This design comes from an exercise in tuning for small area and a short achievable clock period on the open sky130 flow, not from production work.
In this exercise RTL edits were held to simulation tests only and were not proved equivalent to the original.
The series may have gaps, and a smaller design here may also do less where the tests do not look.
Power and IR drop assume default switching activity.

--- flow/design.v ---
`timescale 1ns / 1ps
module ALU(
    input [15:0] valueBits11to8,
    input [15:0] valueBits15to12,
    input [2:0] ALUOp,
    output reg [15:0] dataOut
    );
    always @(*)
        case(ALUOp)
            3'b000: dataOut = valueBits11to8 + valueBits15to12;
            3'b001: dataOut = valueBits11to8 - valueBits15to12;
            3'b010: dataOut = valueBits11to8 & valueBits15to12;
            3'b011: dataOut = valueBits11to8 | valueBits15to12;
            3'b100: dataOut = valueBits11to8 ^ valueBits15to12;
            3'b101: dataOut = valueBits11to8 << valueBits15to12;         
            3'b110: dataOut = valueBits11to8 >> valueBits15to12;         
            3'b111: dataOut = $signed(valueBits11to8) >>> valueBits15to12;        
            default: dataOut = valueBits11to8 + 0;
        endcase
endmodule
`timescale 1ns / 1ps
module PC(
    input clk,
    input rst,               
    input reset,             
    input [15:0] PCin,
    output reg [15:0] PCout
    );
    always @(posedge clk) begin
        if (rst)
            PCout <= 16'h0000;
        else if (reset)
            PCout <= 16'h0040;
        else
            PCout <= PCin;
    end
endmodule
`timescale 1ns / 1ps
module branchUnit(
    input [3:0] controlSignals,
    input [15:0] PCin,
    input [15:0] valueBits11to8,
    input [15:0] valueBits15to12,
    output reg [15:0] PCout
    );
    always @(*)
        begin
            PCout = PCin + 1;        
            case(controlSignals)
                4'b0000:         
                    begin
                        if (valueBits11to8 == 0)
                            PCout = valueBits15to12;
                    end
                4'b0001:         
                    begin
                        PCout = 0;
                    end
                4'b0010:         
                    begin
                        if ($signed(valueBits11to8) < 0)
                            PCout = valueBits15to12;
                    end
                4'b0100:         
                    begin
                        if ($signed(valueBits11to8) >= 0)
                            PCout = valueBits15to12;
                    end
                default:         
                    PCout = PCin + 1;
            endcase
        end
endmodule
`timescale 1ns / 1ps
module controlUnit(
    input [3:0] opcode,
    output reg [3:0] branchUnitSignals,
    output reg shiftUnit,
    output reg dataMemoryFlag,
    output reg [2:0] ALUOp,
    output reg [1:0] mainSelect,
    output reg resetFlag
    );
    always @(*)
    case(opcode)
        4'b0000:     
            begin
                branchUnitSignals = 4'b1000;
                shiftUnit = 1'bx;
                dataMemoryFlag = 1'b1;
                ALUOp = 3'bxxx;
                mainSelect = 2'b00;
                resetFlag = 1'b0;
            end
        4'b0001:     
            begin
                branchUnitSignals = 4'b1000;
                shiftUnit = 1'bx;
                dataMemoryFlag = 1'b0;
                ALUOp = 3'bxxx;
                mainSelect = 2'b00;
                resetFlag = 1'b0;
            end
        4'b0010:     
            begin
                branchUnitSignals = 4'b1000;
                shiftUnit = 1'b1;
                dataMemoryFlag = 1'b0;
                ALUOp = 3'bxxx;
                mainSelect = 2'b01;
                resetFlag = 1'b0;
            end
        4'b0011:     
            begin
                branchUnitSignals = 4'b1000;
                shiftUnit = 1'b0;
                dataMemoryFlag = 1'b0;
                ALUOp = 3'bxxx;
                mainSelect = 2'b01;
                resetFlag = 1'b0;
            end
        4'b0100:     
            begin
                branchUnitSignals = 4'b1000;
                shiftUnit = 1'bx;
                dataMemoryFlag = 1'b0;
                ALUOp = 3'b000;
                mainSelect = 2'b10;
                resetFlag = 1'b0;
            end
        4'b0101:     
            begin
                branchUnitSignals = 4'b1000;
                shiftUnit = 1'bx;
                dataMemoryFlag = 1'b0;
                ALUOp = 3'b001;
                mainSelect = 2'b10;
                resetFlag = 1'b0;
            end
        4'b0110:     
            begin
                branchUnitSignals = 4'b1000;
                shiftUnit = 1'bx;
                dataMemoryFlag = 1'b0;
                ALUOp = 3'b010;
                mainSelect = 2'b10;
                resetFlag = 1'b0;
            end
        4'b0111:     
            begin
                branchUnitSignals = 4'b1000;
                shiftUnit = 1'bx;
                dataMemoryFlag = 1'b0;
                ALUOp = 3'b011;
                mainSelect = 2'b10;
                resetFlag = 1'b0;
            end
        4'b1000:     
            begin
                branchUnitSignals = 4'b1000;
                shiftUnit = 1'bx;
                dataMemoryFlag = 1'b0;
                ALUOp = 3'b100;
                mainSelect = 2'b10;
                resetFlag = 1'b0;
            end
        4'b1001:     
            begin
                branchUnitSignals = 4'b1000;
                shiftUnit = 1'bx;
                dataMemoryFlag = 1'b0;
                ALUOp = 3'b101;
                mainSelect = 2'b10;
                resetFlag = 1'b0;
            end
        4'b1010:    
            begin
                branchUnitSignals = 4'b1000;
                shiftUnit = 1'bx;
                dataMemoryFlag = 1'b0;
                ALUOp = 3'b110;
                mainSelect = 2'b10;
                resetFlag = 1'b0;
            end
        4'b1011:     
            begin
                branchUnitSignals = 4'b1000;
                shiftUnit = 1'bx;
                dataMemoryFlag = 1'b0;
                ALUOp = 3'b111;
                mainSelect = 2'b10;
                resetFlag = 1'b0;
            end
        4'b1100:     
            begin
                branchUnitSignals = 4'b0000;
                shiftUnit = 1'bx;
                dataMemoryFlag = 1'b0;
                ALUOp = 3'bxxx;
                mainSelect = 2'bxx;
                resetFlag = 1'b0;
            end
        4'b1101:     
            begin
                branchUnitSignals = 4'b0010;
                shiftUnit = 1'bx;
                dataMemoryFlag = 1'b0;
                ALUOp = 3'bxxx;
                mainSelect = 2'bxx;
                resetFlag = 1'b0;
            end
        4'b1110:     
            begin
                branchUnitSignals = 4'b0100;
                shiftUnit = 1'bx;
                dataMemoryFlag = 1'b0;
                ALUOp = 3'bxxx;
                mainSelect = 2'bxx;
                resetFlag = 1'b0;
            end
        4'b1111:     
            begin
                branchUnitSignals = 4'b0001;
                shiftUnit = 1'bx;
                dataMemoryFlag = 1'b0;
                ALUOp = 3'bxxx;
                mainSelect = 2'bxx;
                resetFlag = 1'b1;
            end
    endcase
endmodule
`timescale 1ns / 1ps
module mainSelect(
    input [15:0] shiftUnitValue,
    input [15:0] dataMemoryValue,
    input [15:0] ALUValue,
    input [1:0] selectSignal,
    output reg [15:0] valueOut
    );
    always @(*)
        case(selectSignal)
            2'b00:   
                valueOut = dataMemoryValue;
            2'b01:   
                valueOut = shiftUnitValue;
            default:   
                valueOut = ALUValue;
        endcase
endmodule
`timescale 1ns / 1ps
module registerFile(
    input clk,
    input reset,
    input [15:0] instruction,            
    input [15:0] selectedValue,          
    output reg [15:0] valueBits11to8,       
    output reg [15:0] valueBits15to12
    );
    reg [15:0] registers [1:15];         
    wire [3:0] op;
    wire [3:0] bits7to4;
    wire [3:0] bits11to8;
    wire [3:0] bits15to12;
    assign op = instruction[3:0];
    assign bits7to4 = instruction[7:4];
    assign bits11to8 = instruction[11:8];
    assign bits15to12 = instruction[15:12];
    integer i;
    always @(posedge clk)
        begin
            if (reset)       
                begin
                    for (i = 1; i < 16; i = i + 1)
                        registers[i] <= 16'b0;
                end
            else begin
                if (op >= 4'b0010 && op <= 4'b1011)      
                    begin
                        if (bits7to4 != 4'b0000)
                            registers[bits7to4] <= selectedValue;
                    end
                else if (op == 4'b0001)                              
                        begin                                   
                            if (bits15to12 != 4'b0000)
                                registers[bits15to12] <= selectedValue;
                        end
                    end                                              
            end
        always @(*)
            begin
                if (bits11to8 == 4'b0000)
                    valueBits11to8 = 16'b0;
                else
                    valueBits11to8 = registers[bits11to8];
                if (bits15to12 == 4'b0000)
                    valueBits15to12 = 16'b0;
                else
                    valueBits15to12 = registers[bits15to12];
            end
endmodule
`timescale 1ns / 1ps
module shiftUnit(
    input [3:0] bits11to8,
    input [3:0] bits15to12,
    input shiftFlag,
    output reg [15:0] dataOut
    );
    wire [7:0] immValue;
    assign immValue = {bits15to12, bits11to8};
    always @(*)
        begin
            if (shiftFlag)
                dataOut = {immValue, 8'b0};
            else 
                dataOut = {8'b0, immValue};
        end
endmodule
`timescale 1ns / 1ps
module datapathAndControl(
    input reset,
    input clk,
    output [15:0] imem_addr,
    input [15:0] imem_data,
    output [15:0] dmem_addr,
    output [15:0] dmem_wdata,
    output dmem_we,
    input [15:0] dmem_rdata
    );
    wire [15:0] instruction;
    wire [3:0] ctrlToBranchSig;
    wire ctrlToShiftSig;
    wire ctrlToDMSig;
    wire [2:0] ctrlToALUSig;
    wire [1:0] ctrlToMainSelectSig;
    wire ctrlToRegReset;
    wire [15:0] branchToPCIn;
    wire [15:0] PCToInsMemOut;
    wire [15:0] PCToBranchOut;
    wire [15:0] rFOutValBit11to8;
    wire [15:0] rFOutValBit15to12;
    wire [15:0] shiftToMSelect;
    wire [15:0] dMToShiftSelect;
    wire [15:0] ALUToShiftSelect;
    wire [15:0] mSelectToRegFile;
    PC PC(.clk(clk), .rst(reset), .reset(ctrlToRegReset), .PCin(branchToPCIn), .PCout(PCToBranchOut));
    controlUnit controlUnit(.opcode(instruction[3:0]), .branchUnitSignals(ctrlToBranchSig), .shiftUnit(ctrlToShiftSig), .dataMemoryFlag(ctrlToDMSig), 
        .ALUOp(ctrlToALUSig), .mainSelect(ctrlToMainSelectSig), .resetFlag(ctrlToRegReset));
    registerFile registerFile(.clk(clk), .reset(reset | ctrlToRegReset), .instruction(instruction), .selectedValue(mSelectToRegFile), .valueBits11to8(rFOutValBit11to8), 
        .valueBits15to12(rFOutValBit15to12));
    branchUnit branchUnit (.controlSignals(ctrlToBranchSig), .PCin(PCToBranchOut), .valueBits11to8(rFOutValBit11to8), .valueBits15to12(rFOutValBit15to12),
        .PCout(branchToPCIn));
    shiftUnit shiftUnit (.bits11to8(instruction[11:8]), .bits15to12(instruction[15:12]), .shiftFlag(ctrlToShiftSig), .dataOut(shiftToMSelect));
    ALU ALU (.valueBits11to8(rFOutValBit11to8), .valueBits15to12(rFOutValBit15to12), .ALUOp(ctrlToALUSig), .dataOut(ALUToShiftSelect));
    mainSelect mainSelect (.shiftUnitValue(shiftToMSelect), .dataMemoryValue(dMToShiftSelect), .ALUValue(ALUToShiftSelect), .selectSignal(ctrlToMainSelectSig), 
        .valueOut(mSelectToRegFile));
    assign instruction = imem_data;
    assign imem_addr = PCToBranchOut;
    assign dmem_addr = rFOutValBit15to12;
    assign dmem_wdata = rFOutValBit11to8;
    assign dmem_we = ctrlToDMSig;
    assign dMToShiftSelect = dmem_rdata;
endmodule
--- flow/constraint.sdc ---
create_clock -name core_clock -period 6.0 [get_ports {clk}]
set_input_delay 1.2000 -clock core_clock [delete_from_list [all_inputs] [get_ports {clk}]]
set_output_delay 1.2000 -clock core_clock [all_outputs]
set_load 0.01 [all_outputs]
--- flow/run.sh ---
#!/bin/bash
# synth_recipe.tcl (not shown) runs the flow's synth.tcl, then flattens the netlist and writes it again
# the make line also repeats each setting of config.mk as NAME=value (left out here)
make -C /OpenROAD-flow-scripts/flow DESIGN_CONFIG=/design/flow/config.mk WORK_HOME=/design/flow/orfs CLKGATE_MAP_FILE= SYNTH_SCRIPT=/design/flow/synth_recipe.tcl finish
--- flow/config.mk ---
export PLATFORM = sky130hd
export DESIGN_NAME = datapathAndControl
export DESIGN_NICKNAME = datapathAndControl
export VERILOG_FILES = /design/flow/design.v
export SDC_FILE = /design/flow/constraint.sdc
export NUM_CORES = 4
export LEC_CHECK = 0
export CAP_MARGIN = 20
export CORE_MARGIN = 2
export CORE_UTILIZATION = 40
export SLEW_MARGIN = 20
**Run 1: the metal 2 layer**

Cells faint in the background.
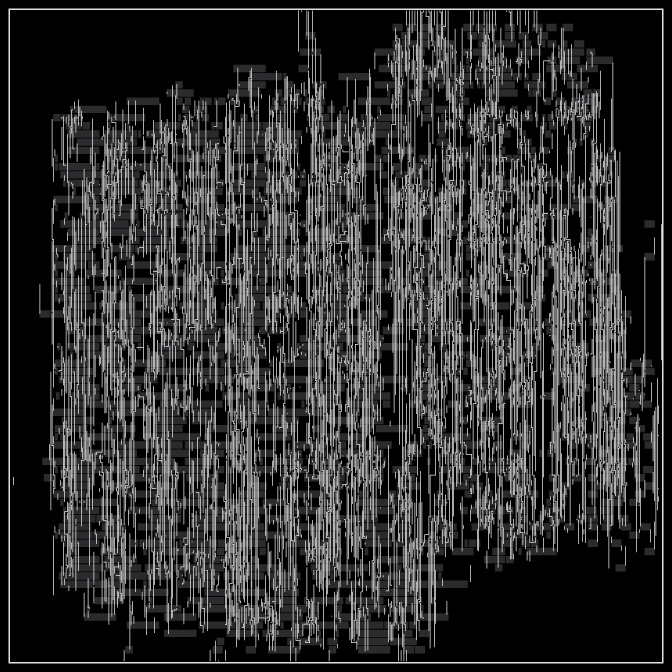
- nets with wire on the layer: 1642
- share of all routed wire: 48%
- main direction: vertical
- wire length on this layer: 32.5 mm
global-route met2 utilization: 0.4762
vias after detailed routing: 15360
Post-Route WL: 67400 microns

**Run 1: sequential cells coloured by netlist name**

Bar = 50 microns.
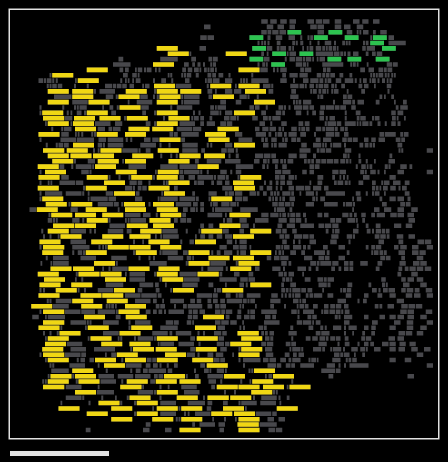
- `PC.PCout`: green (sequential cells 16; where top right)
- `registerFile.registers`: yellow (sequential cells 243)
reported sequential group power: 2130 uW
fraction of area in registers: 0.3584
register area: 0.007617 sq mm

==> run notes, run 1 <==
Outcome
The run finished with no timing, DRC or antenna violations.

Synthesis
The commonest cells after synthesis are sky130_fd_sc_hd__nor2_1, sky130_fd_sc_hd__edfxtp_1, sky130_fd_sc_hd__mux4_2. After synthesis, the cell types taking the most area are sky130_fd_sc_hd__edfxtp_1, sky130_fd_sc_hd__mux4_2, sky130_fd_sc_hd__nor2_1, sky130_fd_sc_hd__mux2i_1, sky130_fd_sc_hd__ha_1. The total standard cell area after synthesis is 0.01808 sq mm. Counting flops with a built-in enable in the synthesized netlist gives around 240. The area fraction in compound gates after synthesis is 0.1351. Of the total synthesized cell area, the portion taken by XOR and XNOR cells is 0.02124.

The synthesis warning total is 7. Synthesis inferred 259 register bits. A synthesized cell averages approximately 11 sq um. The largest area contributor in the netlist is sky130_fd_sc_hd__edfxtp_1. Counting every instance in the synthesized netlist gives about 1700. In the synthesized netlist the dominant register cell turns out to be sky130_fd_sc_hd__edfxtp_1. Among all cell types in the netlist, the one instantiated most often is sky130_fd_sc_hd__nor2_1. Of the total synthesized cell area, the portion taken by AND, OR, NAND and NOR gates is 0.1467. Of the total synthesized cell area, the portion taken by full adders, half adders and majority gates is 0.03847. The portion of the post-synthesis area used by sequential elements is 0.4212.

Power and ir drop
Of the total power, the share spent switching nets is 0.3349. The internal power of the cells totals roughly 3800 uW. The top contributor to total power is sequential cells.

The share of total power dissipated in sequential elements is 0.372. The share of power burned in the clock network is 0.308. The switching component of the power is approximately 1900 uW.

Of the total power, combinational logic draws 0.320. In this run the static leakage power is roughly 0.008 uW.

Floorplan
The floorplan step defined a core boundary enclosing 0.04441 sq mm. The x dimension of the die is roughly 220 microns. The total number of placement rows is 77. The die area is 0.04693 sq mm.

CTS
The clock latency at the later pin of the worst-skew pair is ~560 ps. The count of hold buffers inserted by post-cts repair is 0. The clock passes through at most 3 buffers. In this run, post-CTS repair resized a total of 0 instances. After clock tree synthesis, the setup repair step added 0 buffers. After clock tree synthesis, the clock-pin slew on the worst setup and hold paths is 60 ps.

The clock sink count is between 200 and 300. CTS built an H-tree with a depth of 1.

STA
The worst hold slack across all endpoints is around 680 ps. Setup repair after global routing left no endpoint under its margin. The worst clock skew on the final layout is approximately 14 ps. The final count of pins violating max slew is 0. Based on the critical path, the design can be clocked at up to 175.8 MHz. Setup total negative slack on the finished layout was measured at 0 ps. Of the available clock period, the critical path in the final layout requires 0.9482. Setup violations remaining at the end of the flow were counted as 0.

Setup path
The most critical setup path has its startpoint at imem_data[15]. The termination of the worst setup path is registerFile.registers[5][12]. The start-to-end type of the worst setup path is in2reg.

The cell with the largest stage delay on the worst path is sky130_fd_sc_hd__o221ai_2. The critical path goes through clkdlybuf4s50_1 -> inv_1 -> buf_4 -> nor2_1 -> o31ai_4 -> buf_4 -> buf_4 -> mux2i_1 -> mux2i_1 -> a21bo_1 -> a221oi_1 -> o21ai_1 -> o221ai_2 -> nor2_1. The terminus of the critical flop-to-flop path is registerFile.registers[5][12].

The critical path arrival is roughly 6000 ps. The number of buffers and inverters on the critical path is 5. The worst setup path is launched from an input port. The cell class contributing the biggest share of worst-path delay is compound AO/OA/AOI/OAI gates. STA classifies the critical path endpoint as a flop.

The minimum setup slack among reg-to-reg paths is between 900 and 1000 ps.

Routing
The routed length per instance is about 28 microns. The length of the first detailed-routing pass in iterations is 5. After detailed routing, the number of remaining DRC violations is 0.

Worst hold path
The path with the worst hold slack has its endpoint at PC.PCout[15]. The startpoint identified for the worst hold timing path is PC.PCout[15]. The classification of the worst-slack hold path is reg2reg. The number of cells on the worst hold path is 4.

Layout
The filler cells instantiated in the layout total slightly above 4000. The number of inserted diodes is 0. Leaving out fill and tap cells, the most frequent cell in the layout is sky130_fd_sc_hd__nor2_1. The layout overhead on the synthesized area is 17.54%.

GRT
The via count of the first global-routing pass was 15130. Summed over all layers, the global routing overflow is 0. Entering global routing, the biggest net connects 42 pins.
**Run 1: port wiring**

Bar = 50 microns.
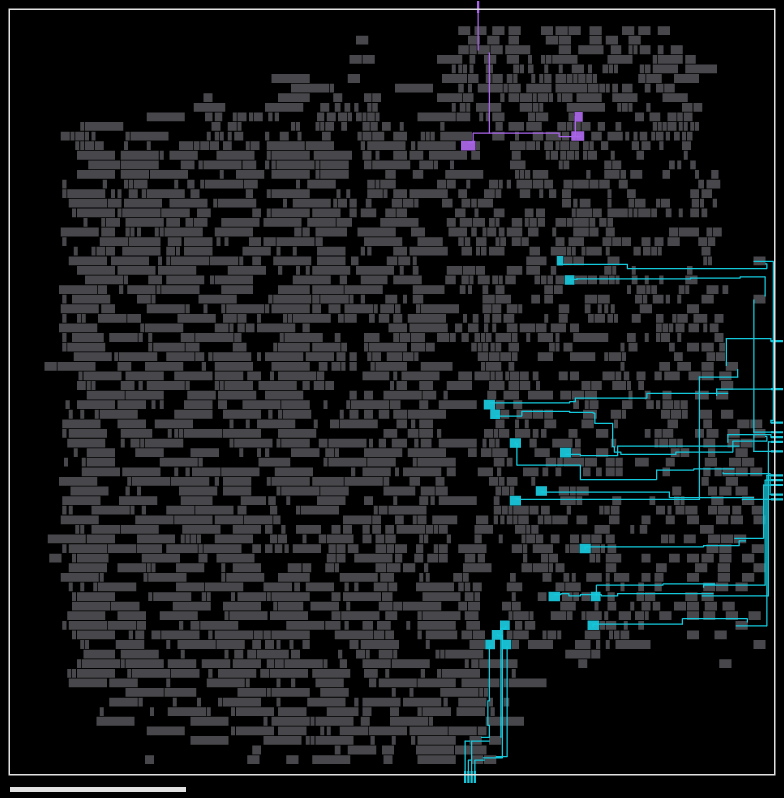
- `reset`: purple (bits 1; direction input; end cells 4; buffers 1; wire 75.6 microns)
- `dmem_rdata`: cyan (bits 16; direction input; end cells 16; buffers 16; wire 1320 microns)
number of primary I/O pins: 83
total of buffers placed on input and output ports: 82

**Run 1: routing congestion**

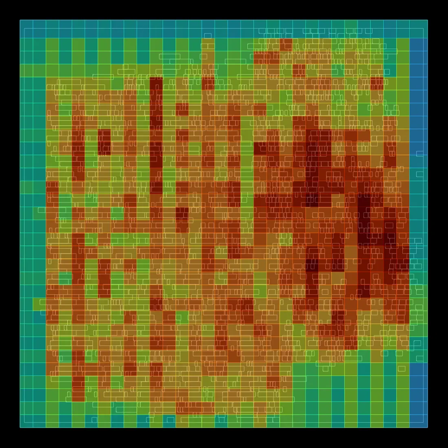
core utilization of the finished layout: 0.4786
global-route usage over all layers: 0.2854
Most Crowded Layer GR: met2

## run 1: routing by layer
metal / vias up / GRT usage / part of all wire
met2: 790 / 0.4762 / 0.48
met3: 152 / 0.04014 / 0.076
met4: 2 / 0.1100 / 0.043
li1: 6637 / - / -
met5: - / 0 / 0.00021
met1: 7779 / 0.3766 / 0.40
## run 1: sequential cells by signal (all words and copies together), names as in the netlist
signal	cells
PC.PCout	16
registerFile.registers	243
## run 1: stage by stage
stage / instances / instance area, sq um / setup WS, ps / util
6_report: 2442 / 21260 / 311.1 / 0.4786
3_3_place_gp: 2386 / 20310 / -80.18 / 0.4574
4_1_cts: 2442 / 21260 / 468.2 / 0.4786
3_5_place_dp: 2386 / 20310 / -119.5 / 0.4574
2_1_floorplan: 1688 / 18100 / 43.76 / -
5_1_grt: 2442 / 21260 / 51.64 / 0.4786
## run 1: area by class of cell
cell class,count,area (sq um),share of cell area
Clock buffer,39,805.8,0.03791
Inverter,51,196.4,0.009242
Multi-Input combinational cell,1246,9654,0.4542
Clock inverter,17,136.4,0.006416
Timing Repair Buffer,238,2105,0.09901
Sequential cell,259,7617,0.3584
Tap cell,592,740.7,0.03485
**Run 1: the metal 4 layer**

Bar = 50 microns. Supply wires on this layer in grey. Cells faint in the background.
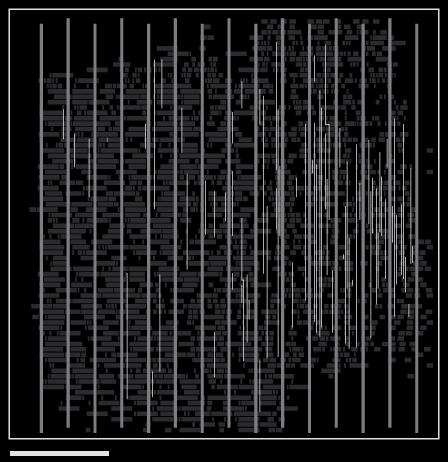

## Run 2: what changed since run 1
==> flow/design.v (replaced) <==
`timescale 1ns / 1ps
module ALU(
    input [15:0] A,
    input [15:0] B,
    input sub,
    output [15:0] sum
    );
    assign sum = A + (B ^ {16{sub}}) + {15'b0, sub};
endmodule
`timescale 1ns / 1ps
module PC(
    input clk,
    input rst,
    input stop,
    input [15:0] PCin,
    output reg [15:0] PCout
    );
    always @(posedge clk)
        if (rst)
            PCout <= 16'h0000;
        else if (stop)
            PCout <= 16'h0040;
        else
            PCout <= PCin;
endmodule
`timescale 1ns / 1ps
module branchUnit(
    input [3:0] op,
    input [15:0] pc,
    input [15:0] A,
    input [15:0] B,
    output [15:0] npc
    );
    wire taken = (op == 4'hC && A == 16'h0000) |
                 (op == 4'hD && A[15]) |
                 (op == 4'hE && !A[15]);
    assign npc = taken ? B : pc + 16'd1;
endmodule
`timescale 1ns / 1ps
module controlUnit(
    input reset,
    input [3:0] op,
    input [3:0] rd,
    input [3:0] rb,
    output clear,
    output wen,
    output [3:0] waddr,
    output store
    );
    wire is_load = (op == 4'h1);
    wire writes_rd = (op >= 4'h2) && (op <= 4'hB);
    assign waddr = is_load ? rb : rd;
    assign wen   = is_load | writes_rd;
    assign clear = reset | (op == 4'hF);
    assign store = (op == 4'h0);
endmodule
`timescale 1ns / 1ps
module mainSelect(
    input [3:0] op,
    input [7:0] imm,
    input [15:0] A,
    input [15:0] B,
    input [15:0] rdata,
    output reg [15:0] result
    );
    wire [15:0] sum, sh;
    ALU ALU(.A(A), .B(B), .sub(op[0]), .sum(sum));
    shiftUnit shiftUnit(.A(A), .B(B), .left(op == 4'h9), .arith(op == 4'hB), .dataOut(sh));
    always @(*)
        case (op)
            4'h1: result = rdata;
            4'h2: result = {imm, 8'h00};
            4'h3: result = {8'h00, imm};
            4'h4, 4'h5: result = sum;
            4'h6: result = A & B;
            4'h7: result = A | B;
            4'h8: result = A ^ B;
            4'h9, 4'hA, 4'hB: result = sh;
            default: result = sum;
        endcase
endmodule
`timescale 1ns / 1ps
module registerFile(
    input clk,
    input clear,
    input wen,
    input [3:0] waddr,
    input [15:0] wdata,
    input [3:0] ra,
    input [3:0] rb,
    output [15:0] A,
    output [15:0] B
    );
    wire [15:0] d = wdata & {16{~clear}};
    wire [16*16-1:0] flat;
    assign flat[15:0] = 16'h0000;
    genvar g;
    generate
        for (g = 1; g < 16; g = g + 1) begin : r
            reg [15:0] q;
            wire en = clear | (wen && waddr == g);
            always @(posedge clk)
                if (en)
                    q <= d;
            assign flat[16*g +: 16] = q;
        end
    endgenerate
    assign A = flat[16*ra +: 16];
    assign B = flat[16*rb +: 16];
endmodule
`timescale 1ns / 1ps
module shiftUnit(
    input [15:0] A,
    input [15:0] B,
    input left,
    input arith,
    output [15:0] dataOut
    );
    function [15:0] rev(input [15:0] x);
        integer k;
        for (k = 0; k < 16; k = k + 1) rev[k] = x[15 - k];
    endfunction
    wire fill = arith & A[15];
    wire big = |B[15:4];
    wire [15:0] x = left ? rev(A) : A;
    wire [31:0] ext = {{16{fill}}, x};
    wire [15:0] s = big ? {16{fill}} : (ext >> B[3:0]);
    assign dataOut = left ? rev(s) : s;
endmodule
`timescale 1ns / 1ps
module datapathAndControl(
    input reset,
    input clk,
    output [15:0] imem_addr,
    input [15:0] imem_data,
    output [15:0] dmem_addr,
    output [15:0] dmem_wdata,
    output dmem_we,
    input [15:0] dmem_rdata
    );
    wire [3:0] op = imem_data[3:0];
    wire [3:0] rd = imem_data[7:4];
    wire [3:0] ra = imem_data[11:8];
    wire [3:0] rb = imem_data[15:12];
    wire [15:0] A, B, result, pc, npc;
    wire        clear, wen;
    wire [3:0]  waddr;
    controlUnit controlUnit(.reset(reset), .op(op), .rd(rd), .rb(rb),
        .clear(clear), .wen(wen), .waddr(waddr), .store(dmem_we));
    registerFile registerFile(.clk(clk), .clear(clear), .wen(wen), .waddr(waddr),
        .wdata(result), .ra(ra), .rb(rb), .A(A), .B(B));
    mainSelect mainSelect(.op(op), .imm(imem_data[15:8]), .A(A), .B(B),
        .rdata(dmem_rdata), .result(result));
    branchUnit branchUnit(.op(op), .pc(pc), .A(A), .B(B), .npc(npc));
    PC PC(.clk(clk), .rst(reset), .stop(op == 4'hF), .PCin(npc), .PCout(pc));
    assign imem_addr  = pc;
    assign dmem_addr  = B;
    assign dmem_wdata = A;
endmodule
--- a/flow/config.mk
+++ b/flow/config.mk
@@ -8,4 +8,6 @@
 export CAP_MARGIN = 20
 export CORE_MARGIN = 2
 export CORE_UTILIZATION = 40
+export SETUP_SLACK_MARGIN = 2.5
 export SLEW_MARGIN = 20
+export TNS_END_PERCENT = 100
**Run 2: the metal 4 layer**

Bar = 50 microns. Supply wires on this layer in grey. Cells faint in the background.
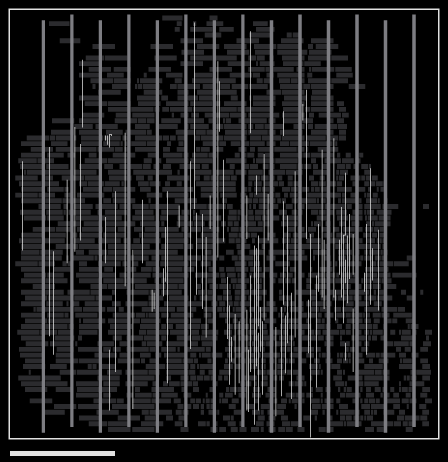
- wire length on this layer: 3330 microns
- nets with wire on the layer: 70
- longest straight run: 96.6 microns
vias after detailed routing: 13440
Post-Route WL: 62730 microns

**Run 2: the metal 2 layer**

Cells faint in the background.
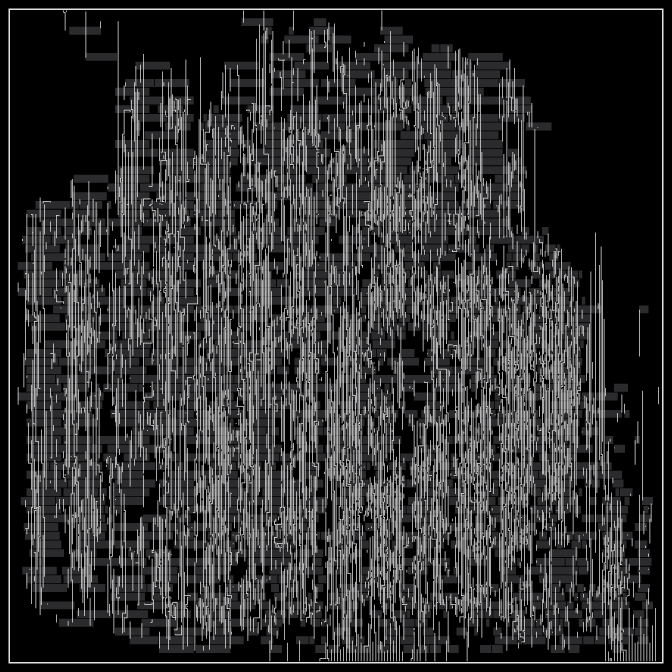
- share of all routed wire: 46%
- nets with wire on the layer: 1482
- wire length on this layer: 28.7 mm
- longest straight run: 100 microns
global-route met2 utilization: 0.4684

==> run 2 against run 1 <==
Still clean. Global-route usage up 1.2 points. Synthesized cell count is 27% lower. Combinational power increased by 58%. Design area increased by 8.3%. Sequential share of layout area down 3.1 points. Routed wire length decreased by 6.9%. Via count fell by 13%. Die area down 12%. Area after synthesis shrank 12%. Non-clock buffer count is 142 higher. Core utilization rose by 10 points. Clock power fell by 11%. Critical path type unchanged.
==> run notes, run 2 <==
Power and ir drop
The leakage power was 0.008758 uW (+8.9%). The share of power burned in registers is 0.359 (-0.013). The proportion of power drawn by combinational gates came to 0.415 (+0.095). The switching portion of total power is 0.3433 (+0.008440). The share of power burned in the clock network came to 0.227 (-0.081). The switching component of the power is 2401 uW (+25%).

Floorplan
The x dimension of the die is 203.7 microns (-6.0%). The total number of placement rows came to 73 (-5.2%). The die area is 0.04149 sq mm (-12%).

The core box area was 0.03955 sq mm (-11%).

CTS
The maximum level of the CTS H-tree came to 1 (unchanged). The clock latency at the later pin of the worst-skew pair was 580 ps (+20 ps). The count of hold buffers inserted by post-cts repair is 0 (unchanged). The post-CTS setup buffer count is 134 (+134).

The buffer depth of the longest clock path is 3 (unchanged). The number of gates given a new drive strength after cts is 461 (+461).

Layout
The number of inserted diodes came to 0 (unchanged). The library cell used most frequently in the layout, excluding fill and tap cells, is sky130_fd_sc_hd__edfxtp_1. The final standard cell count with taps included and fillers excluded came to 2100 (-14%).

The number of flip-flops under the largest register name is 240 (-1.2%). The area occupied by multi-input gates is 0.009528 sq mm (-1.3%). Counting flops per register, the top entry is registerFile.r.q. The final core utilization is 0.5820 (+0.1034). The layout overhead on the synthesized area is 44.30%.

The final design instance area without fill is 0.02302 sq mm (+8.3%). The largest registers in the layout are registerFile.r.q: 240 flops, PC.PCout: 16 flops. The number of fill cells is 3112 (-24%).

Setup path
The cell with the largest stage delay on the worst path is sky130_fd_sc_hd__mux4_2. By startpoint and endpoint, the worst setup path is classified as in2reg. The worst path buffer plus inverter count is 4 (-1). The delay contributed by the slowest stage of the critical path is between 500 and 600 ps. The critical path arrival is 4800 ps (-1170 ps). Among cell families on the critical path, the largest total delay comes from compound AO/OA/AOI/OAI gates. The critical path goes through buf_16 -> buf_6 -> mux4_2 -> a22oi_2 -> o31a_1 -> buf_6 -> xnor2_4 -> fa_2 -> a21oi_2 -> o21ai_2 -> a21oi_2 -> o21ai_2 -> a41oi_2 -> a21oi_2 -> a31oi_1 -> xnor2_1 -> a21oi_2 -> o22ai_4 -> buf_12.

The first element of the critical path is imem_data[12]. The kind of end point of the critical path is a flop.

Placement
The count of buffers from port buffering was 82 (unchanged). The number of placed cells counting well taps is 1857 (-22%). The area of placed instances is 0.01833 sq mm (-9.8%). The placement-stage worst setup slack is 354.2 ps (+473.7 ps).

Synthesis
The post-synthesis share of cell area spent on full adders, half adders and majority gates came to 0.03891 (+0.0004355). The portion of the post-synthesis area used by sequential elements is 0.4719 (+0.05065). The number of flops mapped to enable cells by yosys is 240 (-1.2%). The average cell area after synthesis is 12.92 sq um (+20%). The most common cell in the netlist is sky130_fd_sc_hd__edfxtp_1. Ranked by total cell area, the synthesized netlist is headed by sky130_fd_sc_hd__edfxtp_1, sky130_fd_sc_hd__mux4_2, sky130_fd_sc_hd__mux2i_1, sky130_fd_sc_hd__ha_1, sky130_fd_sc_hd__a221oi_1. The cell count after synthesis is 1235 (-27%).

Sorting the synthesized cells by how often they occur yields sky130_fd_sc_hd__edfxtp_1, sky130_fd_sc_hd__mux4_2, sky130_fd_sc_hd__nand2_1. The flop and latch count out of synthesis is 256 (-1.2%). The xor and xnor fraction of the mapped netlist area is 0.02361 (+0.002368). The total standard cell area after synthesis was 0.01595 sq mm (-12%). The area fraction in compound gates after synthesis is 0.1353 (+0.0002463). Of all cell types, the one taking the most synthesized area is sky130_fd_sc_hd__edfxtp_1. The simple logic cell fraction of the synthesized area is 0.07765 (-0.06903).

GRT
The via count of the first global-routing pass is 13010 (-14%). The global routing met1 resource utilization is 0.4149 (+0.03825). The overall routing resource usage came to 0.2975 (+0.01211).

The global routing stage identified its most utilized layer as met2. The met3 track utilization from global routing came to 0.03899 (-0.001150). The aggregate global routing overflow is 0 (unchanged). The largest net degree at the start of global routing is 31 (-26%).

Routing
The routed length per instance came to 29.87 microns (+8.2%). The length of the first detailed-routing pass in iterations is 6 (+1). The DRC violations left was 0 (unchanged). The detail route stage leaves a number of antenna-violating nets equal to 0.

STA
The final count of pins violating max slew is 0 (unchanged). The final count of negative-setup-slack endpoints is 0 (unchanged). The worst clock skew on the final layout is 13.46 ps (-0.7229 ps). The setup slack after layout is 1643 ps (+1332 ps).

The worst hold slack across all endpoints is 561.2 ps (-115.9 ps). The portion of the clock cycle consumed by the worst path in the final layout is 0.7261 (-0.2221). The highest clock frequency the design can meet was 229.5 MHz (+31%). Setup repair after global routing could not meet its margin everywhere.

The final-layout setup total negative slack is 0 ps (unchanged).

Worst hold path
The beginning of the worst hold path is PC.PCout[0]. The classification of the worst-slack hold path is reg2reg.

Flow run
The tool flagged a number of max-cap violations equal to 0.

Outcome
The flow ran to the end and the layout has no timing, DRC or antenna violations.
-- run 2: metal layers --
metal	wire length, microns	vias up	part of all wire
met1	25670	6821	0.41
li1	-	5647	-
met4	3334	0	0.053
met5	0	-	0
met3	5013	187	0.080
met2	28720	784	0.46
-- run 2: cell type report --
| cell class | count | share of cell area |
|---|---|---|
| multi-input combinational | 848 | 0.4139 |
| sequential | 256 | 0.3270 |
| timing repair buffer | 380 | 0.1866 |
| clock buffer | 30 | 0.02984 |
| tap | 525 | 0.02854 |
| inverter | 42 | 0.008154 |
| clock inverter | 19 | 0.005979 |
-- run 2: power groups by stage --
stage | combinational, uW | sequential, uW | clock, uW
6_report | 2900 | 2510 | 1580
3_3_place_gp | 2030 | 2510 | 0
5_1_grt | 3030 | 2530 | 1670
4_1_cts | 2670 | 2500 | 1610
3_5_place_dp | 2040 | 2530 | 0
2_1_floorplan | 1340 | 2480 | 0
-- run 2: final timing paths --
check / end / slack (ps) / cells after the start
setup reg to reg: registerFile.r[12].q[14] / 2140 / 17
setup / recovery: registerFile.r[12].q[14] / 1640 / 19
hold reg to reg: PC.PCout[0] / 560 / 1
hold / removal: PC.PCout[0] / 560 / 1
**Run 2: routing congestion**

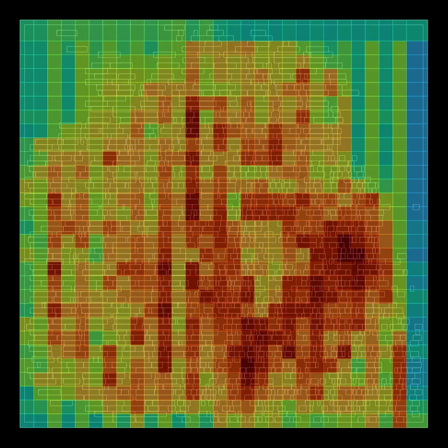

## Run 3: what changed since run 2
--- a/flow/config.mk
+++ b/flow/config.mk
@@ -8,6 +8,6 @@
 export CAP_MARGIN = 20
 export CORE_MARGIN = 2
 export CORE_UTILIZATION = 40
-export SETUP_SLACK_MARGIN = 2.5
+export SETUP_SLACK_MARGIN = 2.0
 export SLEW_MARGIN = 20
 export TNS_END_PERCENT = 100
**Run 3: routing congestion**

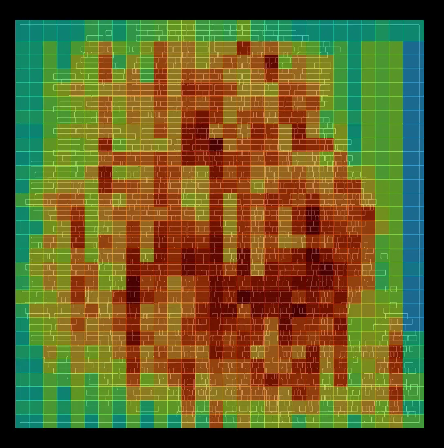
global-route usage over all layers: 0.2984
core utilization of the finished layout: 0.5907
global-route met2 utilization: 0.4840
GRT met1 Usage: 0.3705
Wirelength per Cell: 30.17 microns

==> run 3 against run 2 <==
Still clean on timing, DRC and antenna. Register-to-register slack got worse by 70 ps. Sequential cell count did not move. Die area stayed put. Critical path depth shrank 2.
==> run notes, run 3 <==
Outcome
The run finished with no timing, DRC or antenna violations.

Floorplan
The total number of placement rows is 73 (unchanged). The die area came to 0.04149 sq mm (unchanged). The core box area came to 0.03955 sq mm (unchanged). The x dimension of the die is 203.7 microns (unchanged).

Power and ir drop
The share of power burned in the clock network is 0.257 (+0.030). The power in sequential cells is 2530 uW (about the same). The power in combinational cells is 2980 uW (+3%). The power consumed by the clock network is 1910 uW (+21%). VDD sags by at most between 0.2 and 0.3 mV. The switching portion of total power was 0.3354 (-0.007980).

The share of power burned in registers came to 0.341 (-0.018). The proportion of power drawn by combinational gates is 0.402 (-0.013). The leakage power is 0.008980 uW (+2.5%). The switching component of the power is 2487 uW (+3.6%).

The top contributor to total power is combinational logic.

STA
The highest clock frequency the design can meet is 226.5 MHz (-1.3%). The worst clock skew on the final layout is 26.89 ps (+13.43 ps). The portion of the clock cycle consumed by the worst path in the final layout came to 0.7360 (+0.009865). Setup repair after global routing could not meet its margin everywhere. The final count of negative-setup-slack endpoints is 0 (unchanged).

The setup slack after layout is 1584 ps (-59.19 ps). The worst hold slack across all endpoints is 561.5 ps (+0.2250 ps). The final-layout setup total negative slack came to 0 ps (unchanged).

The final count of pins violating max slew is 0 (unchanged).

Synthesis
The cell count after synthesis came to 1235 (unchanged). The commonest cells after synthesis are sky130_fd_sc_hd__edfxtp_1, sky130_fd_sc_hd__mux4_2, sky130_fd_sc_hd__nand2_1. The flop and latch count out of synthesis is 256 (unchanged).

The number of flops mapped to enable cells by yosys was 240 (unchanged). Yosys instantiated no cell more often than sky130_fd_sc_hd__edfxtp_1. The total standard cell area after synthesis is 0.01595 sq mm (unchanged).

The largest area contributor in the netlist is sky130_fd_sc_hd__edfxtp_1. The async set-or-reset flop fraction in the synthesized netlist is 0. By area the synthesized netlist is led by sky130_fd_sc_hd__edfxtp_1, sky130_fd_sc_hd__mux4_2, sky130_fd_sc_hd__mux2i_1, sky130_fd_sc_hd__ha_1, sky130_fd_sc_hd__a221oi_1. The portion of the post-synthesis area used by sequential elements is 0.4719 (unchanged). The average cell area after synthesis came to 12.92 sq um (unchanged).

Layout
Leaving out fill and tap cells, the most frequent cell in the layout is sky130_fd_sc_hd__edfxtp_1. The number of flip-flops under the largest register name came to 240 (unchanged). The final standard cell count with taps included and fillers excluded was 2134 (+1.6%). Compared with the post-synthesis result, the final layout area differs by 46.45%. The number of inserted diodes is 0 (unchanged). More flip-flops sit in one register than any other, and that register is registerFile.r.q. The final design instance area without fill is 0.02336 sq mm (+1.5%). The largest registers in the layout are registerFile.r.q: 240 flops, PC.PCout: 16 flops.

Setup path
The start-to-end type of the worst setup path is in2reg. The worst register-to-register path begins at registerFile.r[6].q[0]. On the critical path, the stage with the largest delay is an instance of sky130_fd_sc_hd__mux4_2.

The critical path arrival is 4750 ps (-50 ps). The kind of cell with the highest combined delay along the critical path is multiplexers. The first element of the critical path is imem_data[9].

In this run the critical register-to-register path is captured at registerFile.r[5].q[15]. The termination of the worst setup path is registerFile.r[5].q[15]. The delay contributed by the slowest stage of the critical path was 560 ps (+40 ps). The depth of the most critical reg-to-reg path came to 15 (-2).

The minimum setup slack among reg-to-reg paths was 2070 ps (-70 ps). The signal on the critical path passes through buf_16 -> buf_16 -> buf_4 -> buf_16 -> mux2i_2 -> a221oi_2 -> buf_4 -> mux4_2 -> mux4_2 -> buf_6 -> mux2_4 -> a32oi_4 -> a221oi_2 -> o21ai_2 -> nor3_4 -> buf_4 -> buf_8. The required time of the worst setup path is between 6000 and 7000 ps. Along the worst path, the maximum fanout reaches 8. The worst setup path is captured at a flop. The worst path buffer plus inverter count is 8 (+4).

Placement
The number of placed cells counting well taps is 1857 (unchanged). The placement-stage worst setup slack is 221.4 ps (-132.7 ps). The area of placed instances is 0.01808 sq mm (-1.3%). The last weighted congestion value of the routability-driven placer is ~0.96. The count of buffers from port buffering was 82 (unchanged).

CTS
The clock latency at the later pin of the worst-skew pair is 590 ps (about the same). The maximum level of the CTS H-tree is 1 (unchanged). The buffer depth of the longest clock path was 3 (unchanged). The count of hold buffers inserted by post-cts repair is 0 (unchanged).

GRT
The aggregate global routing overflow was 0 (unchanged). The via count of the first global-routing pass is 13450 (+3.4%). The largest net degree at the start of global routing is 31 (unchanged). The number of antenna violations at the first check in global routing came to 1.

Worst hold path
The number of cells on the worst hold path was 1 (unchanged). The classification of the worst-slack hold path is reg2reg. The path with the worst hold slack has its endpoint at PC.PCout[0]. In this run the most critical hold path is launched from PC.PCout[0].

Routing
The met3 wire length came to 6202 microns (+24%). The length of the first detailed-routing pass in iterations is 7 (+1). The post-detailed-route count of antenna-violating nets came to 0 (unchanged). The uppermost signal routing layer after detailed routing is met5. The total routed wire length on the met1 layer was 23470 microns (-8.6%).

The DRC violations left is 0 (unchanged). The met2 wire length came to 30420 microns (+5.9%).

Flow run
The reported max-cap violation count is 0 (unchanged).
**Run 3: the metal 4 layer**

Bar = 50 microns. Supply wires on this layer in grey. Cells faint in the background.
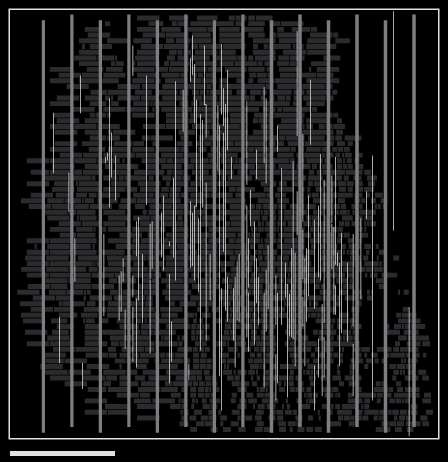
- main direction: vertical
- wire length on this layer: 4290 microns
- longest straight run: 119 microns
Post-Route WL: 64390 microns
vias after detailed routing: 13750

==> run 3: cell counts after synthesis <==
Identical to the previous run, type by type.
==> run 3: cells by family (layout without fill, tap and decap cells) <==
group | after synthesis | after routing | share of synthesized area
buffers and inverters | 132 | 505 | 0.03922
DFF | 256 | 256 | 0.4719
muxes | 213 | 213 | 0.2134
and+or+nand+nor | 257 | 257 | 0.07765
adders and majority gates | 49 | 49 | 0.03891
xor gates and xnor gates | 43 | 43 | 0.02361
AOI/OAI and AO/OA | 285 | 286 | 0.1353
==> run 3: per-layer routing <==
metal / global-route usage / vias to the layer above
li1: - / 5707
met1: 0.3705 / 6898
met2: 0.4840 / 877
met3: 0.06711 / 261
met4: 0.1637 / 2
met5: 0 / -
==> run 3: final cells by class <==
cell class | count | area [sq um]
Sequential cell | 256 | 7527
Clock inverter | 22 | 286.5
Multi-Input combinational cell | 848 | 9450
Timing Repair Buffer | 409 | 4514
Inverter | 42 | 188.9
Fill cell | 2952 | 16190
Clock buffer | 32 | 737.0
Tap cell | 525 | 656.9
==> run 3: what timing repair did <==
item                       4_1_cts  5_1_grt
resized for setup              403      146
setup endpoints to repair      273      270
setup buffers                  137       63
cloned                          20        3
pin swaps                       69       64
**Run 3: port wiring**

Bar = 50 microns.
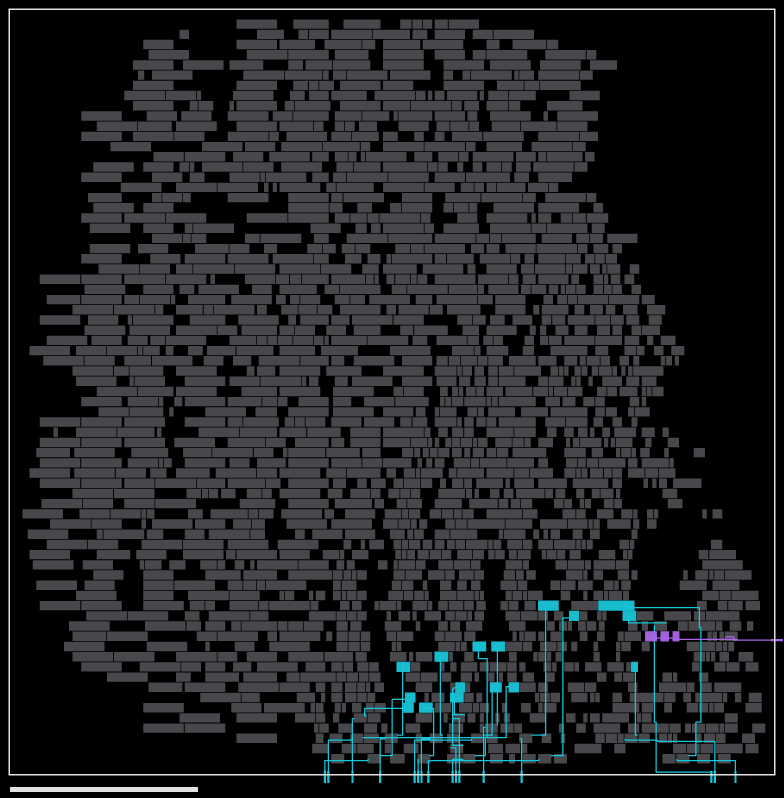

## Run 4: what changed since run 3
--- a/flow/config.mk
+++ b/flow/config.mk
@@ -8,6 +8,4 @@
 export CAP_MARGIN = 20
 export CORE_MARGIN = 2
 export CORE_UTILIZATION = 40
-export SETUP_SLACK_MARGIN = 2.0
 export SLEW_MARGIN = 20
-export TNS_END_PERCENT = 100
**Run 4: port wiring**

Bar = 50 microns.
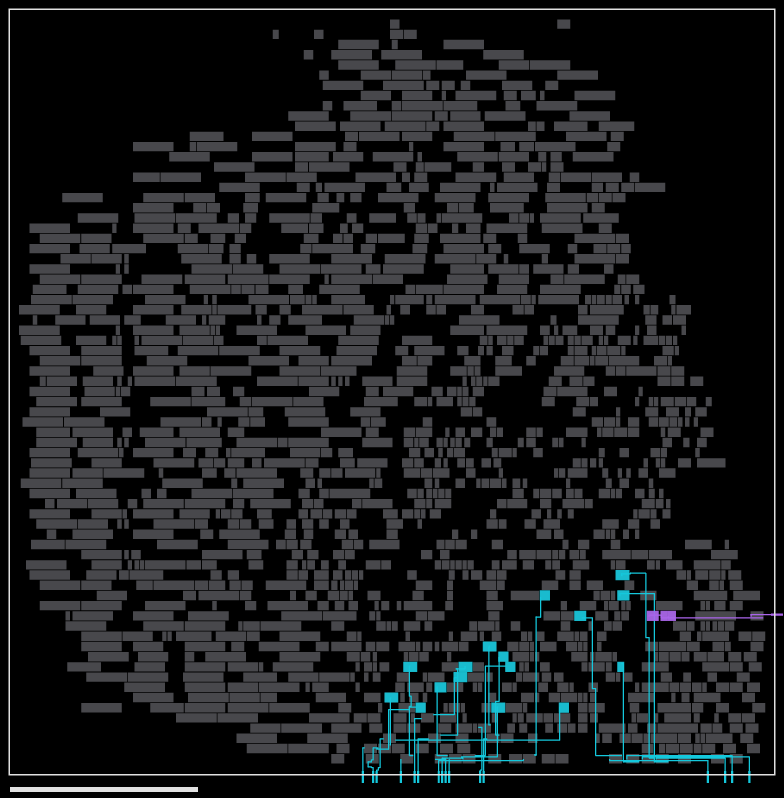
- `dmem_rdata`: cyan (bits 16; direction input; end cells 16; buffers 16; wire 763 microns)
- `reset`: purple (bits 1; direction input; end cells 3; buffers 1; wire 38.0 microns)

**Run 4: routing congestion**

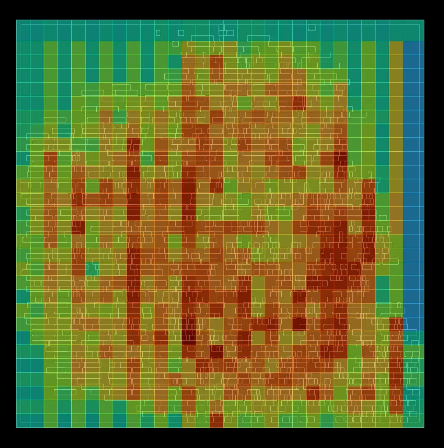
global routing usage on met3: 0.02876
global-route met2 utilization: 0.4275
Wirelength per Cell: 28.17 microns
core utilization of the finished layout: 0.4780
GRT met1 Usage: 0.3613

==> run 4 against run 3 <==
Synthesized cell count did not move. Area after synthesis is the same. Sequential share of layout area rose by 7.6 points. Sequential cell count unchanged. Largest power group is now sequential cells. Via count fell by 11%. Non-clock buffer count fell by 220. Global-route usage shrank 3.9 points. Worst setup slack got worse by 1000 ps.
==> run notes, run 4 <==
Synthesis
After synthesis, the largest family of logic cells by area is multiplexers. Ranked by total cell area, the synthesized netlist is headed by sky130_fd_sc_hd__edfxtp_1, sky130_fd_sc_hd__mux4_2, sky130_fd_sc_hd__mux2i_1, sky130_fd_sc_hd__ha_1, sky130_fd_sc_hd__a221oi_1. The total standard cell area after synthesis is 0.01595 sq mm (unchanged).

The post-synthesis share of cell area spent on full adders, half adders and majority gates was 0.03891 (unchanged). The xor and xnor fraction of the mapped netlist area was 0.02361 (unchanged). The fraction of synthesized area in multiplexers was 0.2134 (unchanged). The most common cell in the netlist is sky130_fd_sc_hd__edfxtp_1. The portion of the post-synthesis area used by sequential elements came to 0.4719 (unchanged). The commonest cells after synthesis are sky130_fd_sc_hd__edfxtp_1, sky130_fd_sc_hd__mux4_2, sky130_fd_sc_hd__nand2_1. The simple logic cell fraction of the synthesized area is 0.07765 (unchanged). The largest area contributor in the netlist is sky130_fd_sc_hd__edfxtp_1. The cell count after synthesis is 1235 (unchanged). The flop and latch count out of synthesis was 256 (unchanged). The average cell area after synthesis is 12.92 sq um (unchanged).

Power and ir drop
The worst IR drop on VDD is 0.2997 mV (+15%). The leakage power was 0.007042 uW (-22%).

STA
The final count of negative-setup-slack endpoints came to 0 (unchanged). The worst hold slack across all endpoints is 567.8 ps (+6.322 ps). The worst clock skew on the final layout is 33.11 ps (+6.217 ps). The highest clock frequency the design can meet is 184.0 MHz (-19%). Setup repair after global routing left no endpoint under its margin. The portion of the clock cycle consumed by the worst path in the final layout is 0.9056 (+0.1697). The setup slack after layout came to 566.1 ps (-1018 ps).

CTS
The count of hold buffers inserted by post-cts repair is 0 (unchanged). The number of gates given a new drive strength after cts is 0 (-100%). The buffer depth of the longest clock path came to 3 (unchanged).

The post-CTS setup buffer count was 0 (-100%). The clock latency at the later pin of the worst-skew pair was 580 ps (about the same).

Placement
The placement-stage worst setup slack is 245.1 ps (+23.66 ps). The number of placed cells counting well taps came to 1859 (+0.11%). The area of placed instances was 0.01797 sq mm (-0.64%).

GRT
The aggregate global routing overflow is 0 (unchanged). The largest net degree at the start of global routing is 43 (+39%). The overall routing resource usage came to 0.2594 (-0.03895).

The number of antenna violations at the first check in global routing came to 0 (-1). The via count of the first global-routing pass is 11730 (-13%).

Floorplan
The die area is 0.04149 sq mm (unchanged). The total number of placement rows is 73 (unchanged). The core box area was 0.03955 sq mm (unchanged). The x dimension of the die was 203.7 microns (unchanged).

Layout
The library cell used most frequently in the layout, excluding fill and tap cells, is sky130_fd_sc_hd__edfxtp_1. The number of flip-flops under the largest register name is 240 (unchanged). In the final layout, the registers with the most flip-flops are registerFile.r.q: 240 flops, PC.PCout: 16 flops. The final standard cell count with taps included and fillers excluded came to 1911 (-10%). The final design instance area without fill was 0.01891 sq mm (-19%). The layout overhead on the synthesized area is 18.52%.

Setup path
The critical path arrival came to 4230 ps (-520 ps). The peak fanout along the critical path is 15 (+7). The critical path is of the in2out type. The delay contributed by the slowest stage of the critical path was 780 ps (+220 ps).

The required time of the worst setup path is 4800 ps (-1540 ps). The worst path buffer plus inverter count was 4 (-4). Traced cell by cell, the critical path runs through clkdlybuf4s50_1 -> nor2b_2 -> a22oi_1 -> o31a_1 -> inv_1 -> buf_4 -> clkdlybuf4s50_1. The kind of end point of the critical path is a primary output.

Worst hold path
The classification of the worst-slack hold path is reg2reg.

Routing
The via count of the routed design came to 12180 (-11%). The DRC violations left is 0 (unchanged). The final routed wirelength across all metal layers was 53830 microns (-16%).

Outcome
The flow ran to the end and the layout has no timing, DRC or antenna violations.
-- run 4: layout make-up --
cell class / count / area, sq um
fillers: 3487 / 20640
multi-input cells: 847 / 7920
flip-flops and latches: 256 / 7527
repair buffers: 189 / 1707
clock buffers: 34 / 723.2
well taps: 525 / 656.9
clock inverters: 17 / 211.5
inverters: 42 / 157.7
diodes: 1 / 2.502
-- run 4: final timing paths --
path                          startpoint                      end  slack, ps  cells past startpoint
setup / recovery           imem_data[14]             dmem_addr[1]        570                      7
hold / removal               PC.PCout[0]              PC.PCout[0]        570                      1
setup reg to reg  registerFile.r[3].q[1]  registerFile.r[2].q[14]       1640                     16
hold reg to reg              PC.PCout[0]              PC.PCout[0]        570                      1
-- run 4: per-layer routing --
| metal | share of wire | GRT usage | vias to the layer above |
|---|---|---|---|
| met5 | 0 | 0 | - |
| met4 | 0.033 | 0.07847 | 0 |
| met3 | 0.074 | 0.02876 | 101 |
| met2 | 0.48 | 0.4275 | 659 |
| met1 | 0.41 | 0.3613 | 6174 |
| li1 | - | - | 5244 |
-- run 4: power by group --
group	switching, uW	internal, uW	total (uW)	leakage [uW]
clock network	702	1030	1730	0.000454
registers	137	2350	2490	0.00262
logic	1130	832	1970	0.00397
**Run 4: sequential cells coloured by netlist name**

Bar = 50 microns.
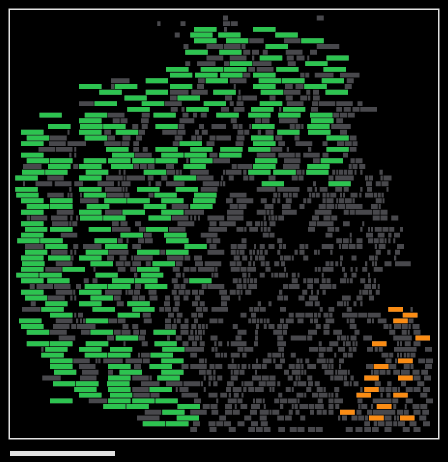

## Run 5: what changed since run 4
--- a/flow/design.v
+++ b/flow/design.v
@@ -5,7 +5,42 @@
     input sub,
     output [15:0] sum
     );
-    assign sum = A + (B ^ {16{sub}}) + {15'b0, sub};
+    wire [15:0] b = B ^ {16{sub}};
+    wire [15:0] p0 = A ^ b;
+    wire [15:0] g0 = A & b;
+    wire [15:0] g1, p1, g2, p2, g3, p3, g4;
+    wire [15:0] gi = {g0[15:1], g0[0] | (p0[0] & sub)};
+    genvar i;
+    generate
+        for (i = 0; i < 16; i = i + 1) begin : ks
+            if (i >= 1) begin
+                assign g1[i] = gi[i] | (p0[i] & gi[i-1]);
+                assign p1[i] = p0[i] & p0[i-1];
+            end else begin
+                assign g1[i] = gi[i];
+                assign p1[i] = p0[i];
+            end
+            if (i >= 2) begin
+                assign g2[i] = g1[i] | (p1[i] & g1[i-2]);
+                assign p2[i] = p1[i] & p1[i-2];
+            end else begin
+                assign g2[i] = g1[i];
+                assign p2[i] = p1[i];
+            end
+            if (i >= 4) begin
+                assign g3[i] = g2[i] | (p2[i] & g2[i-4]);
+                assign p3[i] = p2[i] & p2[i-4];
+            end else begin
+                assign g3[i] = g2[i];
+                assign p3[i] = p2[i];
+            end
+            if (i >= 8)
+                assign g4[i] = g3[i] | (p3[i] & g3[i-8]);
+            else
+                assign g4[i] = g3[i];
+        end
+    endgenerate
+    assign sum = p0 ^ {g4[14:0], sub};
 endmodule
 `timescale 1ns / 1ps
 module PC(
@@ -108,23 +143,19 @@
     assign A = flat[16*ra +: 16];
     assign B = flat[16*rb +: 16];
 endmodule
-`timescale 1ns / 1ps
-module shiftUnit(
-    input [15:0] A,
-    input [15:0] B,
-    input left,
-    input arith,
-    output [15:0] dataOut
-    );
+module shiftUnit(input [15:0] A, input [15:0] B, input left, input arith, output [15:0] dataOut);
     function [15:0] rev(input [15:0] x);
         integer k;
         for (k = 0; k < 16; k = k + 1) rev[k] = x[15 - k];
     endfunction
     wire fill = arith & A[15];
     wire big = |B[15:4];
-    wire [15:0] x = left ? rev(A) : A;
-    wire [31:0] ext = {{16{fill}}, x};
-    wire [15:0] s = big ? {16{fill}} : (ext >> B[3:0]);
+    wire [15:0] x0 = left ? rev(A) : A;
+    wire [15:0] x1 = B[3] ? {{8{fill}}, x0[15:8]} : x0;
+    wire [15:0] x2 = B[2] ? {{4{fill}}, x1[15:4]} : x1;
+    wire [15:0] x3 = B[1] ? {{2{fill}}, x2[15:2]} : x2;
+    wire [15:0] x4 = B[0] ? {fill, x3[15:1]} : x3;
+    wire [15:0] s = big ? {16{fill}} : x4;
     assign dataOut = left ? rev(s) : s;
 endmodule
 `timescale 1ns / 1ps
--- a/flow/config.mk
+++ b/flow/config.mk
@@ -8,4 +8,6 @@
 export CAP_MARGIN = 20
 export CORE_MARGIN = 2
 export CORE_UTILIZATION = 40
+export SETUP_SLACK_MARGIN = 2.5
 export SLEW_MARGIN = 20
+export TNS_END_PERCENT = 100
**Run 5: sequential cells coloured by netlist name**

Bar = 50 microns.
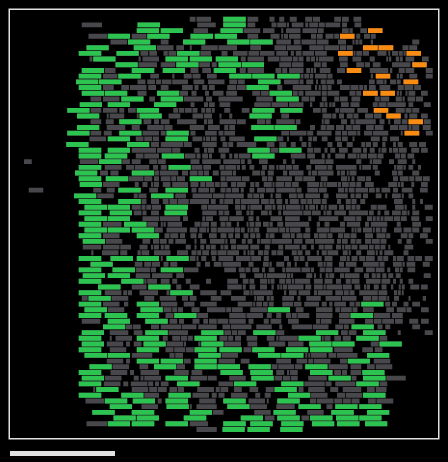
- `PC.PCout`: orange (sequential cells 16; where top right)
- `registerFile.r.q`: green (sequential cells 240)
register area: 0.007527 sq mm
reported sequential group power: 2440 uW
core utilization of the finished layout: 0.6050
fraction of area in registers: 0.3139

**Run 5: the metal 2 layer**

Cells faint in the background.
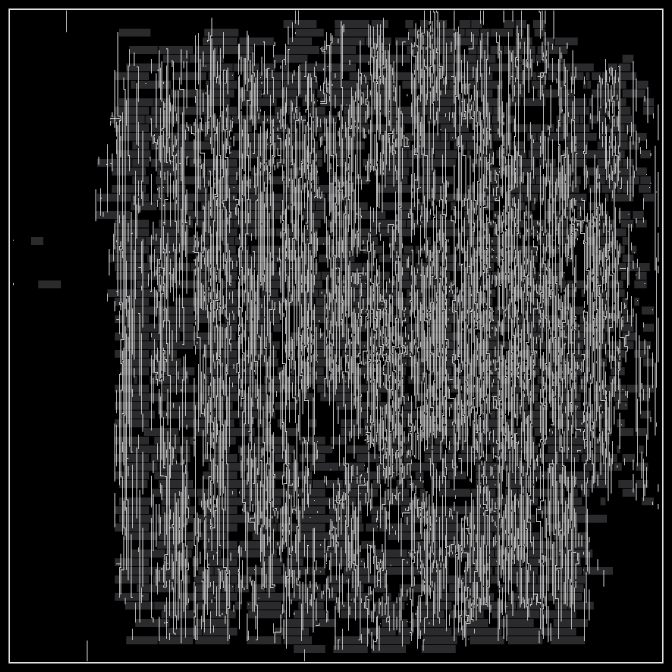
- wire length on this layer: 29.4 mm
- nets with wire on the layer: 1578
global-route met2 utilization: 0.4715
Post-Route WL: 65010 microns
vias after detailed routing: 14280

==> run 5 against run 4 <==
Critical path type is now in2reg. Fmax up 20%. Largest cell class unchanged. First-iteration DRC count is 35% higher. Core utilization is 13 points higher. Cell count rose by 15%. Critical path depth rose by 10. Largest power group is now combinational logic. Area after synthesis increased by 0.61%.
==> run notes, run 5 <==
Layout
The number of flip-flops under the largest register name is 240 (unchanged). The dominant kind of cell by area is multi-input combinational cells. The number of fill cells is 3002 (-14%). The final standard cell count with taps included and fillers excluded is 2193 (+15%). The final design instance area without fill is 0.02398 sq mm (+27%).

Leaving out fill and tap cells, the most frequent cell in the layout is sky130_fd_sc_hd__edfxtp_1. The count of plain and timing-repair buffers in the layout is 421 (+120%). The portion of the layout cell area used by clock cells is 0.03370 (-0.01574). The layout sequential cell count is 256 (unchanged). From synthesis to final layout, the design area changed by 49.43%. The largest registers in the layout are registerFile.r.q: 240 flops, PC.PCout: 16 flops.

The number of inserted diodes is 2 (+1). The count of inverters other than clock inverters in the layout is 42 (unchanged). The clock buffer count in the final layout came to 33 (-2.9%). The buffering overhead is 0.1952 (+0.1049). The share of the final layout cell area in multi-input gates came to 0.4187 (about the same). The area occupied by multi-input gates is 0.01004 sq mm (+27%).

The number of multi-input combinational cells in the layout came to 899 (+6.1%).

Power and ir drop
The worst IR drop on VDD is 0.2210 mV (-26%). The share of power burned in registers is 0.347 (-0.055). Per report_power, the top consumer among the power groups is combinational logic. The proportion of power drawn by combinational gates came to 0.429 (+0.111). The switching component of the power is 2440 uW (+24%). The power consumed by the clock network is 1580 uW (-9%).

The share of power burned in the clock network is 0.224 (-0.056). The internal portion of total power is 4599 uW (+9.1%). The switching portion of total power is 0.3467 (+0.02779). The leakage power is 0.009016 uW (+28%). The power in combinational cells is 3020 uW (+53%).

Routing
The met3 wire length is 6584 microns (+64%). Routed signal wires occupy layers up through met4. The routed length per instance is 29.64 microns (+5.2%). The total routed wire length on the met1 layer is 25490 microns (+14%). The first detailed-routing pass took 6 iterations. The DRC violations left is 0 (unchanged).

Synthesis
The cell count after synthesis came to 1292 (+4.6%). Sorting the synthesized cells by area gives the leading types as sky130_fd_sc_hd__edfxtp_1, sky130_fd_sc_hd__mux4_2, sky130_fd_sc_hd__mux2_2, sky130_fd_sc_hd__ha_1, sky130_fd_sc_hd__dfxtp_1. The synthesis warning total is 4. The simple logic cell fraction of the synthesized area is 0.08209 (+0.004439). The portion of the post-synthesis area used by sequential elements came to 0.4690 (-0.002869).

The largest family of logic cells by synthesized area is multiplexers. After synthesis, the most frequently instantiated cells are sky130_fd_sc_hd__edfxtp_1, sky130_fd_sc_hd__mux2_2, sky130_fd_sc_hd__mux4_2. The synthesized design spends more area on one cell type than any other, namely sky130_fd_sc_hd__edfxtp_1. The fraction of synthesized area in multiplexers is 0.1961 (-0.01736). The flop and latch count out of synthesis was 256 (unchanged). For this run, asynchronously set or reset flops after synthesis account for 0. The xor and xnor fraction of the mapped netlist area was 0.02128 (-0.002326).

Setup path
STA classifies the critical path endpoint as a flop. The endpoint identified for the worst register-to-register timing path is registerFile.r[9].q[14]. The start-to-end type of the worst setup path is in2reg. The critical path goes through buf_16 -> mux4_2 -> a22oi_2 -> o41a_1 -> buf_6 -> xnor2_4 -> fa_2 -> a21o_1 -> a21oi_4 -> o21bai_1 -> a21oi_2 -> o21bai_4 -> a2111oi_4 -> nor4_2 -> o41ai_2 -> a21oi_2 -> buf_12.

The worst path buffer plus inverter count is 3 (-1). The minimum setup slack among reg-to-reg paths is 1890 ps (+250 ps). The depth of the most critical reg-to-reg path came to 16 (unchanged).

The dominant cell type by count on the critical path is sky130_fd_sc_hd__a21oi_2. Following the worst setup path forward leads to its endpoint at registerFile.r[9].q[14]. The launch instance of the worst register-to-register path is registerFile.r[11].q[1]. The required time of the worst setup path is 6310 ps (+1510 ps).

The critical path arrival is 4850 ps (+620 ps). The peak fanout along the critical path is 15 (unchanged). The logic depth of the worst setup path including buffers is 17 (+10). The first element of the critical path is imem_data[12]. The delay contributed by the slowest stage of the critical path is 540 ps (-240 ps).

Floorplan
The well-tap cell count is 525 (unchanged). The die area is 0.04174 sq mm (+0.60%). The core box area came to 0.03964 sq mm (+0.23%). The total number of placement rows came to 73 (unchanged). The x dimension of the die is 204.3 microns (+0.30%).

GRT
The number of antenna violations at the first check in global routing is 1 (+1). The largest net degree at the start of global routing was 31 (-28%). The met3 track utilization from global routing came to 0.05947 (+0.03071). The aggregate global routing overflow came to 0 (unchanged). In this run the most used layer during global routing was met2. The global routing met1 resource utilization is 0.4084 (+0.04717).

Worst hold path
The startpoint identified for the worst hold timing path is PC.PCout[0]. The number of cells on the worst hold path is 1 (unchanged). The path class of the tightest hold or removal check is reg2reg.

The worst hold path endpoint is PC.PCout[0].

STA
The highest clock frequency the design can meet is 220.1 MHz (+20%). The portion of the clock cycle consumed by the worst path in the final layout is 0.7573 (-0.1483). The worst clock skew on the final layout came to 31.87 ps (-1.236 ps). The worst hold slack across all endpoints is 533.6 ps (-34.18 ps). The final count of negative-setup-slack endpoints is 0 (unchanged).

CTS
The count of hold buffers inserted by post-cts repair is 0 (unchanged). The clock latency at the later pin of the worst-skew pair is 570 ps (about the same). The library cell used as clock root buffer is sky130_fd_sc_hd__clkbuf_16. The buffer depth of the longest clock path came to 3 (unchanged).

Placement
The placed wire-length estimate after detailed placement is ~41000 microns. The number of placed cells counting well taps came to 1904 (+2.4%). The area of placed instances is 0.01851 sq mm (+3.0%).

Outcome
The flow ran to the end and the layout has no timing, DRC or antenna violations.
[run 5: changes by cell type after synthesis, sizes merged, moves of 17 or more]
| cell | before | now |
|---|---|---|
| a21oi | 33 | 50 |
| a221oi | 56 | 22 |
| mux2 | 42 | 103 |
| mux2i | 75 | 23 |
| mux4 | 96 | 78 |
| nand2 | 88 | 52 |
| o22ai | 7 | 29 |
[run 5: cells by family (layout without fill, tap and decap cells)]
family / count (synthesis) / count (layout)
fa+ha+maj: 49 / 49
other cells: 0 / 2
compound gates: 346 / 346
mux: 204 / 204
buf+inv: 137 / 511
simple gates: 261 / 261
xor+xnor: 39 / 39
flops: 256 / 256
[run 5: stage by stage]
step	power, uW	setup WS, ps
after floorplan	3757	856.8
after global placement	4459	401.2
after detailed placement	4475	361.5
after CTS	6724	1539
after global routing	7257	1367
final	7039	1456
[run 5: what timing repair did]
item | in CTS | in global routing
cloned | 19 | 4
setup endpoints to repair | 481 | 344
pin swaps | 78 | 58
endpoints found under the hold margin | 0 | 0
buffers inserted | 155 | 61
resized for setup | 503 | 147
**Run 5: the metal 4 layer**

Bar = 50 microns. Supply wires on this layer in grey. Cells faint in the background.
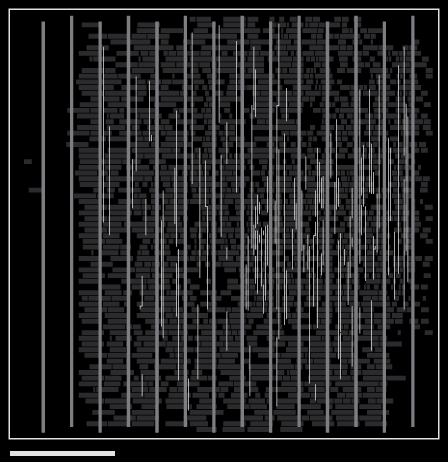

## Run 6: what changed since run 5
--- a/flow/config.mk
+++ b/flow/config.mk
@@ -8,6 +8,6 @@
 export CAP_MARGIN = 20
 export CORE_MARGIN = 2
 export CORE_UTILIZATION = 40
-export SETUP_SLACK_MARGIN = 2.5
+export SETUP_SLACK_MARGIN = 1.5
 export SLEW_MARGIN = 20
 export TNS_END_PERCENT = 100
**Run 6: the metal 4 layer**

Bar = 50 microns. Supply wires on this layer in grey. Cells faint in the background.
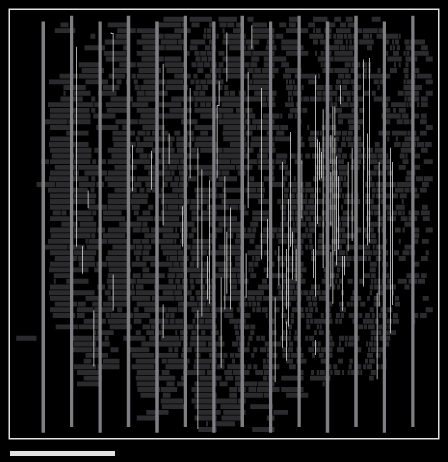
- nets with wire on the layer: 54
- main direction: vertical
vias after detailed routing: 13270
Post-Route WL: 59640 microns

**Run 6: port wiring**

Bar = 50 microns.
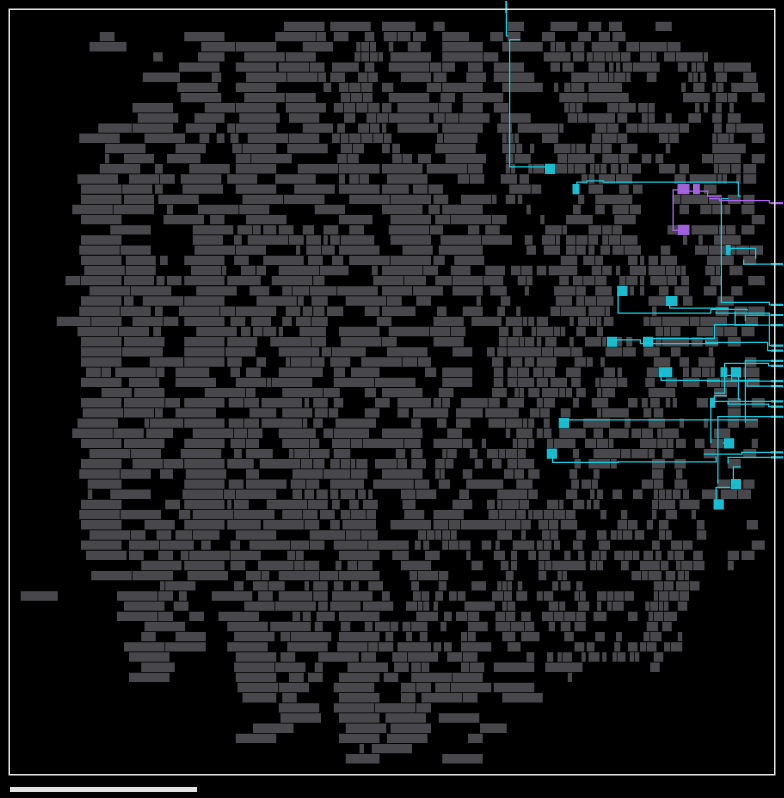
- `dmem_rdata`: cyan (bits 16; direction input; end cells 16; buffers 16; wire 694 microns)
- `reset`: purple (bits 1; direction input; end cells 3; buffers 1; wire 45.3 microns)

==> run 6 against run 5 <==
Still clean. Worst hold slack worse by 9.4 ps. Via count is 7.1% lower. Register-to-register slack is essentially flat. Design area down 13%. Sequential cell count is the same. Area after synthesis stayed put. Synthesized cell count is the same. Critical endpoint is now registerFile.r[13].q[13]. Highest routed layer unchanged.
==> run notes, run 6 <==
Power and ir drop
The power in combinational cells is 2350 uW (-22%). The power in sequential cells is 2440 uW (about the same). The switching component of the power is 2182 uW (-11%). The internal portion of total power is 4293 uW (-6.6%). The proportion of power drawn by combinational gates was 0.363 (-0.066). The total power of the final layout was 6476 uW (-8.0%). The share of power burned in registers came to 0.377 (+0.030). The share of power burned in the clock network came to 0.260 (+0.036). The switching portion of total power is 0.3370 (-0.009686).

Synthesis
The async set-or-reset flop fraction in the synthesized netlist is 0 (unchanged). The cell count after synthesis is 1292 (unchanged). The biggest area contributor in the post-synthesis netlist is sky130_fd_sc_hd__edfxtp_1. The fraction of synthesized area in multiplexers is 0.1961 (unchanged).

The simple logic cell fraction of the synthesized area was 0.08209 (unchanged).

CTS
The buffer depth of the longest clock path came to 3 (unchanged). The count of hold buffers inserted by post-cts repair came to 0 (unchanged). CTS placed an instance of sky130_fd_sc_hd__clkbuf_16 at the clock tree root. The clock latency at the later pin of the worst-skew pair came to 580 ps (about the same).

Routing
The length of the first detailed-routing pass in iterations is 6 (unchanged). The routed length per instance is 29.09 microns (-1.9%). The DRC violations left was 0 (unchanged). The met3 wire length is 5707 microns (-13%).

Layout
The leading cell type in the layout, fill and taps excluded is sky130_fd_sc_hd__edfxtp_1. The final standard cell count with taps included and fillers excluded is 2050 (-6.5%). The final design instance area without fill is 0.02085 sq mm (-13%). The largest registers in the layout are registerFile.r.q: 240 flops, PC.PCout: 16 flops. The number of fill cells came to 3340 (+11%). The final core utilization is 0.5259 (-0.07907).

Setup path
The start-to-end type of the worst setup path is in2reg. The critical path arrival was 5000 ps (+150 ps). The peak fanout along the critical path is 15 (unchanged). The delay contributed by the slowest stage of the critical path is 560 ps (+20 ps). The critical path goes through buf_16 -> buf_12 -> buf_6 -> mux4_2 -> a22oi_2 -> o31ai_4 -> xor2_1 -> ha_1 -> a21o_1 -> a21o_1 -> a21o_1 -> a21o_1 -> nand3_1 -> nand2_1 -> a41o_2 -> a221o_1 -> a21oi_4 -> buf_12.

Placement
The placed wire-length estimate after detailed placement is 42470 microns (+2.7%). The area of placed instances came to 0.01839 sq mm (-0.66%).

GRT
The largest net degree at the start of global routing is 31 (unchanged). The global-route track usage on met2 is 0.4568 (-0.01477). The met3 track utilization from global routing is 0.04305 (-0.01642). The global routing met1 resource utilization is 0.3768 (-0.03163).

Floorplan
The core box area is 0.03964 sq mm (unchanged). The x dimension of the die was 204.3 microns (unchanged).

Outcome
The run finished with no timing, DRC or antenna violations.

STA
The portion of the clock cycle consumed by the worst path in the final layout came to 0.7652 (+0.007867).

Worst hold path
The min-delay analysis places its worst path in the category reg2reg.
==> run 6: cell types whose count changed in the layout (fill, tap and decap cells not counted), moves of 14 or more <==
cell | previous run | this run
sky130_fd_sc_hd__buf_12 | 47 | 20
sky130_fd_sc_hd__buf_4 | 193 | 151
sky130_fd_sc_hd__buf_6 | 90 | 18
sky130_fd_sc_hd__mux2_2 | 70 | 92
sky130_fd_sc_hd__mux2_4 | 32 | 10
sky130_fd_sc_hd__nor2_1 | 45 | 61
sky130_fd_sc_hd__nor2_4 | 21 | 7
==> run 6: layout make-up <==
| class | instances | area, sq um | share of cell area |
|---|---|---|---|
| clock buffers | 29 | 683.2 | 0.03277 |
| clock inverters | 21 | 197.7 | 0.009482 |
| inverters | 42 | 181.4 | 0.008702 |
| multi-input cells | 900 | 8797 | 0.4220 |
| flip-flops and latches | 256 | 7527 | 0.3610 |
| well taps | 525 | 656.9 | 0.03151 |
| repair buffers | 277 | 2805 | 0.1345 |
==> run 6: final timing paths <==
path	end	from
worst min register to register	PC.PCout[0]	PC.PCout[0]
worst max register to register	registerFile.r[9].q[14]	registerFile.r[12].q[0]
worst max-delay path	registerFile.r[13].q[13]	imem_data[12]
worst min-delay path	PC.PCout[0]	PC.PCout[0]
**Run 6: sequential cells coloured by netlist name**

Bar = 50 microns.
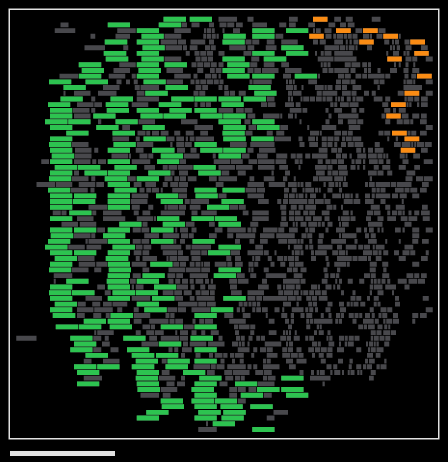

## Run 7: what changed since run 6
--- a/flow/config.mk
+++ b/flow/config.mk
@@ -8,6 +8,6 @@
 export CAP_MARGIN = 20
 export CORE_MARGIN = 2
 export CORE_UTILIZATION = 40
-export SETUP_SLACK_MARGIN = 1.5
+export SETUP_SLACK_MARGIN = 1.0
 export SLEW_MARGIN = 20
 export TNS_END_PERCENT = 100
**Run 7: sequential cells coloured by netlist name**

Bar = 50 microns.
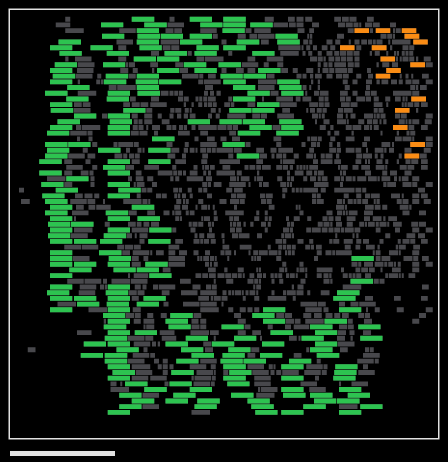
- `registerFile.r.q`: green (sequential cells 240)
- `PC.PCout`: orange (sequential cells 16; where top right)
core utilization of the finished layout: 0.4864
reported sequential group power: 2430 uW

**Run 7: routing congestion**

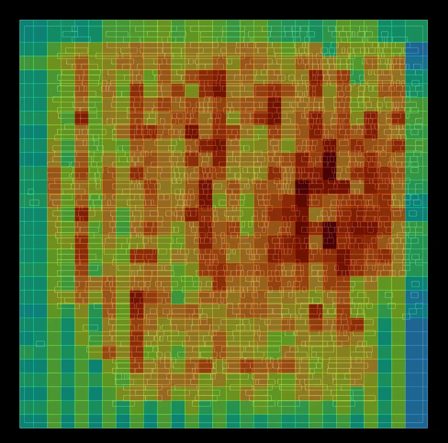
Wirelength per Cell: 29.57 microns
global-route usage over all layers: 0.2769
global-route met2 utilization: 0.4179
global routing usage on met3: 0.04480
GRT met1 Usage: 0.3966

==> run 7 against run 6 <==
Global-route usage fell by 0.42 points. Register-to-register slack got worse by 190 ps. Sequential cell count did not move. Clock skew fell by 25 ps. Largest power group unchanged.
==> run notes, run 7 <==
Floorplan
The core box area is 0.03964 sq mm (unchanged). The die area is around 0.042 sq mm. The x dimension of the die is 204.3 microns (unchanged).

Setup path
The required time of the worst setup path is 4800 ps. The signal on the critical path passes through clkbuf_4 -> buf_12 -> nand2b_1 -> buf_4 -> o22ai_1 -> nor3_1 -> nor2_1 -> inv_1 -> clkdlybuf4s50_1. The critical path arrival is 3790 ps (-1210 ps).

The startpoint identified for the worst register-to-register timing path is registerFile.r[14].q[0]. The peak fanout along the critical path is 26 (+11). The most critical setup path has its startpoint at imem_data[8]. The delay contributed by the slowest stage of the critical path is 520 ps (-40 ps). The start-to-end type of the worst setup path is in2out. The worst register-to-register path ends at registerFile.r[8].q[14].

Power and ir drop
The total power of the final layout is 6076 uW (-6.2%).

Worst hold path
The worst hold path endpoint is PC.PCout[0]. The min-delay analysis places its worst path in the category reg2reg. The worst hold path begins at PC.PCout[0].

STA
For the pin with the worst max-slew slack, the measured transition is between 1000 and 1500 ps. The portion of the clock cycle consumed by the worst path in the final layout is 0.8313 (+0.06612).

GRT
The number of antenna violations at the first check in global routing came to 0. The largest net degree at the start of global routing was 34 (+9.7%).

Synthesis
The cell count after synthesis is 1292 (unchanged). The simple logic cell fraction of the synthesized area is 0.08209 (unchanged). The fraction of synthesized area in multiplexers is 0.1961 (unchanged).

The number of flops mapped to enable cells by yosys is between 200 and 250. The largest area contributor in the netlist is sky130_fd_sc_hd__edfxtp_1. After synthesis the cells add up to between 0.015 and 0.02 sq mm.

Routing
The length of the first detailed-routing pass in iterations is 6 (unchanged). The DRC violations left is 0 (unchanged). The final routed wirelength across all metal layers is 58230 microns (-2.4%).

The via count of the routed design is 12760 (-3.8%).

Placement
The area of placed instances came to 0.01816 sq mm (-1.3%).

Outcome
The run finished with no timing, DRC or antenna violations.

CTS
The CTS tree is done. In this run the clock root is driven by a sky130_fd_sc_hd__clkbuf_16. In this run the post-CTS setup repair buffer count came out at 2. The clock latency at the later pin of the worst-skew pair is 560 ps (-20 ps). The buffer depth of the longest clock path is 3 (unchanged).

Layout
Leaving out fill and tap cells, the most frequent cell in the layout is sky130_fd_sc_hd__edfxtp_1. The largest registers in the layout are registerFile.r.q: 240 flops, PC.PCout: 16 flops. The final standard cell count with taps included and fillers excluded is 1969 (-4.0%). Ranked by flip-flop count, first place goes to registerFile.r.q.

The final design instance area without fill is 0.01928 sq mm (-7.5%).
## run 7: cell counts after synthesis
No cell type changed its count.
## run 7: worst max-delay path by stage
stage	endpoint	slack, ps	cells after the start
6_report	dmem_wdata[15]	1010	9
5_1_grt	registerFile.r[12].q[14]	980	17
4_1_cts	dmem_addr[1]	1000	9
3_5_place_dp	registerFile.r[10].q[15]	200	16
3_3_place_gp	registerFile.r[14].q[15]	240	16
2_1_floorplan	registerFile.r[10].q[14]	860	19
## run 7: area by class of cell
cell class	count	area (sq um)
Fill cell	3497	20360
Multi-Input combinational cell	899	8220
Sequential cell	256	7527
Timing Repair Buffer	197	1857
Clock buffer	37	755.7
Tap cell	525	656.9
Inverter	42	166.4
Clock inverter	13	97.59
## run 7: report_power, final
| part | internal [uW] | switching, uW |
|---|---|---|
| registers | 2310 | 129 |
| clock network | 925 | 688 |
| logic | 848 | 1180 |
## run 7: metal layers
metal  global-route usage  routed length (microns)  vias to the layer above
met5                    0                        0                        -
met2               0.4179                    25620                      737
met4               0.1146                     2550                        0
li1                     -                        -                     5497
met1               0.3966                    24410                     6395
met3              0.04480                     5642                      131
**Run 7: port wiring**

Bar = 50 microns.
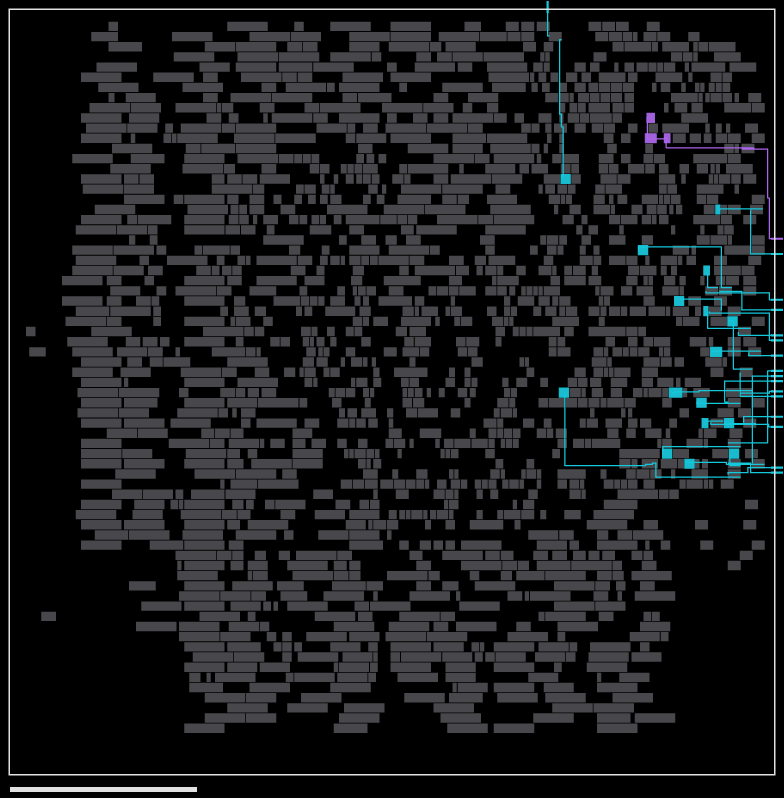

## Run 8: what changed since run 7
==> flow/flow/run.sh (new file) <==
#!/bin/bash
# Own layout flow: the standard ORFS flow, with only the ABC technology-mapping script
# replaced (flow/abc_speed.script). Registers are mapped before ABC runs, so they are the
# standard synthesis's. Each tool's output goes to a log of its own in this folder and under
# orfs/logs/.
set -euo pipefail
WORK="$(cd "$(dirname "${BASH_SOURCE[0]}")/.." && pwd)"
cd "$WORK"
rm -rf "$WORK/scripts_own"
cp -r "$FLOW_HOME/scripts" "$WORK/scripts_own"
cp "$WORK/flow/abc_speed.script" "$WORK/scripts_own/abc_speed.script"
bash "$WORK/standard.sh" "SCRIPTS_DIR=$WORK/scripts_own" finish > "$WORK/make_finish.log" 2>&1
test -s "$WORK/out/final.def"
==> flow/flow/abc_speed.script (new file) <==
strash
&get -n
&syn2
&dch
&put
map -D 1500
topo
buffer
upsize
dnsize
==> flow/standard.sh (new file) <==
#!/bin/bash
# synth_recipe.tcl (not shown) runs the flow's synth.tcl, then flattens the netlist and writes it again
# the make line also repeats each setting of config.mk as NAME=value (left out here)
make -C /OpenROAD-flow-scripts/flow DESIGN_CONFIG=/design/flow/config.mk WORK_HOME=/design/flow/orfs CLKGATE_MAP_FILE= SYNTH_SCRIPT=/design/flow/synth_recipe.tcl "${@:-finish}"
--- a/flow/config.mk
+++ b/flow/config.mk
@@ -8,6 +8,6 @@
 export CAP_MARGIN = 20
 export CORE_MARGIN = 2
 export CORE_UTILIZATION = 40
-export SETUP_SLACK_MARGIN = 1.0
+export SETUP_SLACK_MARGIN = 1.5
 export SLEW_MARGIN = 20
 export TNS_END_PERCENT = 100
removed: flow/run.sh
**Run 8: port wiring**

Bar = 50 microns.
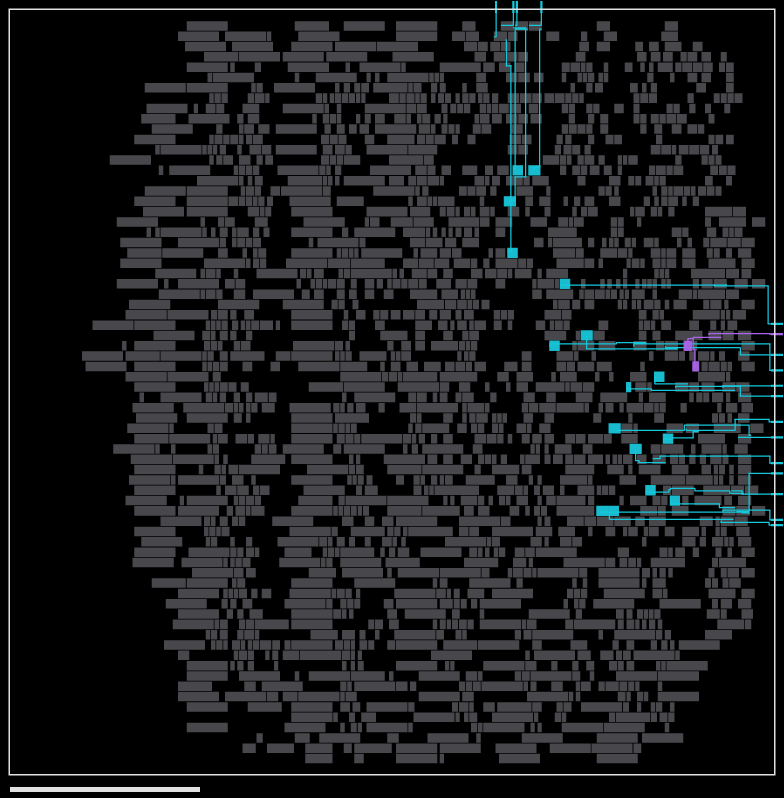
- `dmem_rdata`: cyan (bits 16; direction input; end cells 16; buffers 16; wire 812 microns)
- `reset`: purple (bits 1; direction input; end cells 2; buffers 1; wire 37.3 microns)

**Run 8: the metal 2 layer**

Cells faint in the background.
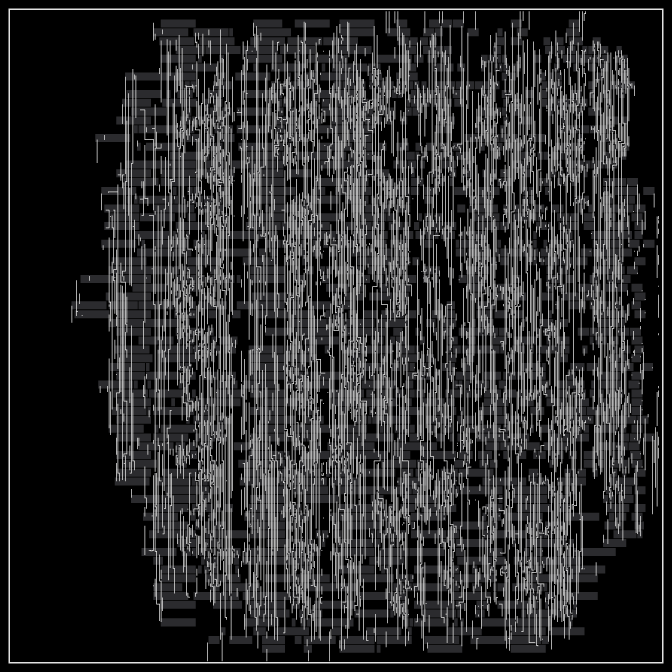
- share of all routed wire: 46%
- main direction: vertical
- longest straight run: 124 microns
vias after detailed routing: 14740
Post-Route WL: 60760 microns
global-route met2 utilization: 0.4648

==> run 8 against run 7 <==
Clock power is 9% higher. Global-route usage is 0.85 points higher. Combinational power is 15% lower. Cell count is 21% higher. Fmax is 11% higher. Via count is 15% higher. Worst hold slack worse by 31 ps. Sequential cell count stayed put. Clock-buffer cell count is 3 lower. Critical path type is now in2reg. Largest cell class is now sequential cells.
==> run notes, run 8 <==
STA
The final count of pins violating max slew is 0. Setup repair after global routing left no endpoint under its margin. The portion of the clock cycle consumed by the worst path in the final layout is 0.7493 (-0.08206).

The transition time of the tightest slew-check pin is 674.8 ps (-356.0 ps).

Synthesis
The cell count after synthesis was 1682 (+30%). Of all cell types, the one taking the most synthesized area is sky130_fd_sc_hd__edfxtp_1. sky130_fd_sc_hd__nand2_1 is the most common cell in the netlist. The number of flops mapped to enable cells by yosys is 240 (unchanged). The async set-or-reset flop fraction in the synthesized netlist is 0. The total standard cell area after synthesis came to 0.01558 sq mm (-2.9%). For this run, the leading register cell type out of synthesis is sky130_fd_sc_hd__edfxtp_1.

Power and ir drop
The proportion of power drawn by combinational gates is 0.292 (-0.042). The power in combinational cells was 1730 uW (-15%). The share of power burned in the clock network is 0.297 (+0.031). The switching portion of total power came to 0.3281 (-0.0005512).

The switching component of the power is 1943 uW (-2.7%). The power in sequential cells came to 2430 uW (about the same). The internal portion of total power is 3979 uW (-2.5%). The total power of the final layout is 5921 uW (-2.5%). The power consumed by the clock network came to 1760 uW (+9%). The top contributor to total power is sequential cells. The share of power burned in registers is 0.411 (+0.010).

Routing
The DRC violations left was 0 (unchanged). Once detail routing completed, the nets flagged for antenna violations numbered 0. Signal routing reaches up to met4.

The met3 wire length is 6258 microns (+11%). The met2 wire length came to 27740 microns (+8.3%). The routed length per instance was 25.48 microns (-14%). The total routed wire length on the met1 layer came to 23740 microns (-2.7%). The length of the first detailed-routing pass in iterations was 6 (unchanged). Dividing the detail-routed via count by the number of cells gives 6.178.

Worst hold path
In this run the worst hold path is classified as reg2reg.

Layout
The final standard cell count with taps included and fillers excluded is 2385 (+21%). The number of inserted diodes is 0. The final core utilization is 0.5014 (+0.01500). The largest registers in the layout are registerFile.r.q: 240 flops, PC.PCout: 16 flops. Counting flops per register, the top entry is registerFile.r.q.

The final design instance area without fill is 0.01933 sq mm (+0.27%).

CTS
The post-CTS setup buffer count is 19 (+17). The buffer depth of the longest clock path is 3 (unchanged). The maximum level of the CTS H-tree is 1. Gates resized during post-CTS repair numbered 76.

The clock latency at the later pin of the worst-skew pair is 580 ps (+20 ps). The CTS tree is done. The cell sitting at the root of the clock tree is a sky130_fd_sc_hd__clkbuf_16.

GRT
The largest net degree at the start of global routing is 73 (+110%). The met3 track utilization from global routing is 0.04082 (-0.003986). The peak-usage layer in the global routing report is met2. The number of antenna violations at the first check in global routing was 0 (unchanged).

The global routing met1 resource utilization was 0.3767 (-0.01985). The overall routing resource usage is 0.2854 (+0.008475).

Setup path
The required time of the worst setup path is 6440 ps (+1640 ps). The peak fanout along the critical path is 7 (-73%). The delay contributed by the slowest stage of the critical path is 350 ps (-170 ps). The logic depth of the worst setup path including buffers was 22 (+13).

The worst setup path is of the in2reg kind. STA classifies the critical path endpoint as a flop. The signal on the critical path passes through buf_8 -> buf_6 -> nor2_2 -> buf_6 -> a22oi_1 -> o221ai_1 -> a21oi_1 -> nand3_2 -> xor2_1 -> ha_1 -> a21oi_1 -> o21bai_1 -> a221o_1 -> a21o_1 -> nand2_2 -> a21boi_2 -> a31oi_1 -> o21ai_2 -> a21oi_2 -> o21ai_2 -> a31oi_4 -> clkbuf_16. The critical path arrival was 4930 ps (+1140 ps).

Floorplan
The die area was 0.04056 sq mm (-2.8%). The total number of placement rows is 72. The x dimension of the die is 201.4 microns (-1.4%). The core box area was 0.03856 sq mm (-2.7%).

Placement
The area of placed instances is 0.01750 sq mm (-3.6%).

Outcome
The run finished with no timing, DRC or antenna violations.
==> run 8: changes by cell type in the layout (fill, tap and decap cells not counted), sizes merged, moves of 28 or more <==
cell	change
o22ai	+73
mux4	-78
nand2	+208
mux2	-103
nand3	+164
o211ai	+33
buf	+40
inv	+94
o21ai	+111
nand4	+28
==> run 8: final cells by class <==
type,count,area (sq um)
Clock buffer,34,723.2
Clock inverter,17,206.4
Inverter,139,584.3
Tap cell,518,648.1
Fill cell,3608,19220
Multi-Input combinational cell,1176,7162
Timing Repair Buffer,245,2481
Sequential cell,256,7527
==> run 8: path summary, 6_finish.rpt <==
path,from,endpoint,slack (ps)
setup / recovery,imem_data[13],registerFile.r[9].q[14],1500
setup reg to reg,registerFile.r[4].q[1],registerFile.r[9].q[14],2210
hold reg to reg,PC.PCout[0],PC.PCout[0],480
hold / removal,PC.PCout[0],PC.PCout[0],480
==> run 8: kinds of logic (layout without fill, tap and decap cells) <==
logic type	after synthesis	count (layout)	synth area share
simple gates	589	589	0.1794
compound gates	505	505	0.2060
flops	256	256	0.4830
buf+inv	250	435	0.07330
fa+ha+maj	49	49	0.03982
xor+xnor	33	33	0.01855
**Run 8: routing congestion**

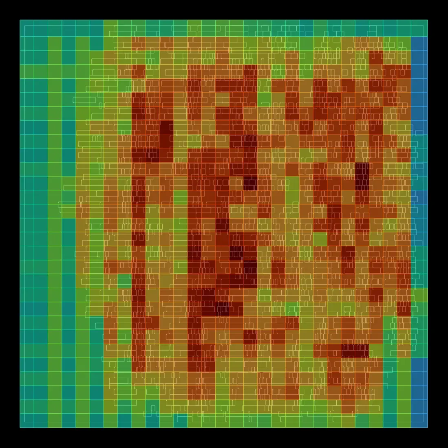

## Run 9: what changed since run 8
==> flow/flow/run.sh (replaced) <==
#!/bin/bash
set -euo pipefail
WORK="$(cd "$(dirname "${BASH_SOURCE[0]}")/.." && pwd)"
cd "$WORK"
rm -rf "$WORK/scripts_own"
cp -r "$FLOW_HOME/scripts" "$WORK/scripts_own"
cp "$WORK/flow/abc_speed.script" "$WORK/scripts_own/abc_speed.script"
bash "$WORK/standard.sh" "SCRIPTS_DIR=$WORK/scripts_own" \
  "BUFFER_PORTS_ARGS=-buffer_cell sky130_fd_sc_hd__buf_1" \
  "CTS_ARGS=-sink_clustering_enable -repair_clock_nets -sink_clustering_size 16 -sink_clustering_max_diameter 50 -buf_list {sky130_fd_sc_hd__clkbuf_4 sky130_fd_sc_hd__clkbuf_8} -dont_use_dummy_load" \
  finish > "$WORK/make_finish.log" 2>&1
test -s "$WORK/out/final.def"
**Run 9: routing congestion**

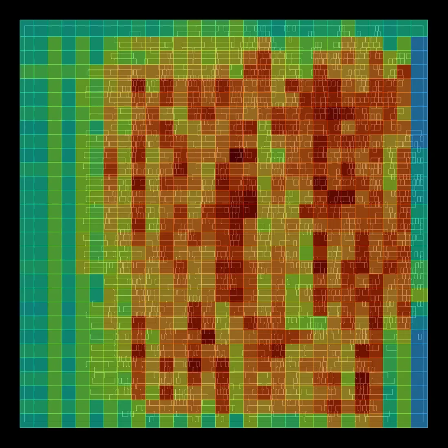
global routing usage on met3: 0.05086
core utilization of the finished layout: 0.4628
Wirelength per Cell: 25.31 microns

**Run 9: the metal 4 layer**

Bar = 50 microns. Supply wires on this layer in grey. Cells faint in the background.
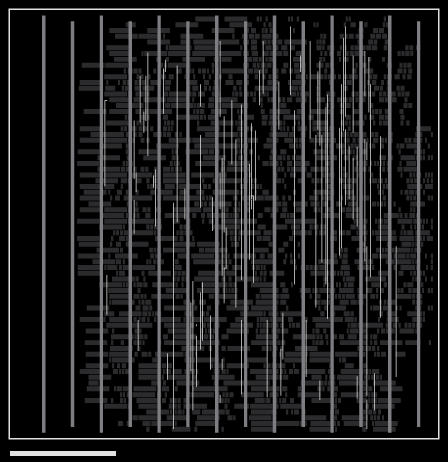
- share of all routed wire: 5.0%
- wire length on this layer: 2920 microns
- main direction: vertical
- nets with wire on the layer: 56
Post-Route WL: 58810 microns
vias after detailed routing: 14380

==> run 9 against run 8 <==
Design area is 7.7% lower. Via count is 2.4% lower. Critical path depth is 10 lower. Largest power group unchanged. Register-to-register slack better by 90 ps. Total power is 15% lower. Core utilization is 3.9 points lower. Cell count is 2.6% lower. Critical endpoint is now dmem_addr[2]. Clock-buffer cell count is 5 lower. Critical path type is now in2out.
==> run notes, run 9 <==
Outcome
The flow ran to the end and the layout has no timing, DRC or antenna violations.

Synthesis
The async set-or-reset flop fraction in the synthesized netlist is 0 (unchanged). The area fraction in compound gates after synthesis is 0.2060 (unchanged). The total standard cell area after synthesis was 0.01558 sq mm (unchanged). The most common cell in the netlist is sky130_fd_sc_hd__nand2_1. The xor and xnor fraction of the mapped netlist area came to 0.01855 (unchanged).

The fraction of synthesized area in multiplexers is 0 (unchanged). The simple logic cell fraction of the synthesized area is 0.1794 (unchanged). The post-synthesis share of cell area spent on full adders, half adders and majority gates came to 0.03982 (unchanged).

The largest area contributor in the netlist is sky130_fd_sc_hd__edfxtp_1. The largest family of logic cells by synthesized area is compound AO/OA/AOI/OAI gates. The cell count after synthesis came to 1682 (unchanged). The number of flops mapped to enable cells by yosys was 240 (unchanged). The most used flip-flop cell after synthesis is sky130_fd_sc_hd__edfxtp_1.

Setup path
The peak fanout along the critical path is 20 (+13). The type of element launching the critical path is an input port. The terminus of the critical flop-to-flop path is registerFile.r[11].q[14]. The minimum setup slack among reg-to-reg paths was 2300 ps (+90 ps). Traced cell by cell, the critical path runs through buf_6 -> buf_4 -> nor2_1 -> buf_4 -> a22oi_1 -> o221ai_1 -> a22oi_1 -> nand2_2 -> buf_4 -> inv_1 -> buf_4 -> buf_1.

The start-to-end type of the worst setup path is in2out. The cell family contributing the most delay on the critical path is buffers and inverters. The required time of the worst setup path is 4800 ps (-1640 ps). The critical path arrival was 3270 ps (-1660 ps).

The logic depth of the worst setup path including buffers came to 12 (-45%). The most critical setup path has its endpoint at dmem_addr[2]. The delay contributed by the slowest stage of the critical path is 260 ps (-90 ps). In this run the worst setup path begins at imem_data[12].

The startpoint identified for the worst register-to-register timing path is registerFile.r[4].q[5]. On the critical path, the stage with the largest delay is an instance of sky130_fd_sc_hd__buf_4. The worst setup path is captured at a primary output.

Floorplan
The core box area is 0.03856 sq mm (unchanged). The total number of placement rows is 72 (unchanged). The die area is 0.04056 sq mm (unchanged). Measured along the y axis, the die boundary spans 201.4 microns. The x dimension of the die is 201.4 microns (unchanged).

Routing
For this block, the initial DRC count from the detailed router was approximately 1700. The met2 wire length is 27100 microns (-2.3%). The DRC violations left is 0 (unchanged). The post-detailed-route count of antenna-violating nets is 0 (unchanged). The via-per-instance ratio was 6.191 (+0.21%). The uppermost signal routing layer after detailed routing is met5.

The length of the first detailed-routing pass in iterations is 6 (unchanged). The met3 wire length was 5623 microns (-10%). The total routed wire length on the met1 layer is 23150 microns (-2.5%).

Layout
The final design instance area without fill was 0.01784 sq mm (-7.7%). The number of inserted diodes is 0 (unchanged). The largest registers in the layout are registerFile.r.q: 240 flops, PC.PCout: 16 flops. The top register by number of flip-flops is registerFile.r.q.

The final standard cell count with taps included and fillers excluded was 2323 (-2.6%).

STA
The worst path needs 4466 ps of the cycle, external delays included. The portion of the clock cycle consumed by the worst path in the final layout is 0.7443 (-0.005008). The setup slack after layout is 1534 ps.

Setup violations remaining at the end of the flow were counted as 0. The final count of hold timing violations is 0. Headroom to the max-slew limit came out at 0.2046.

Clock skew on the completed layout was measured at 93.83 ps. The final count of pins violating max slew came to 0 (unchanged). Setup repair after global routing could not meet its margin everywhere. The transition time of the tightest slew-check pin is 1192 ps (+516.9 ps). Summed over all failing endpoints, the final setup total negative slack is 0 ps.

Power and ir drop
The leakage power is about 0.0066 uW.

GRT
The global-route track usage on met2 is 0.4511 (-0.01367). The overall routing resource usage is 0.2775 (-0.007876). The global routing met1 resource utilization is 0.3586 (-0.01813).

The layer flagged by global routing as most heavily used is met2. The number of antenna violations at the first check in global routing came to 1 (+1). The largest net degree at the start of global routing is 51 (-30%).

CTS
The maximum level of the CTS H-tree was 1 (unchanged). The number of buffers created by CTS is 29. The clock-pin slew on the worst setup and hold paths is about 60 ps. TritonCTS built the clock tree. CTS placed an instance of sky130_fd_sc_hd__clkbuf_8 at the clock tree root. The clock latency at the later pin of the worst-skew pair is 650 ps (+70 ps). The buffer depth of the longest clock path is 3 (unchanged). The clock sink count is 256.

Worst hold path
The classification of the worst-slack hold path is reg2reg. The worst hold path endpoint is PC.PCout[0]. The startpoint identified for the worst hold timing path is PC.PCout[0].

Placement
The count of buffers from port buffering is just over 80. In this run, placement finished with an instance count of 2270. The area of placed instances is 0.01688 sq mm (-3.6%).

Flow run
The tool flagged a number of max-cap violations equal to 0.
run 9: cell types whose count changed in the layout (fill, tap and decap cells not counted), sizes merged, moves of 3 or more:
| cell | before | now |
|---|---|---|
| clkdlybuf4s50 | 68 | 0 |
| dlygate4sd2 | 5 | 0 |
| clkbuf | 43 | 35 |
| clkinvlp | 4 | 1 |
| bufinv | 4 | 0 |
| clkinv | 12 | 2 |
| buf | 159 | 198 |
run 9: area by class of cell:
class | count | area (sq um)
fill | 3689 | 20710
tap | 518 | 648.1
inverter | 139 | 540.5
timing repair buffer | 205 | 1509
sequential | 256 | 7527
multi-input combinational | 1176 | 7219
clock buffer | 29 | 399.1
run 9: power by group:
group	internal [uW]	switching, uW	total [uW]
Combinational	531	1060	1590
Clock	425	583	1010
Sequential	2300	130	2430
Total	3250	1780	5030
run 9: stage by stage:
step | util | power, uW
after floorplan | - | 3377
after global placement | 0.4377 | 3905
after detailed placement | 0.4378 | 3927
after CTS | 0.4526 | 4957
after global routing | 0.4628 | 5249
final | 0.4628 | 5027
run 9: what timing repair did:
item	in CTS	in global routing
pin swaps	4	5
gates cloned	1	3
setup buffers	4	16
endpoints found under the setup margin	158	186
hold buffers	0	0
resized for setup	15	40
hold endpoints to repair	0	0
**Run 9: the metal 2 layer**

Cells faint in the background.
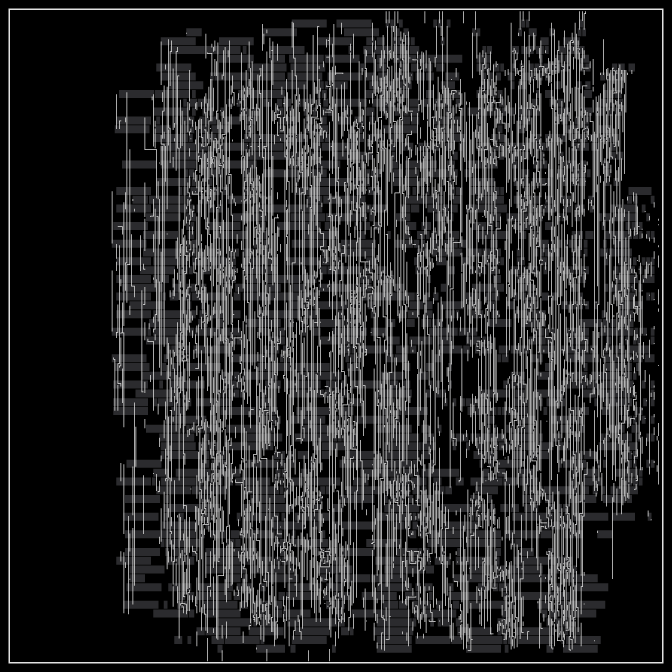

## Run 10: what changed since run 9
--- a/flow/config.mk
+++ b/flow/config.mk
@@ -5,9 +5,9 @@
 export SDC_FILE = /design/flow/constraint.sdc
 export NUM_CORES = 4
 export LEC_CHECK = 0
-export CAP_MARGIN = 20
+export CAP_MARGIN = 5
 export CORE_MARGIN = 2
-export CORE_UTILIZATION = 40
+export CORE_UTILIZATION = 50
 export SETUP_SLACK_MARGIN = 1.5
-export SLEW_MARGIN = 20
+export SLEW_MARGIN = 5
 export TNS_END_PERCENT = 100
**Run 10: the metal 2 layer**

Cells faint in the background.
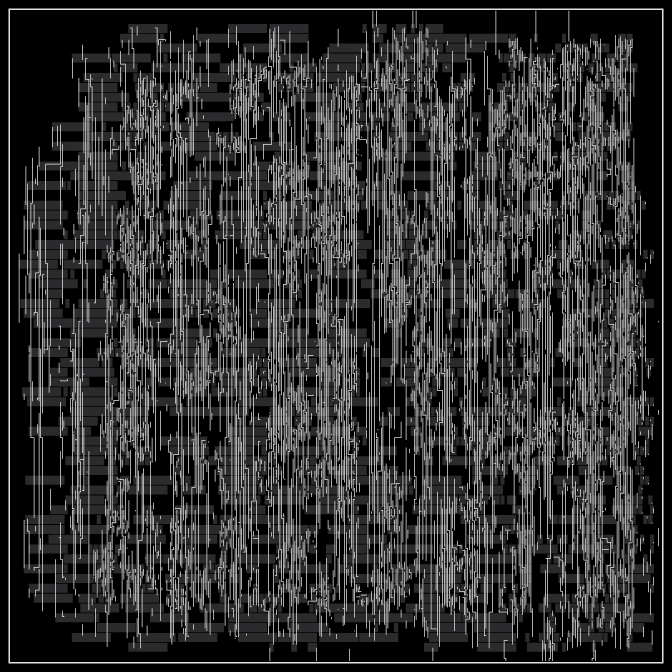
- share of all routed wire: 44%
- main direction: vertical
- nets with wire on the layer: 1509
- wire length on this layer: 25.4 mm
- longest straight run: 81.3 microns
global-route met2 utilization: 0.5197
Post-Route WL: 58260 microns

**Run 10: sequential cells coloured by netlist name**

Bar = 50 microns.
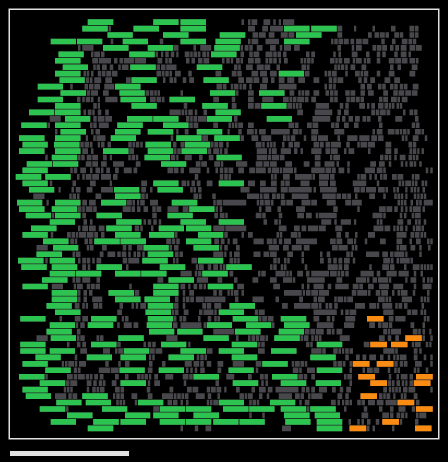
- `registerFile.r.q`: green (sequential cells 240)
- `PC.PCout`: orange (sequential cells 16; where bottom right)
fraction of area in registers: 0.4291
reported sequential group power: 2420 uW

==> run 10 against run 9 <==
Still clean on timing, DRC and antenna. Area after synthesis unchanged. Worst setup slack improved by 44 ps. Worst hold slack improved by 28 ps. Design area decreased by 1.7%. Sequential power about the same. Total power decreased by 0.84%. Cell count decreased by 5.6%. First-iteration DRC count increased by 13%. Fmax increased by 1.0%. Synthesized cell count unchanged. Largest cell class unchanged. Highest routed layer is now met4.
==> run notes, run 10 <==
Outcome
The flow ran to the end and the layout has no timing, DRC or antenna violations.

Floorplan
The vertical die dimension is 180.6 microns (-10%). The total number of placement rows is 64 (-11%). The die area is 0.03260 sq mm (-20%). The well-tap cell count is 396 (-24%).

CTS
TritonCTS built the clock tree. Clock tree synthesis selected as its root buffer the cell sky130_fd_sc_hd__clkbuf_8. The number of gates given a new drive strength after cts is 11 (-4). The buffer depth of the longest clock path is 3 (unchanged).

The count of hold buffers inserted by post-cts repair came to 0 (unchanged). The number of buffers created by CTS is 28 (-3.4%). The clock latency at the later pin of the worst-skew pair came to 600 ps (-50 ps). The maximum level of the CTS H-tree is 1 (unchanged). The clock sink count is 256 (unchanged).

Layout
The number of multi-input combinational cells in the layout is 1176 (unchanged). The area occupied by multi-input gates is 0.007158 sq mm (-0.85%). The top register by number of flip-flops is registerFile.r.q. The count of plain and timing-repair buffers in the layout came to 198 (-3.4%). The buffering overhead is 0.08032 (-0.004247). The number of inserted diodes is 0 (unchanged). The combined flip-flop and latch cell area is 0.007527 sq mm (unchanged).

The share of the final layout cell area in multi-input gates is 0.4081 (+0.003490). By area, the class that comes first in the final layout consists of sequential cells. The count of inverters other than clock inverters in the layout came to 140 (+0.72%). The number of fill cells is 2729 (-26%).

Setup path
The setup path with the least slack is of type in2out. The required time of the worst setup path is 4800 ps (about the same). Walking the worst path, the cells encountered are buf_6 -> inv_8 -> nor2_4 -> buf_4 -> buf_4 -> a22oi_1 -> o221ai_1 -> a21oi_1 -> nand3_2 -> buf_4 -> inv_1 -> buf_1. The logic depth of the worst setup path including buffers is 12 (unchanged).

The first element of the critical path is imem_data[12]. The termination of the worst setup path is dmem_addr[9]. The launch instance of the worst register-to-register path is registerFile.r[6].q[1]. The worst setup path is launched from an input port.

The worst register-to-register path ends at registerFile.r[9].q[14]. On the critical path the largest part of the delay comes from buffers and inverters. The critical path arrival is 3220 ps (-50 ps). The delay contributed by the slowest stage of the critical path is 350 ps (+90 ps).

Synthesis
The main flop type after synthesis is sky130_fd_sc_hd__edfxtp_1. The area fraction in compound gates after synthesis is 0.2060 (unchanged). The cell count after synthesis is 1682 (unchanged).

The simple logic cell fraction of the synthesized area is 0.1794 (unchanged). The xor and xnor fraction of the mapped netlist area is 0.01855 (unchanged). The total standard cell area after synthesis is 0.01558 sq mm (unchanged). The post-synthesis share of cell area spent on full adders, half adders and majority gates is 0.03982 (unchanged).

Power and ir drop
The internal portion of total power is 3221 uW (-0.93%). The power in combinational cells is 1580 uW (about the same). The total power of the final layout is 4985 uW (-0.84%). The power consumed by the clock network is 978 uW (about the same).

The proportion of power drawn by combinational gates is 0.318 (about the same). The share of power burned in the clock network was 0.196 (-0.005).

Worst hold path
In this run the worst hold path is classified as reg2reg. The beginning of the worst hold path is PC.PCout[0]. The worst hold path endpoint is PC.PCout[0].

Routing
The via count of the routed design is 14580 (+1.3%). The routed length per instance was 26.55 microns (+4.9%). The violation count after the first detailed-route iteration is 1905 (+13%). The via-per-instance ratio is 6.643 (+7.3%).

STA
The final count of negative-setup-slack endpoints came to 0 (unchanged). The tightest slew margin relative to the limit is 0.2386 (+0.03393). The portion of the clock cycle consumed by the worst path in the final layout was 0.7369 (-0.007377). The time the worst path needs with I/O delays and setup is 4421 ps (-44.26 ps).

The final count of hold timing violations is 0 (unchanged). Setup repair after global routing left no endpoint under its margin. The setup slack after layout is 1579 ps (+44.26 ps).

The final count of pins violating max slew is 0 (unchanged).

GRT
The overall routing resource usage is 0.3406 (+0.06315). The number of antenna violations at the first check in global routing was 0 (-1).

Placement
The count of buffers from port buffering is 82 (unchanged).
## run 10: cell count changes in the layout (fill, tap and decap cells not counted), moves of 3 or more
cell | previous run | this run
sky130_fd_sc_hd__a41oi_2 | 1 | 6
sky130_fd_sc_hd__buf_16 | 0 | 3
sky130_fd_sc_hd__buf_12 | 11 | 4
sky130_fd_sc_hd__a22oi_1 | 29 | 25
sky130_fd_sc_hd__a22oi_2 | 1 | 5
sky130_fd_sc_hd__nor2_2 | 6 | 3
sky130_fd_sc_hd__a41oi_4 | 6 | 1
sky130_fd_sc_hd__buf_6 | 10 | 7
## run 10: metal layers
layer,global-route usage,routed length (microns)
met3,0.05618,6673
met1,0.4793,23300
met5,0,0
met4,0.1516,2861
met2,0.5197,25420
## run 10: stage by stage
| stage | hold slack (ps) | utilization | std cells |
|---|---|---|---|
| 4_1_cts | 506.7 | 0.5604 | 2180 |
| 6_report | 514.7 | 0.5719 | 2194 |
| 2_1_floorplan | 490.8 | - | 1682 |
| 3_3_place_gp | 469.4 | 0.5441 | 2146 |
| 3_5_place_dp | 491.6 | 0.5441 | 2146 |
| 5_1_grt | 518.2 | 0.5719 | 2194 |
**Run 10: the metal 4 layer**

Bar = 50 microns. Supply wires on this layer in grey. Cells faint in the background.
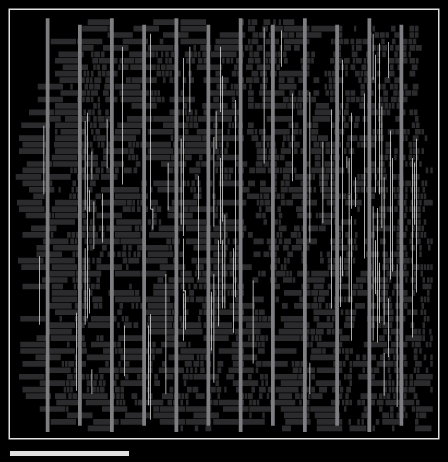

## Run 11: what changed since run 10
==> flow/flow/run.sh (replaced) <==
#!/bin/bash
# Own layout flow: the standard ORFS flow with two changes:
#  - the ABC technology-mapping script is flow/abc_speed.script. Registers are mapped
#    before ABC runs, so they are the standard synthesis's.
#  - every input and output port still gets a buffer, but a sky130_fd_sc_hd__buf_1
#    (the resizer upsizes it where timing needs) instead of the default delay-cell pick.
# Each tool's output goes to a log of its own in this folder and under orfs/logs/.
set -euo pipefail
WORK="$(cd "$(dirname "${BASH_SOURCE[0]}")/.." && pwd)"
cd "$WORK"
rm -rf "$WORK/scripts_own"
cp -r "$FLOW_HOME/scripts" "$WORK/scripts_own"
cp "$WORK/flow/abc_speed.script" "$WORK/scripts_own/abc_speed.script"
bash "$WORK/standard.sh" "SCRIPTS_DIR=$WORK/scripts_own" \
  "BUFFER_PORTS_ARGS=-buffer_cell sky130_fd_sc_hd__buf_1" \
  finish > "$WORK/make_finish.log" 2>&1
test -s "$WORK/out/final.def"
--- a/flow/config.mk
+++ b/flow/config.mk
@@ -5,9 +5,11 @@
 export SDC_FILE = /design/flow/constraint.sdc
 export NUM_CORES = 4
 export LEC_CHECK = 0
-export CAP_MARGIN = 5
+export CAP_MARGIN = 20
 export CORE_MARGIN = 2
-export CORE_UTILIZATION = 50
+export CORE_UTILIZATION = 40
+export CTS_BUF_LIST = sky130_fd_sc_hd__clkbuf_4 sky130_fd_sc_hd__clkbuf_8
+export CTS_CLUSTER_SIZE = 20
 export SETUP_SLACK_MARGIN = 1.5
-export SLEW_MARGIN = 5
+export SLEW_MARGIN = 20
 export TNS_END_PERCENT = 100
**Run 11: the metal 4 layer**

Bar = 50 microns. Supply wires on this layer in grey. Cells faint in the background.
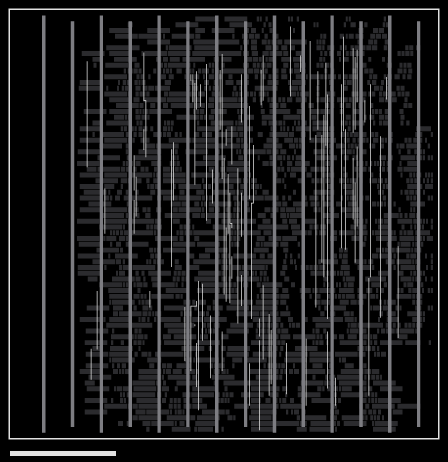
- longest straight run: 105 microns
- wire length on this layer: 2710 microns
- main direction: vertical
vias after detailed routing: 14660
Post-Route WL: 59910 microns

==> run 11 against run 10 <==
Die area rose by 24%. Combinational power up 4%. Total power up 13%. Critical path depth unchanged. Global-route usage fell by 6.0 points. Non-clock buffer count is 29 higher. Clock power increased by 57%. Highest routed layer is now met5. Sequential cell count unchanged. Design area increased by 6.0%. Register-to-register slack worse by 100 ps. First-iteration DRC count shrank 4.7%.
==> run notes, run 11 <==
Setup path
The dominant cell type by count on the critical path is sky130_fd_sc_hd__buf_6. Traced cell by cell, the critical path runs through buf_6 -> buf_6 -> nor2_1 -> buf_6 -> a22oi_1 -> o221ai_1 -> a22oi_1 -> nand2_2 -> buf_4 -> inv_1 -> buf_4 -> buf_1. The logic depth of the worst setup path including buffers is 12 (unchanged). The launch instance of the worst register-to-register path is registerFile.r[4].q[0].

Among cell families on the critical path, the largest total delay comes from buffers and inverters. The critical path arrival was 3210 ps (about the same). The required time of the worst setup path is 4800 ps (about the same). The delay contributed by the slowest stage of the critical path is 260 ps (-90 ps).

The worst setup path is launched from an input port. The slowest stage of the critical path is the sky130_fd_sc_hd__buf_4 cell. Following the worst setup path forward leads to its endpoint at dmem_addr[2]. The worst path buffer plus inverter count is 7. Along the worst path, the maximum fanout reaches 20. The critical path starts at imem_data[12].

The terminus of the critical flop-to-flop path is registerFile.r[14].q[14]. The start-to-end type of the worst setup path is in2out. The kind of end point of the critical path is a primary output.

GRT
The global-route track usage on met2 is 0.4564 (-0.06329). The global routing met1 resource utilization is 0.3583 (-0.1210). Entering global routing, the biggest net connects 51 pins.

In this run the most used layer during global routing was met2. The number of antenna violations at the first check in global routing is 1 (+1). The overall routing resource usage is 0.2804 (-0.06021).

Floorplan
The number of placed I/O pins is 83. The core box area is approximately 0.039 sq mm. The x dimension of the die is 201.4 microns. The vertical die dimension is 201.4 microns (+12%). The total number of placement rows is 72 (+13%). For this configuration, the core starts out at a cell density of 0.4042. The die area is 0.04056 sq mm (+24%).

CTS
The library cell used as clock root buffer is sky130_fd_sc_hd__clkbuf_8. The buffer depth of the longest clock path came to 3 (unchanged). The count of hold buffers inserted by post-cts repair is 0 (unchanged). The clock sink count came to 256 (unchanged). The number of buffers created by CTS is 43 (+54%). The clock-pin slew on the worst setup and hold paths is around 60 ps. The CTS tree is done. The clock latency at the later pin of the worst-skew pair is 590 ps (about the same). The maximum level of the CTS H-tree is 2 (+1).

STA
The tightest slew margin relative to the limit is 0.2023 (-0.03628). The final count of pins violating max slew is 0 (unchanged). The final count of hold timing violations is 0 (unchanged). The portion of the clock cycle consumed by the worst path in the final layout was 0.7346 (-0.002268). Setup repair after global routing left no endpoint under its margin. The transition time of the tightest slew-check pin is ~1200 ps. The time the worst path needs with I/O delays and setup is 4408 ps (-13.61 ps). The setup slack after layout is 1592 ps (+13.61 ps).

The final count of negative-setup-slack endpoints is 0 (unchanged). The worst clock skew on the final layout is between 30 and 40 ps. The worst hold slack across all endpoints is 486.7 ps (-27.94 ps).

For this run, the top clock speed supported by timing is ~230 MHz. Adding up every negative setup slack in the final design gives 0 ps.

Synthesis
The fraction of synthesized area in multiplexers is 0. By area the synthesized netlist is led by sky130_fd_sc_hd__edfxtp_1, sky130_fd_sc_hd__nand2_1, sky130_fd_sc_hd__nand3_1, sky130_fd_sc_hd__o22ai_1, sky130_fd_sc_hd__ha_1. The average cell area after synthesis is 9.266 sq um. The xor and xnor fraction of the mapped netlist area is 0.01855 (unchanged). The main flop type after synthesis is sky130_fd_sc_hd__edfxtp_1. Counting flops with a built-in enable in the synthesized netlist gives between 200 and 250. After synthesis, the largest family of logic cells by area is compound AO/OA/AOI/OAI gates. The cell count after synthesis came to 1682 (unchanged). The post-synthesis share of cell area spent on full adders, half adders and majority gates is 0.03982 (unchanged).

The simple logic cell fraction of the synthesized area is 0.1794 (unchanged). Yosys mapped the design onto 56 distinct sky130hd cell types. After synthesis, the most frequently instantiated cells are sky130_fd_sc_hd__nand2_1, sky130_fd_sc_hd__edfxtp_1, sky130_fd_sc_hd__nand3_1. The total standard cell area after synthesis came to 0.01558 sq mm (unchanged). Of all cell types, the one taking the most synthesized area is sky130_fd_sc_hd__edfxtp_1.

The most common cell in the netlist is sky130_fd_sc_hd__nand2_1. The area fraction in compound gates after synthesis is 0.2060 (unchanged).

Layout
The number of nets at the end of the flow is a little under 2000. The final design instance area without fill is between 0.015 and 0.02 sq mm. The final core utilization came to 0.4821 (-0.08980). The largest registers in the layout are registerFile.r.q: 240 flops, PC.PCout: 16 flops. The number of inserted diodes came to 0 (unchanged). The final standard cell count with taps included and fillers excluded is 2392 (+9.0%). The top register by number of flip-flops is registerFile.r.q. In the layout the commonest cells are sky130_fd_sc_hd__nand2_1, sky130_fd_sc_hd__edfxtp_1, sky130_fd_sc_hd__nand3_1, sky130_fd_sc_hd__inv_1, sky130_fd_sc_hd__buf_4.

Power and ir drop
The internal portion of total power was 3675 uW (+14%). The power consumed by the clock network came to 1540 uW (+57%). The switching component of the power is just under 2000 uW. The total power of the final layout is 5609 uW (+13%).

The power in sequential cells came to 2430 uW (about the same). The group that draws the most power in this run is sequential cells. The proportion of power drawn by combinational gates is 0.293 (-0.025). The share of power burned in the clock network is 0.274 (+0.078).

The power in combinational cells is 1640 uW (+4%). Of the total power, the share spent switching nets is 0.3449.

Placement
OpenSTA, run right after detailed placement, puts the worst setup slack at 417.7 ps. The number of placed cells counting well taps is 2270 (+5.8%). The last weighted congestion value of the routability-driven placer is just under 1. The count of buffers from port buffering came to 82 (unchanged).

Worst hold path
The min-delay analysis places its worst path in the category reg2reg. The beginning of the worst hold path is PC.PCout[0]. The worst hold path endpoint is PC.PCout[0].

Routing
The length of the first detailed-routing pass in iterations is 6. The met3 wire length is 5737 microns (-14%). Routed signal wires occupy layers up through met5.

The met2 wire length is 28040 microns (+10%). The via-per-instance ratio is 6.130 (-7.7%). The total routed wire length on the met1 layer is 23400 microns (+0.45%). The violation count after the first detailed-route iteration is 1816 (-4.7%).

Outcome
The flow ran to the end and the layout has no timing, DRC or antenna violations.

Flow run
The reported max-cap violation count is 0.
**Run 11: routing congestion**

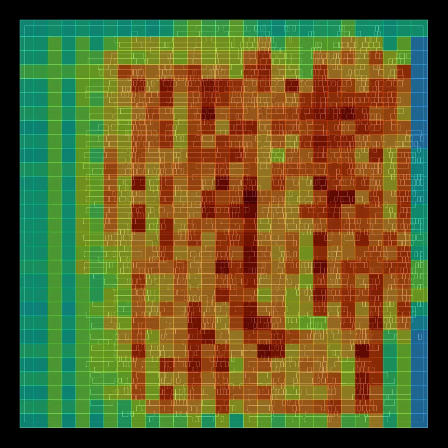
Wirelength per Cell: 25.04 microns
global routing usage on met3: 0.05426

==> run 11: changes by cell type in the layout (fill, tap and decap cells not counted), moves of 5 or more <==
cell,previous run,this run
sky130_fd_sc_hd__clkinv_2,0,9
sky130_fd_sc_hd__buf_6,7,12
sky130_fd_sc_hd__clkinv_1,2,12
sky130_fd_sc_hd__clkbuf_4,1,9
sky130_fd_sc_hd__a41oi_2,6,1
sky130_fd_sc_hd__buf_4,100,111
sky130_fd_sc_hd__a41oi_4,1,6
sky130_fd_sc_hd__clkbuf_8,28,43
sky130_fd_sc_hd__buf_12,4,15
==> run 11: cells by family after synthesis <==
logic type / count (synthesis)
simple gates: 589
compound gates: 505
flops: 256
buf+inv: 250
fa+ha+maj: 49
xor+xnor: 33
==> run 11: layout make-up <==
class                   count  area [sq um]
flip-flops and latches    256          7527
clock buffers              52         659.4
repair buffers            227          1782
fillers                  3638         19970
multi-input cells        1176          7261
inverters                 139         545.5
well taps                 518         648.1
clock inverters            24         166.4
==> run 11: what timing repair did <==
item | CTS | global route
setup buffers | 10 | 29
gates resized for setup | 15 | 69
endpoints found under the hold margin | 0 | 0
cloned | 1 | 6
setup endpoints to repair | 188 | 179
pin swaps | 6 | 20

==> notes/layouts.md <==
Pictures saved along the way, in no particular order.

Port wiring.
Bar = 50 microns.
image #1
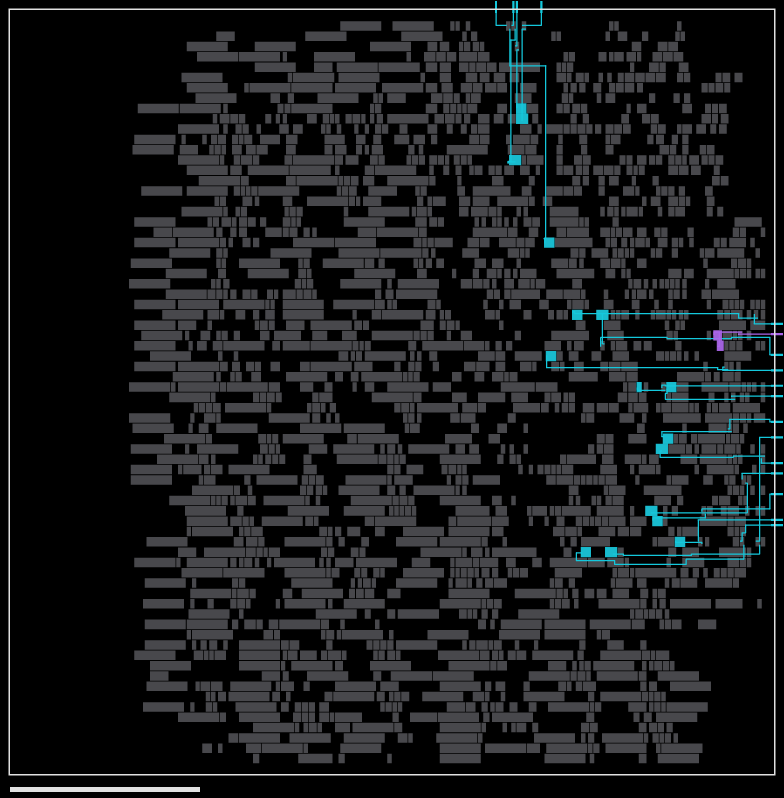
image #2
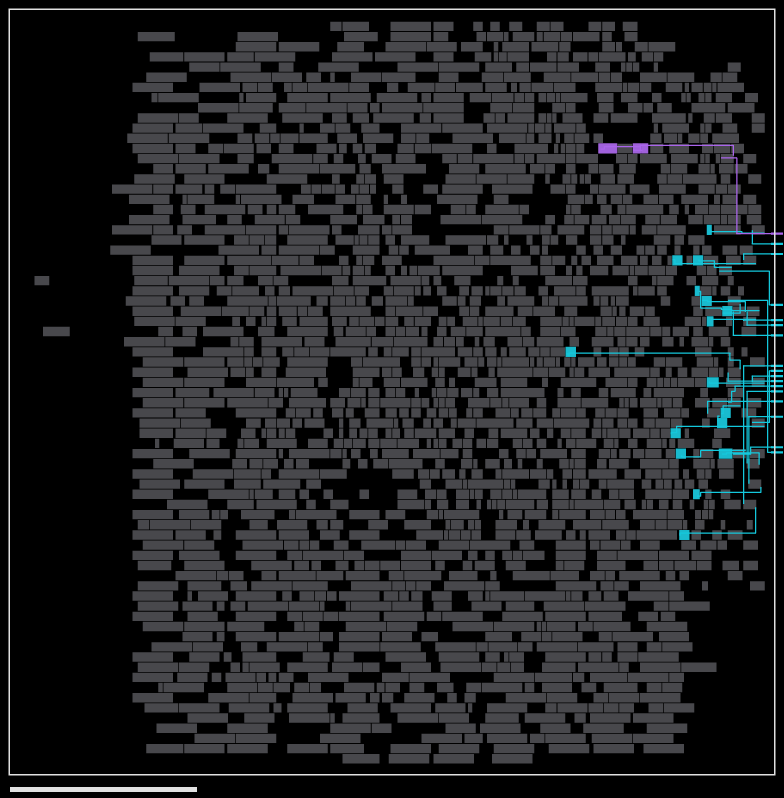
image #3
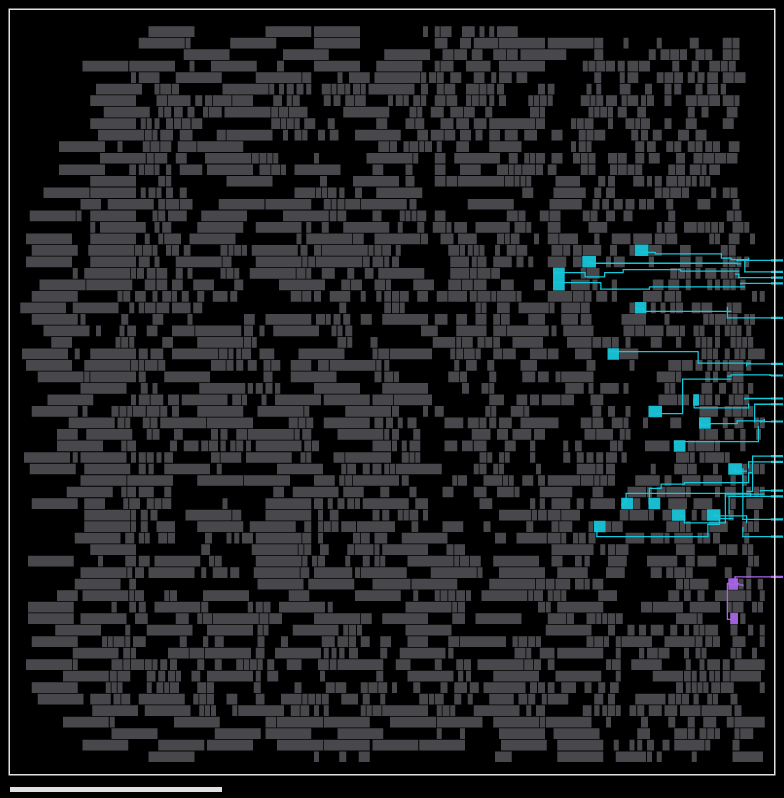
image #4
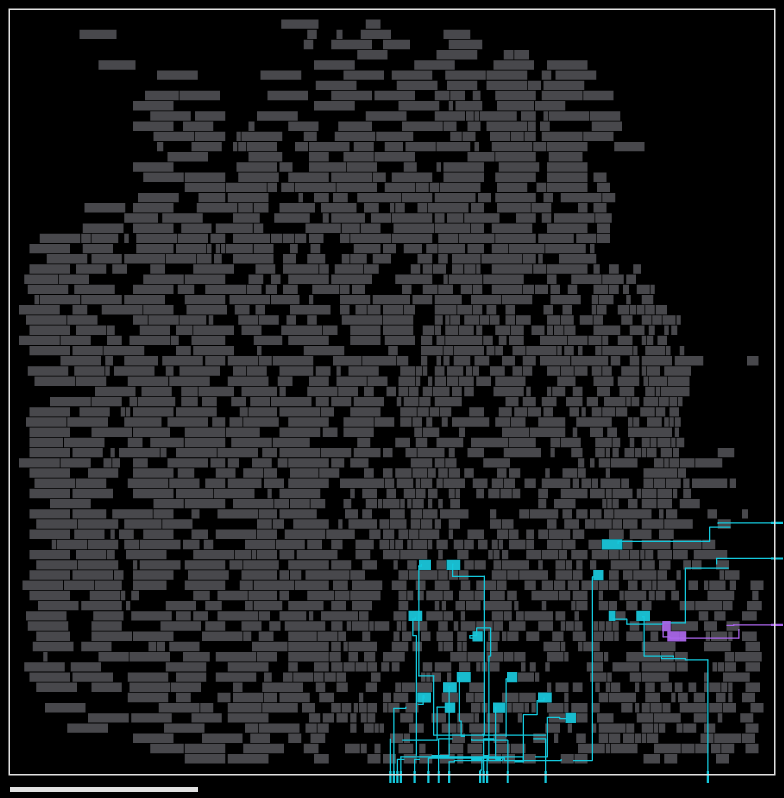
Image #3 comes from run 10.
Image #4 comes from run 2.
Image #1 comes from run 9.
Image #2 comes from run 5.
- smallest die: image #3

Key to image #1:
- `dmem_rdata`: cyan (bits 16; direction input; end cells 16; buffers 16; wire 755 microns)
- `reset`: purple (bits 1; direction input; end cells 2; buffers 1; wire 21.4 microns)


==> screenshots <==
The metal 4 layer.
Bar = 50 microns. Supply wires on this layer in grey. Cells faint in the background.
panel A
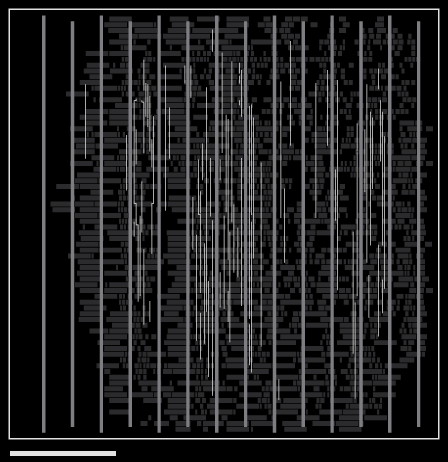
panel B
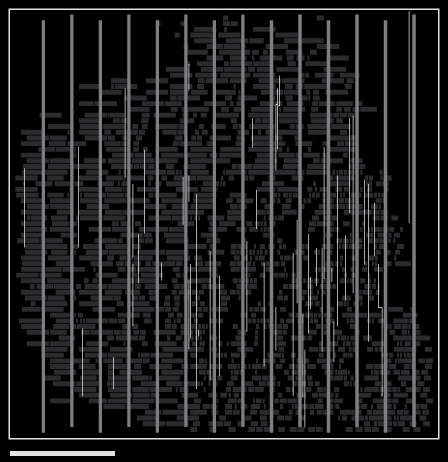
| from | picture |
|---|---|
| run 4 | panel B |
| run 8 | panel A |

Key to panel B:
- nets with wire on the layer: 33
- main direction: vertical
- wire length on this layer: 1780 microns
- share of all routed wire: 3.3%

-- static timing again, ports no longer ideal --
How much do the figures lean on ideal ports? The routed layouts below were timed once more, with nothing changed but the port constraints. Step 1 assumes that a clkbuf_16 drives the clock port and a buf_2 every other input. Step 2 moves the port delays by t, midway between the first and last clock arrival at a register: inputs arrive t later, outputs are due t later. That takes back most of the time a late clock gives input paths. a / b / c = no drivers / after step 1 / after step 2; a / b = the first two.
run	shift t [ns]	setup WS [ns]	hold WS [ns]	clock arrival spread, ns
run 1	0.611	0.311 / 0.341 / -0.270	0.677 / 0.677 / 0.677	0.014 / 0.014
run 2	0.629	1.643 / 1.409 / 0.781	0.561 / 0.561 / 0.561	0.013 / 0.013
run 3	0.630	1.584 / 1.391 / 0.761	0.561 / 0.561 / 0.561	0.027 / 0.026
run 4	0.623	0.566 / 0.545 / 0.178	0.568 / 0.568 / 0.568	0.033 / 0.033
run 5	0.613	1.456 / 1.253 / 0.640	0.534 / 0.534 / 0.534	0.032 / 0.032
run 6	0.620	1.409 / 1.241 / 0.621	0.524 / 0.524 / 0.524	0.035 / 0.036
run 7	0.611	1.012 / 0.992 / 0.537	0.512 / 0.512 / 0.512	0.011 / 0.010
run 8	0.620	1.504 / 1.498 / 0.878	0.481 / 0.481 / 0.481	0.031 / 0.032
run 9	0.653	1.534 / 1.485 / 0.865	0.487 / 0.487 / 0.487	0.094 / 0.093
run 10	0.619	1.579 / 1.547 / 1.068	0.515 / 0.515 / 0.515	0.069 / 0.070
run 11	0.623	1.592 / 1.481 / 0.858	0.487 / 0.487 / 0.487	0.039 / 0.040
With both steps, setup timing fails in run 1, where it was met with ideal ports. The setup slack of run 2, which loses most, moves by -0.234 ns with the drivers and by -0.862 ns with both steps.
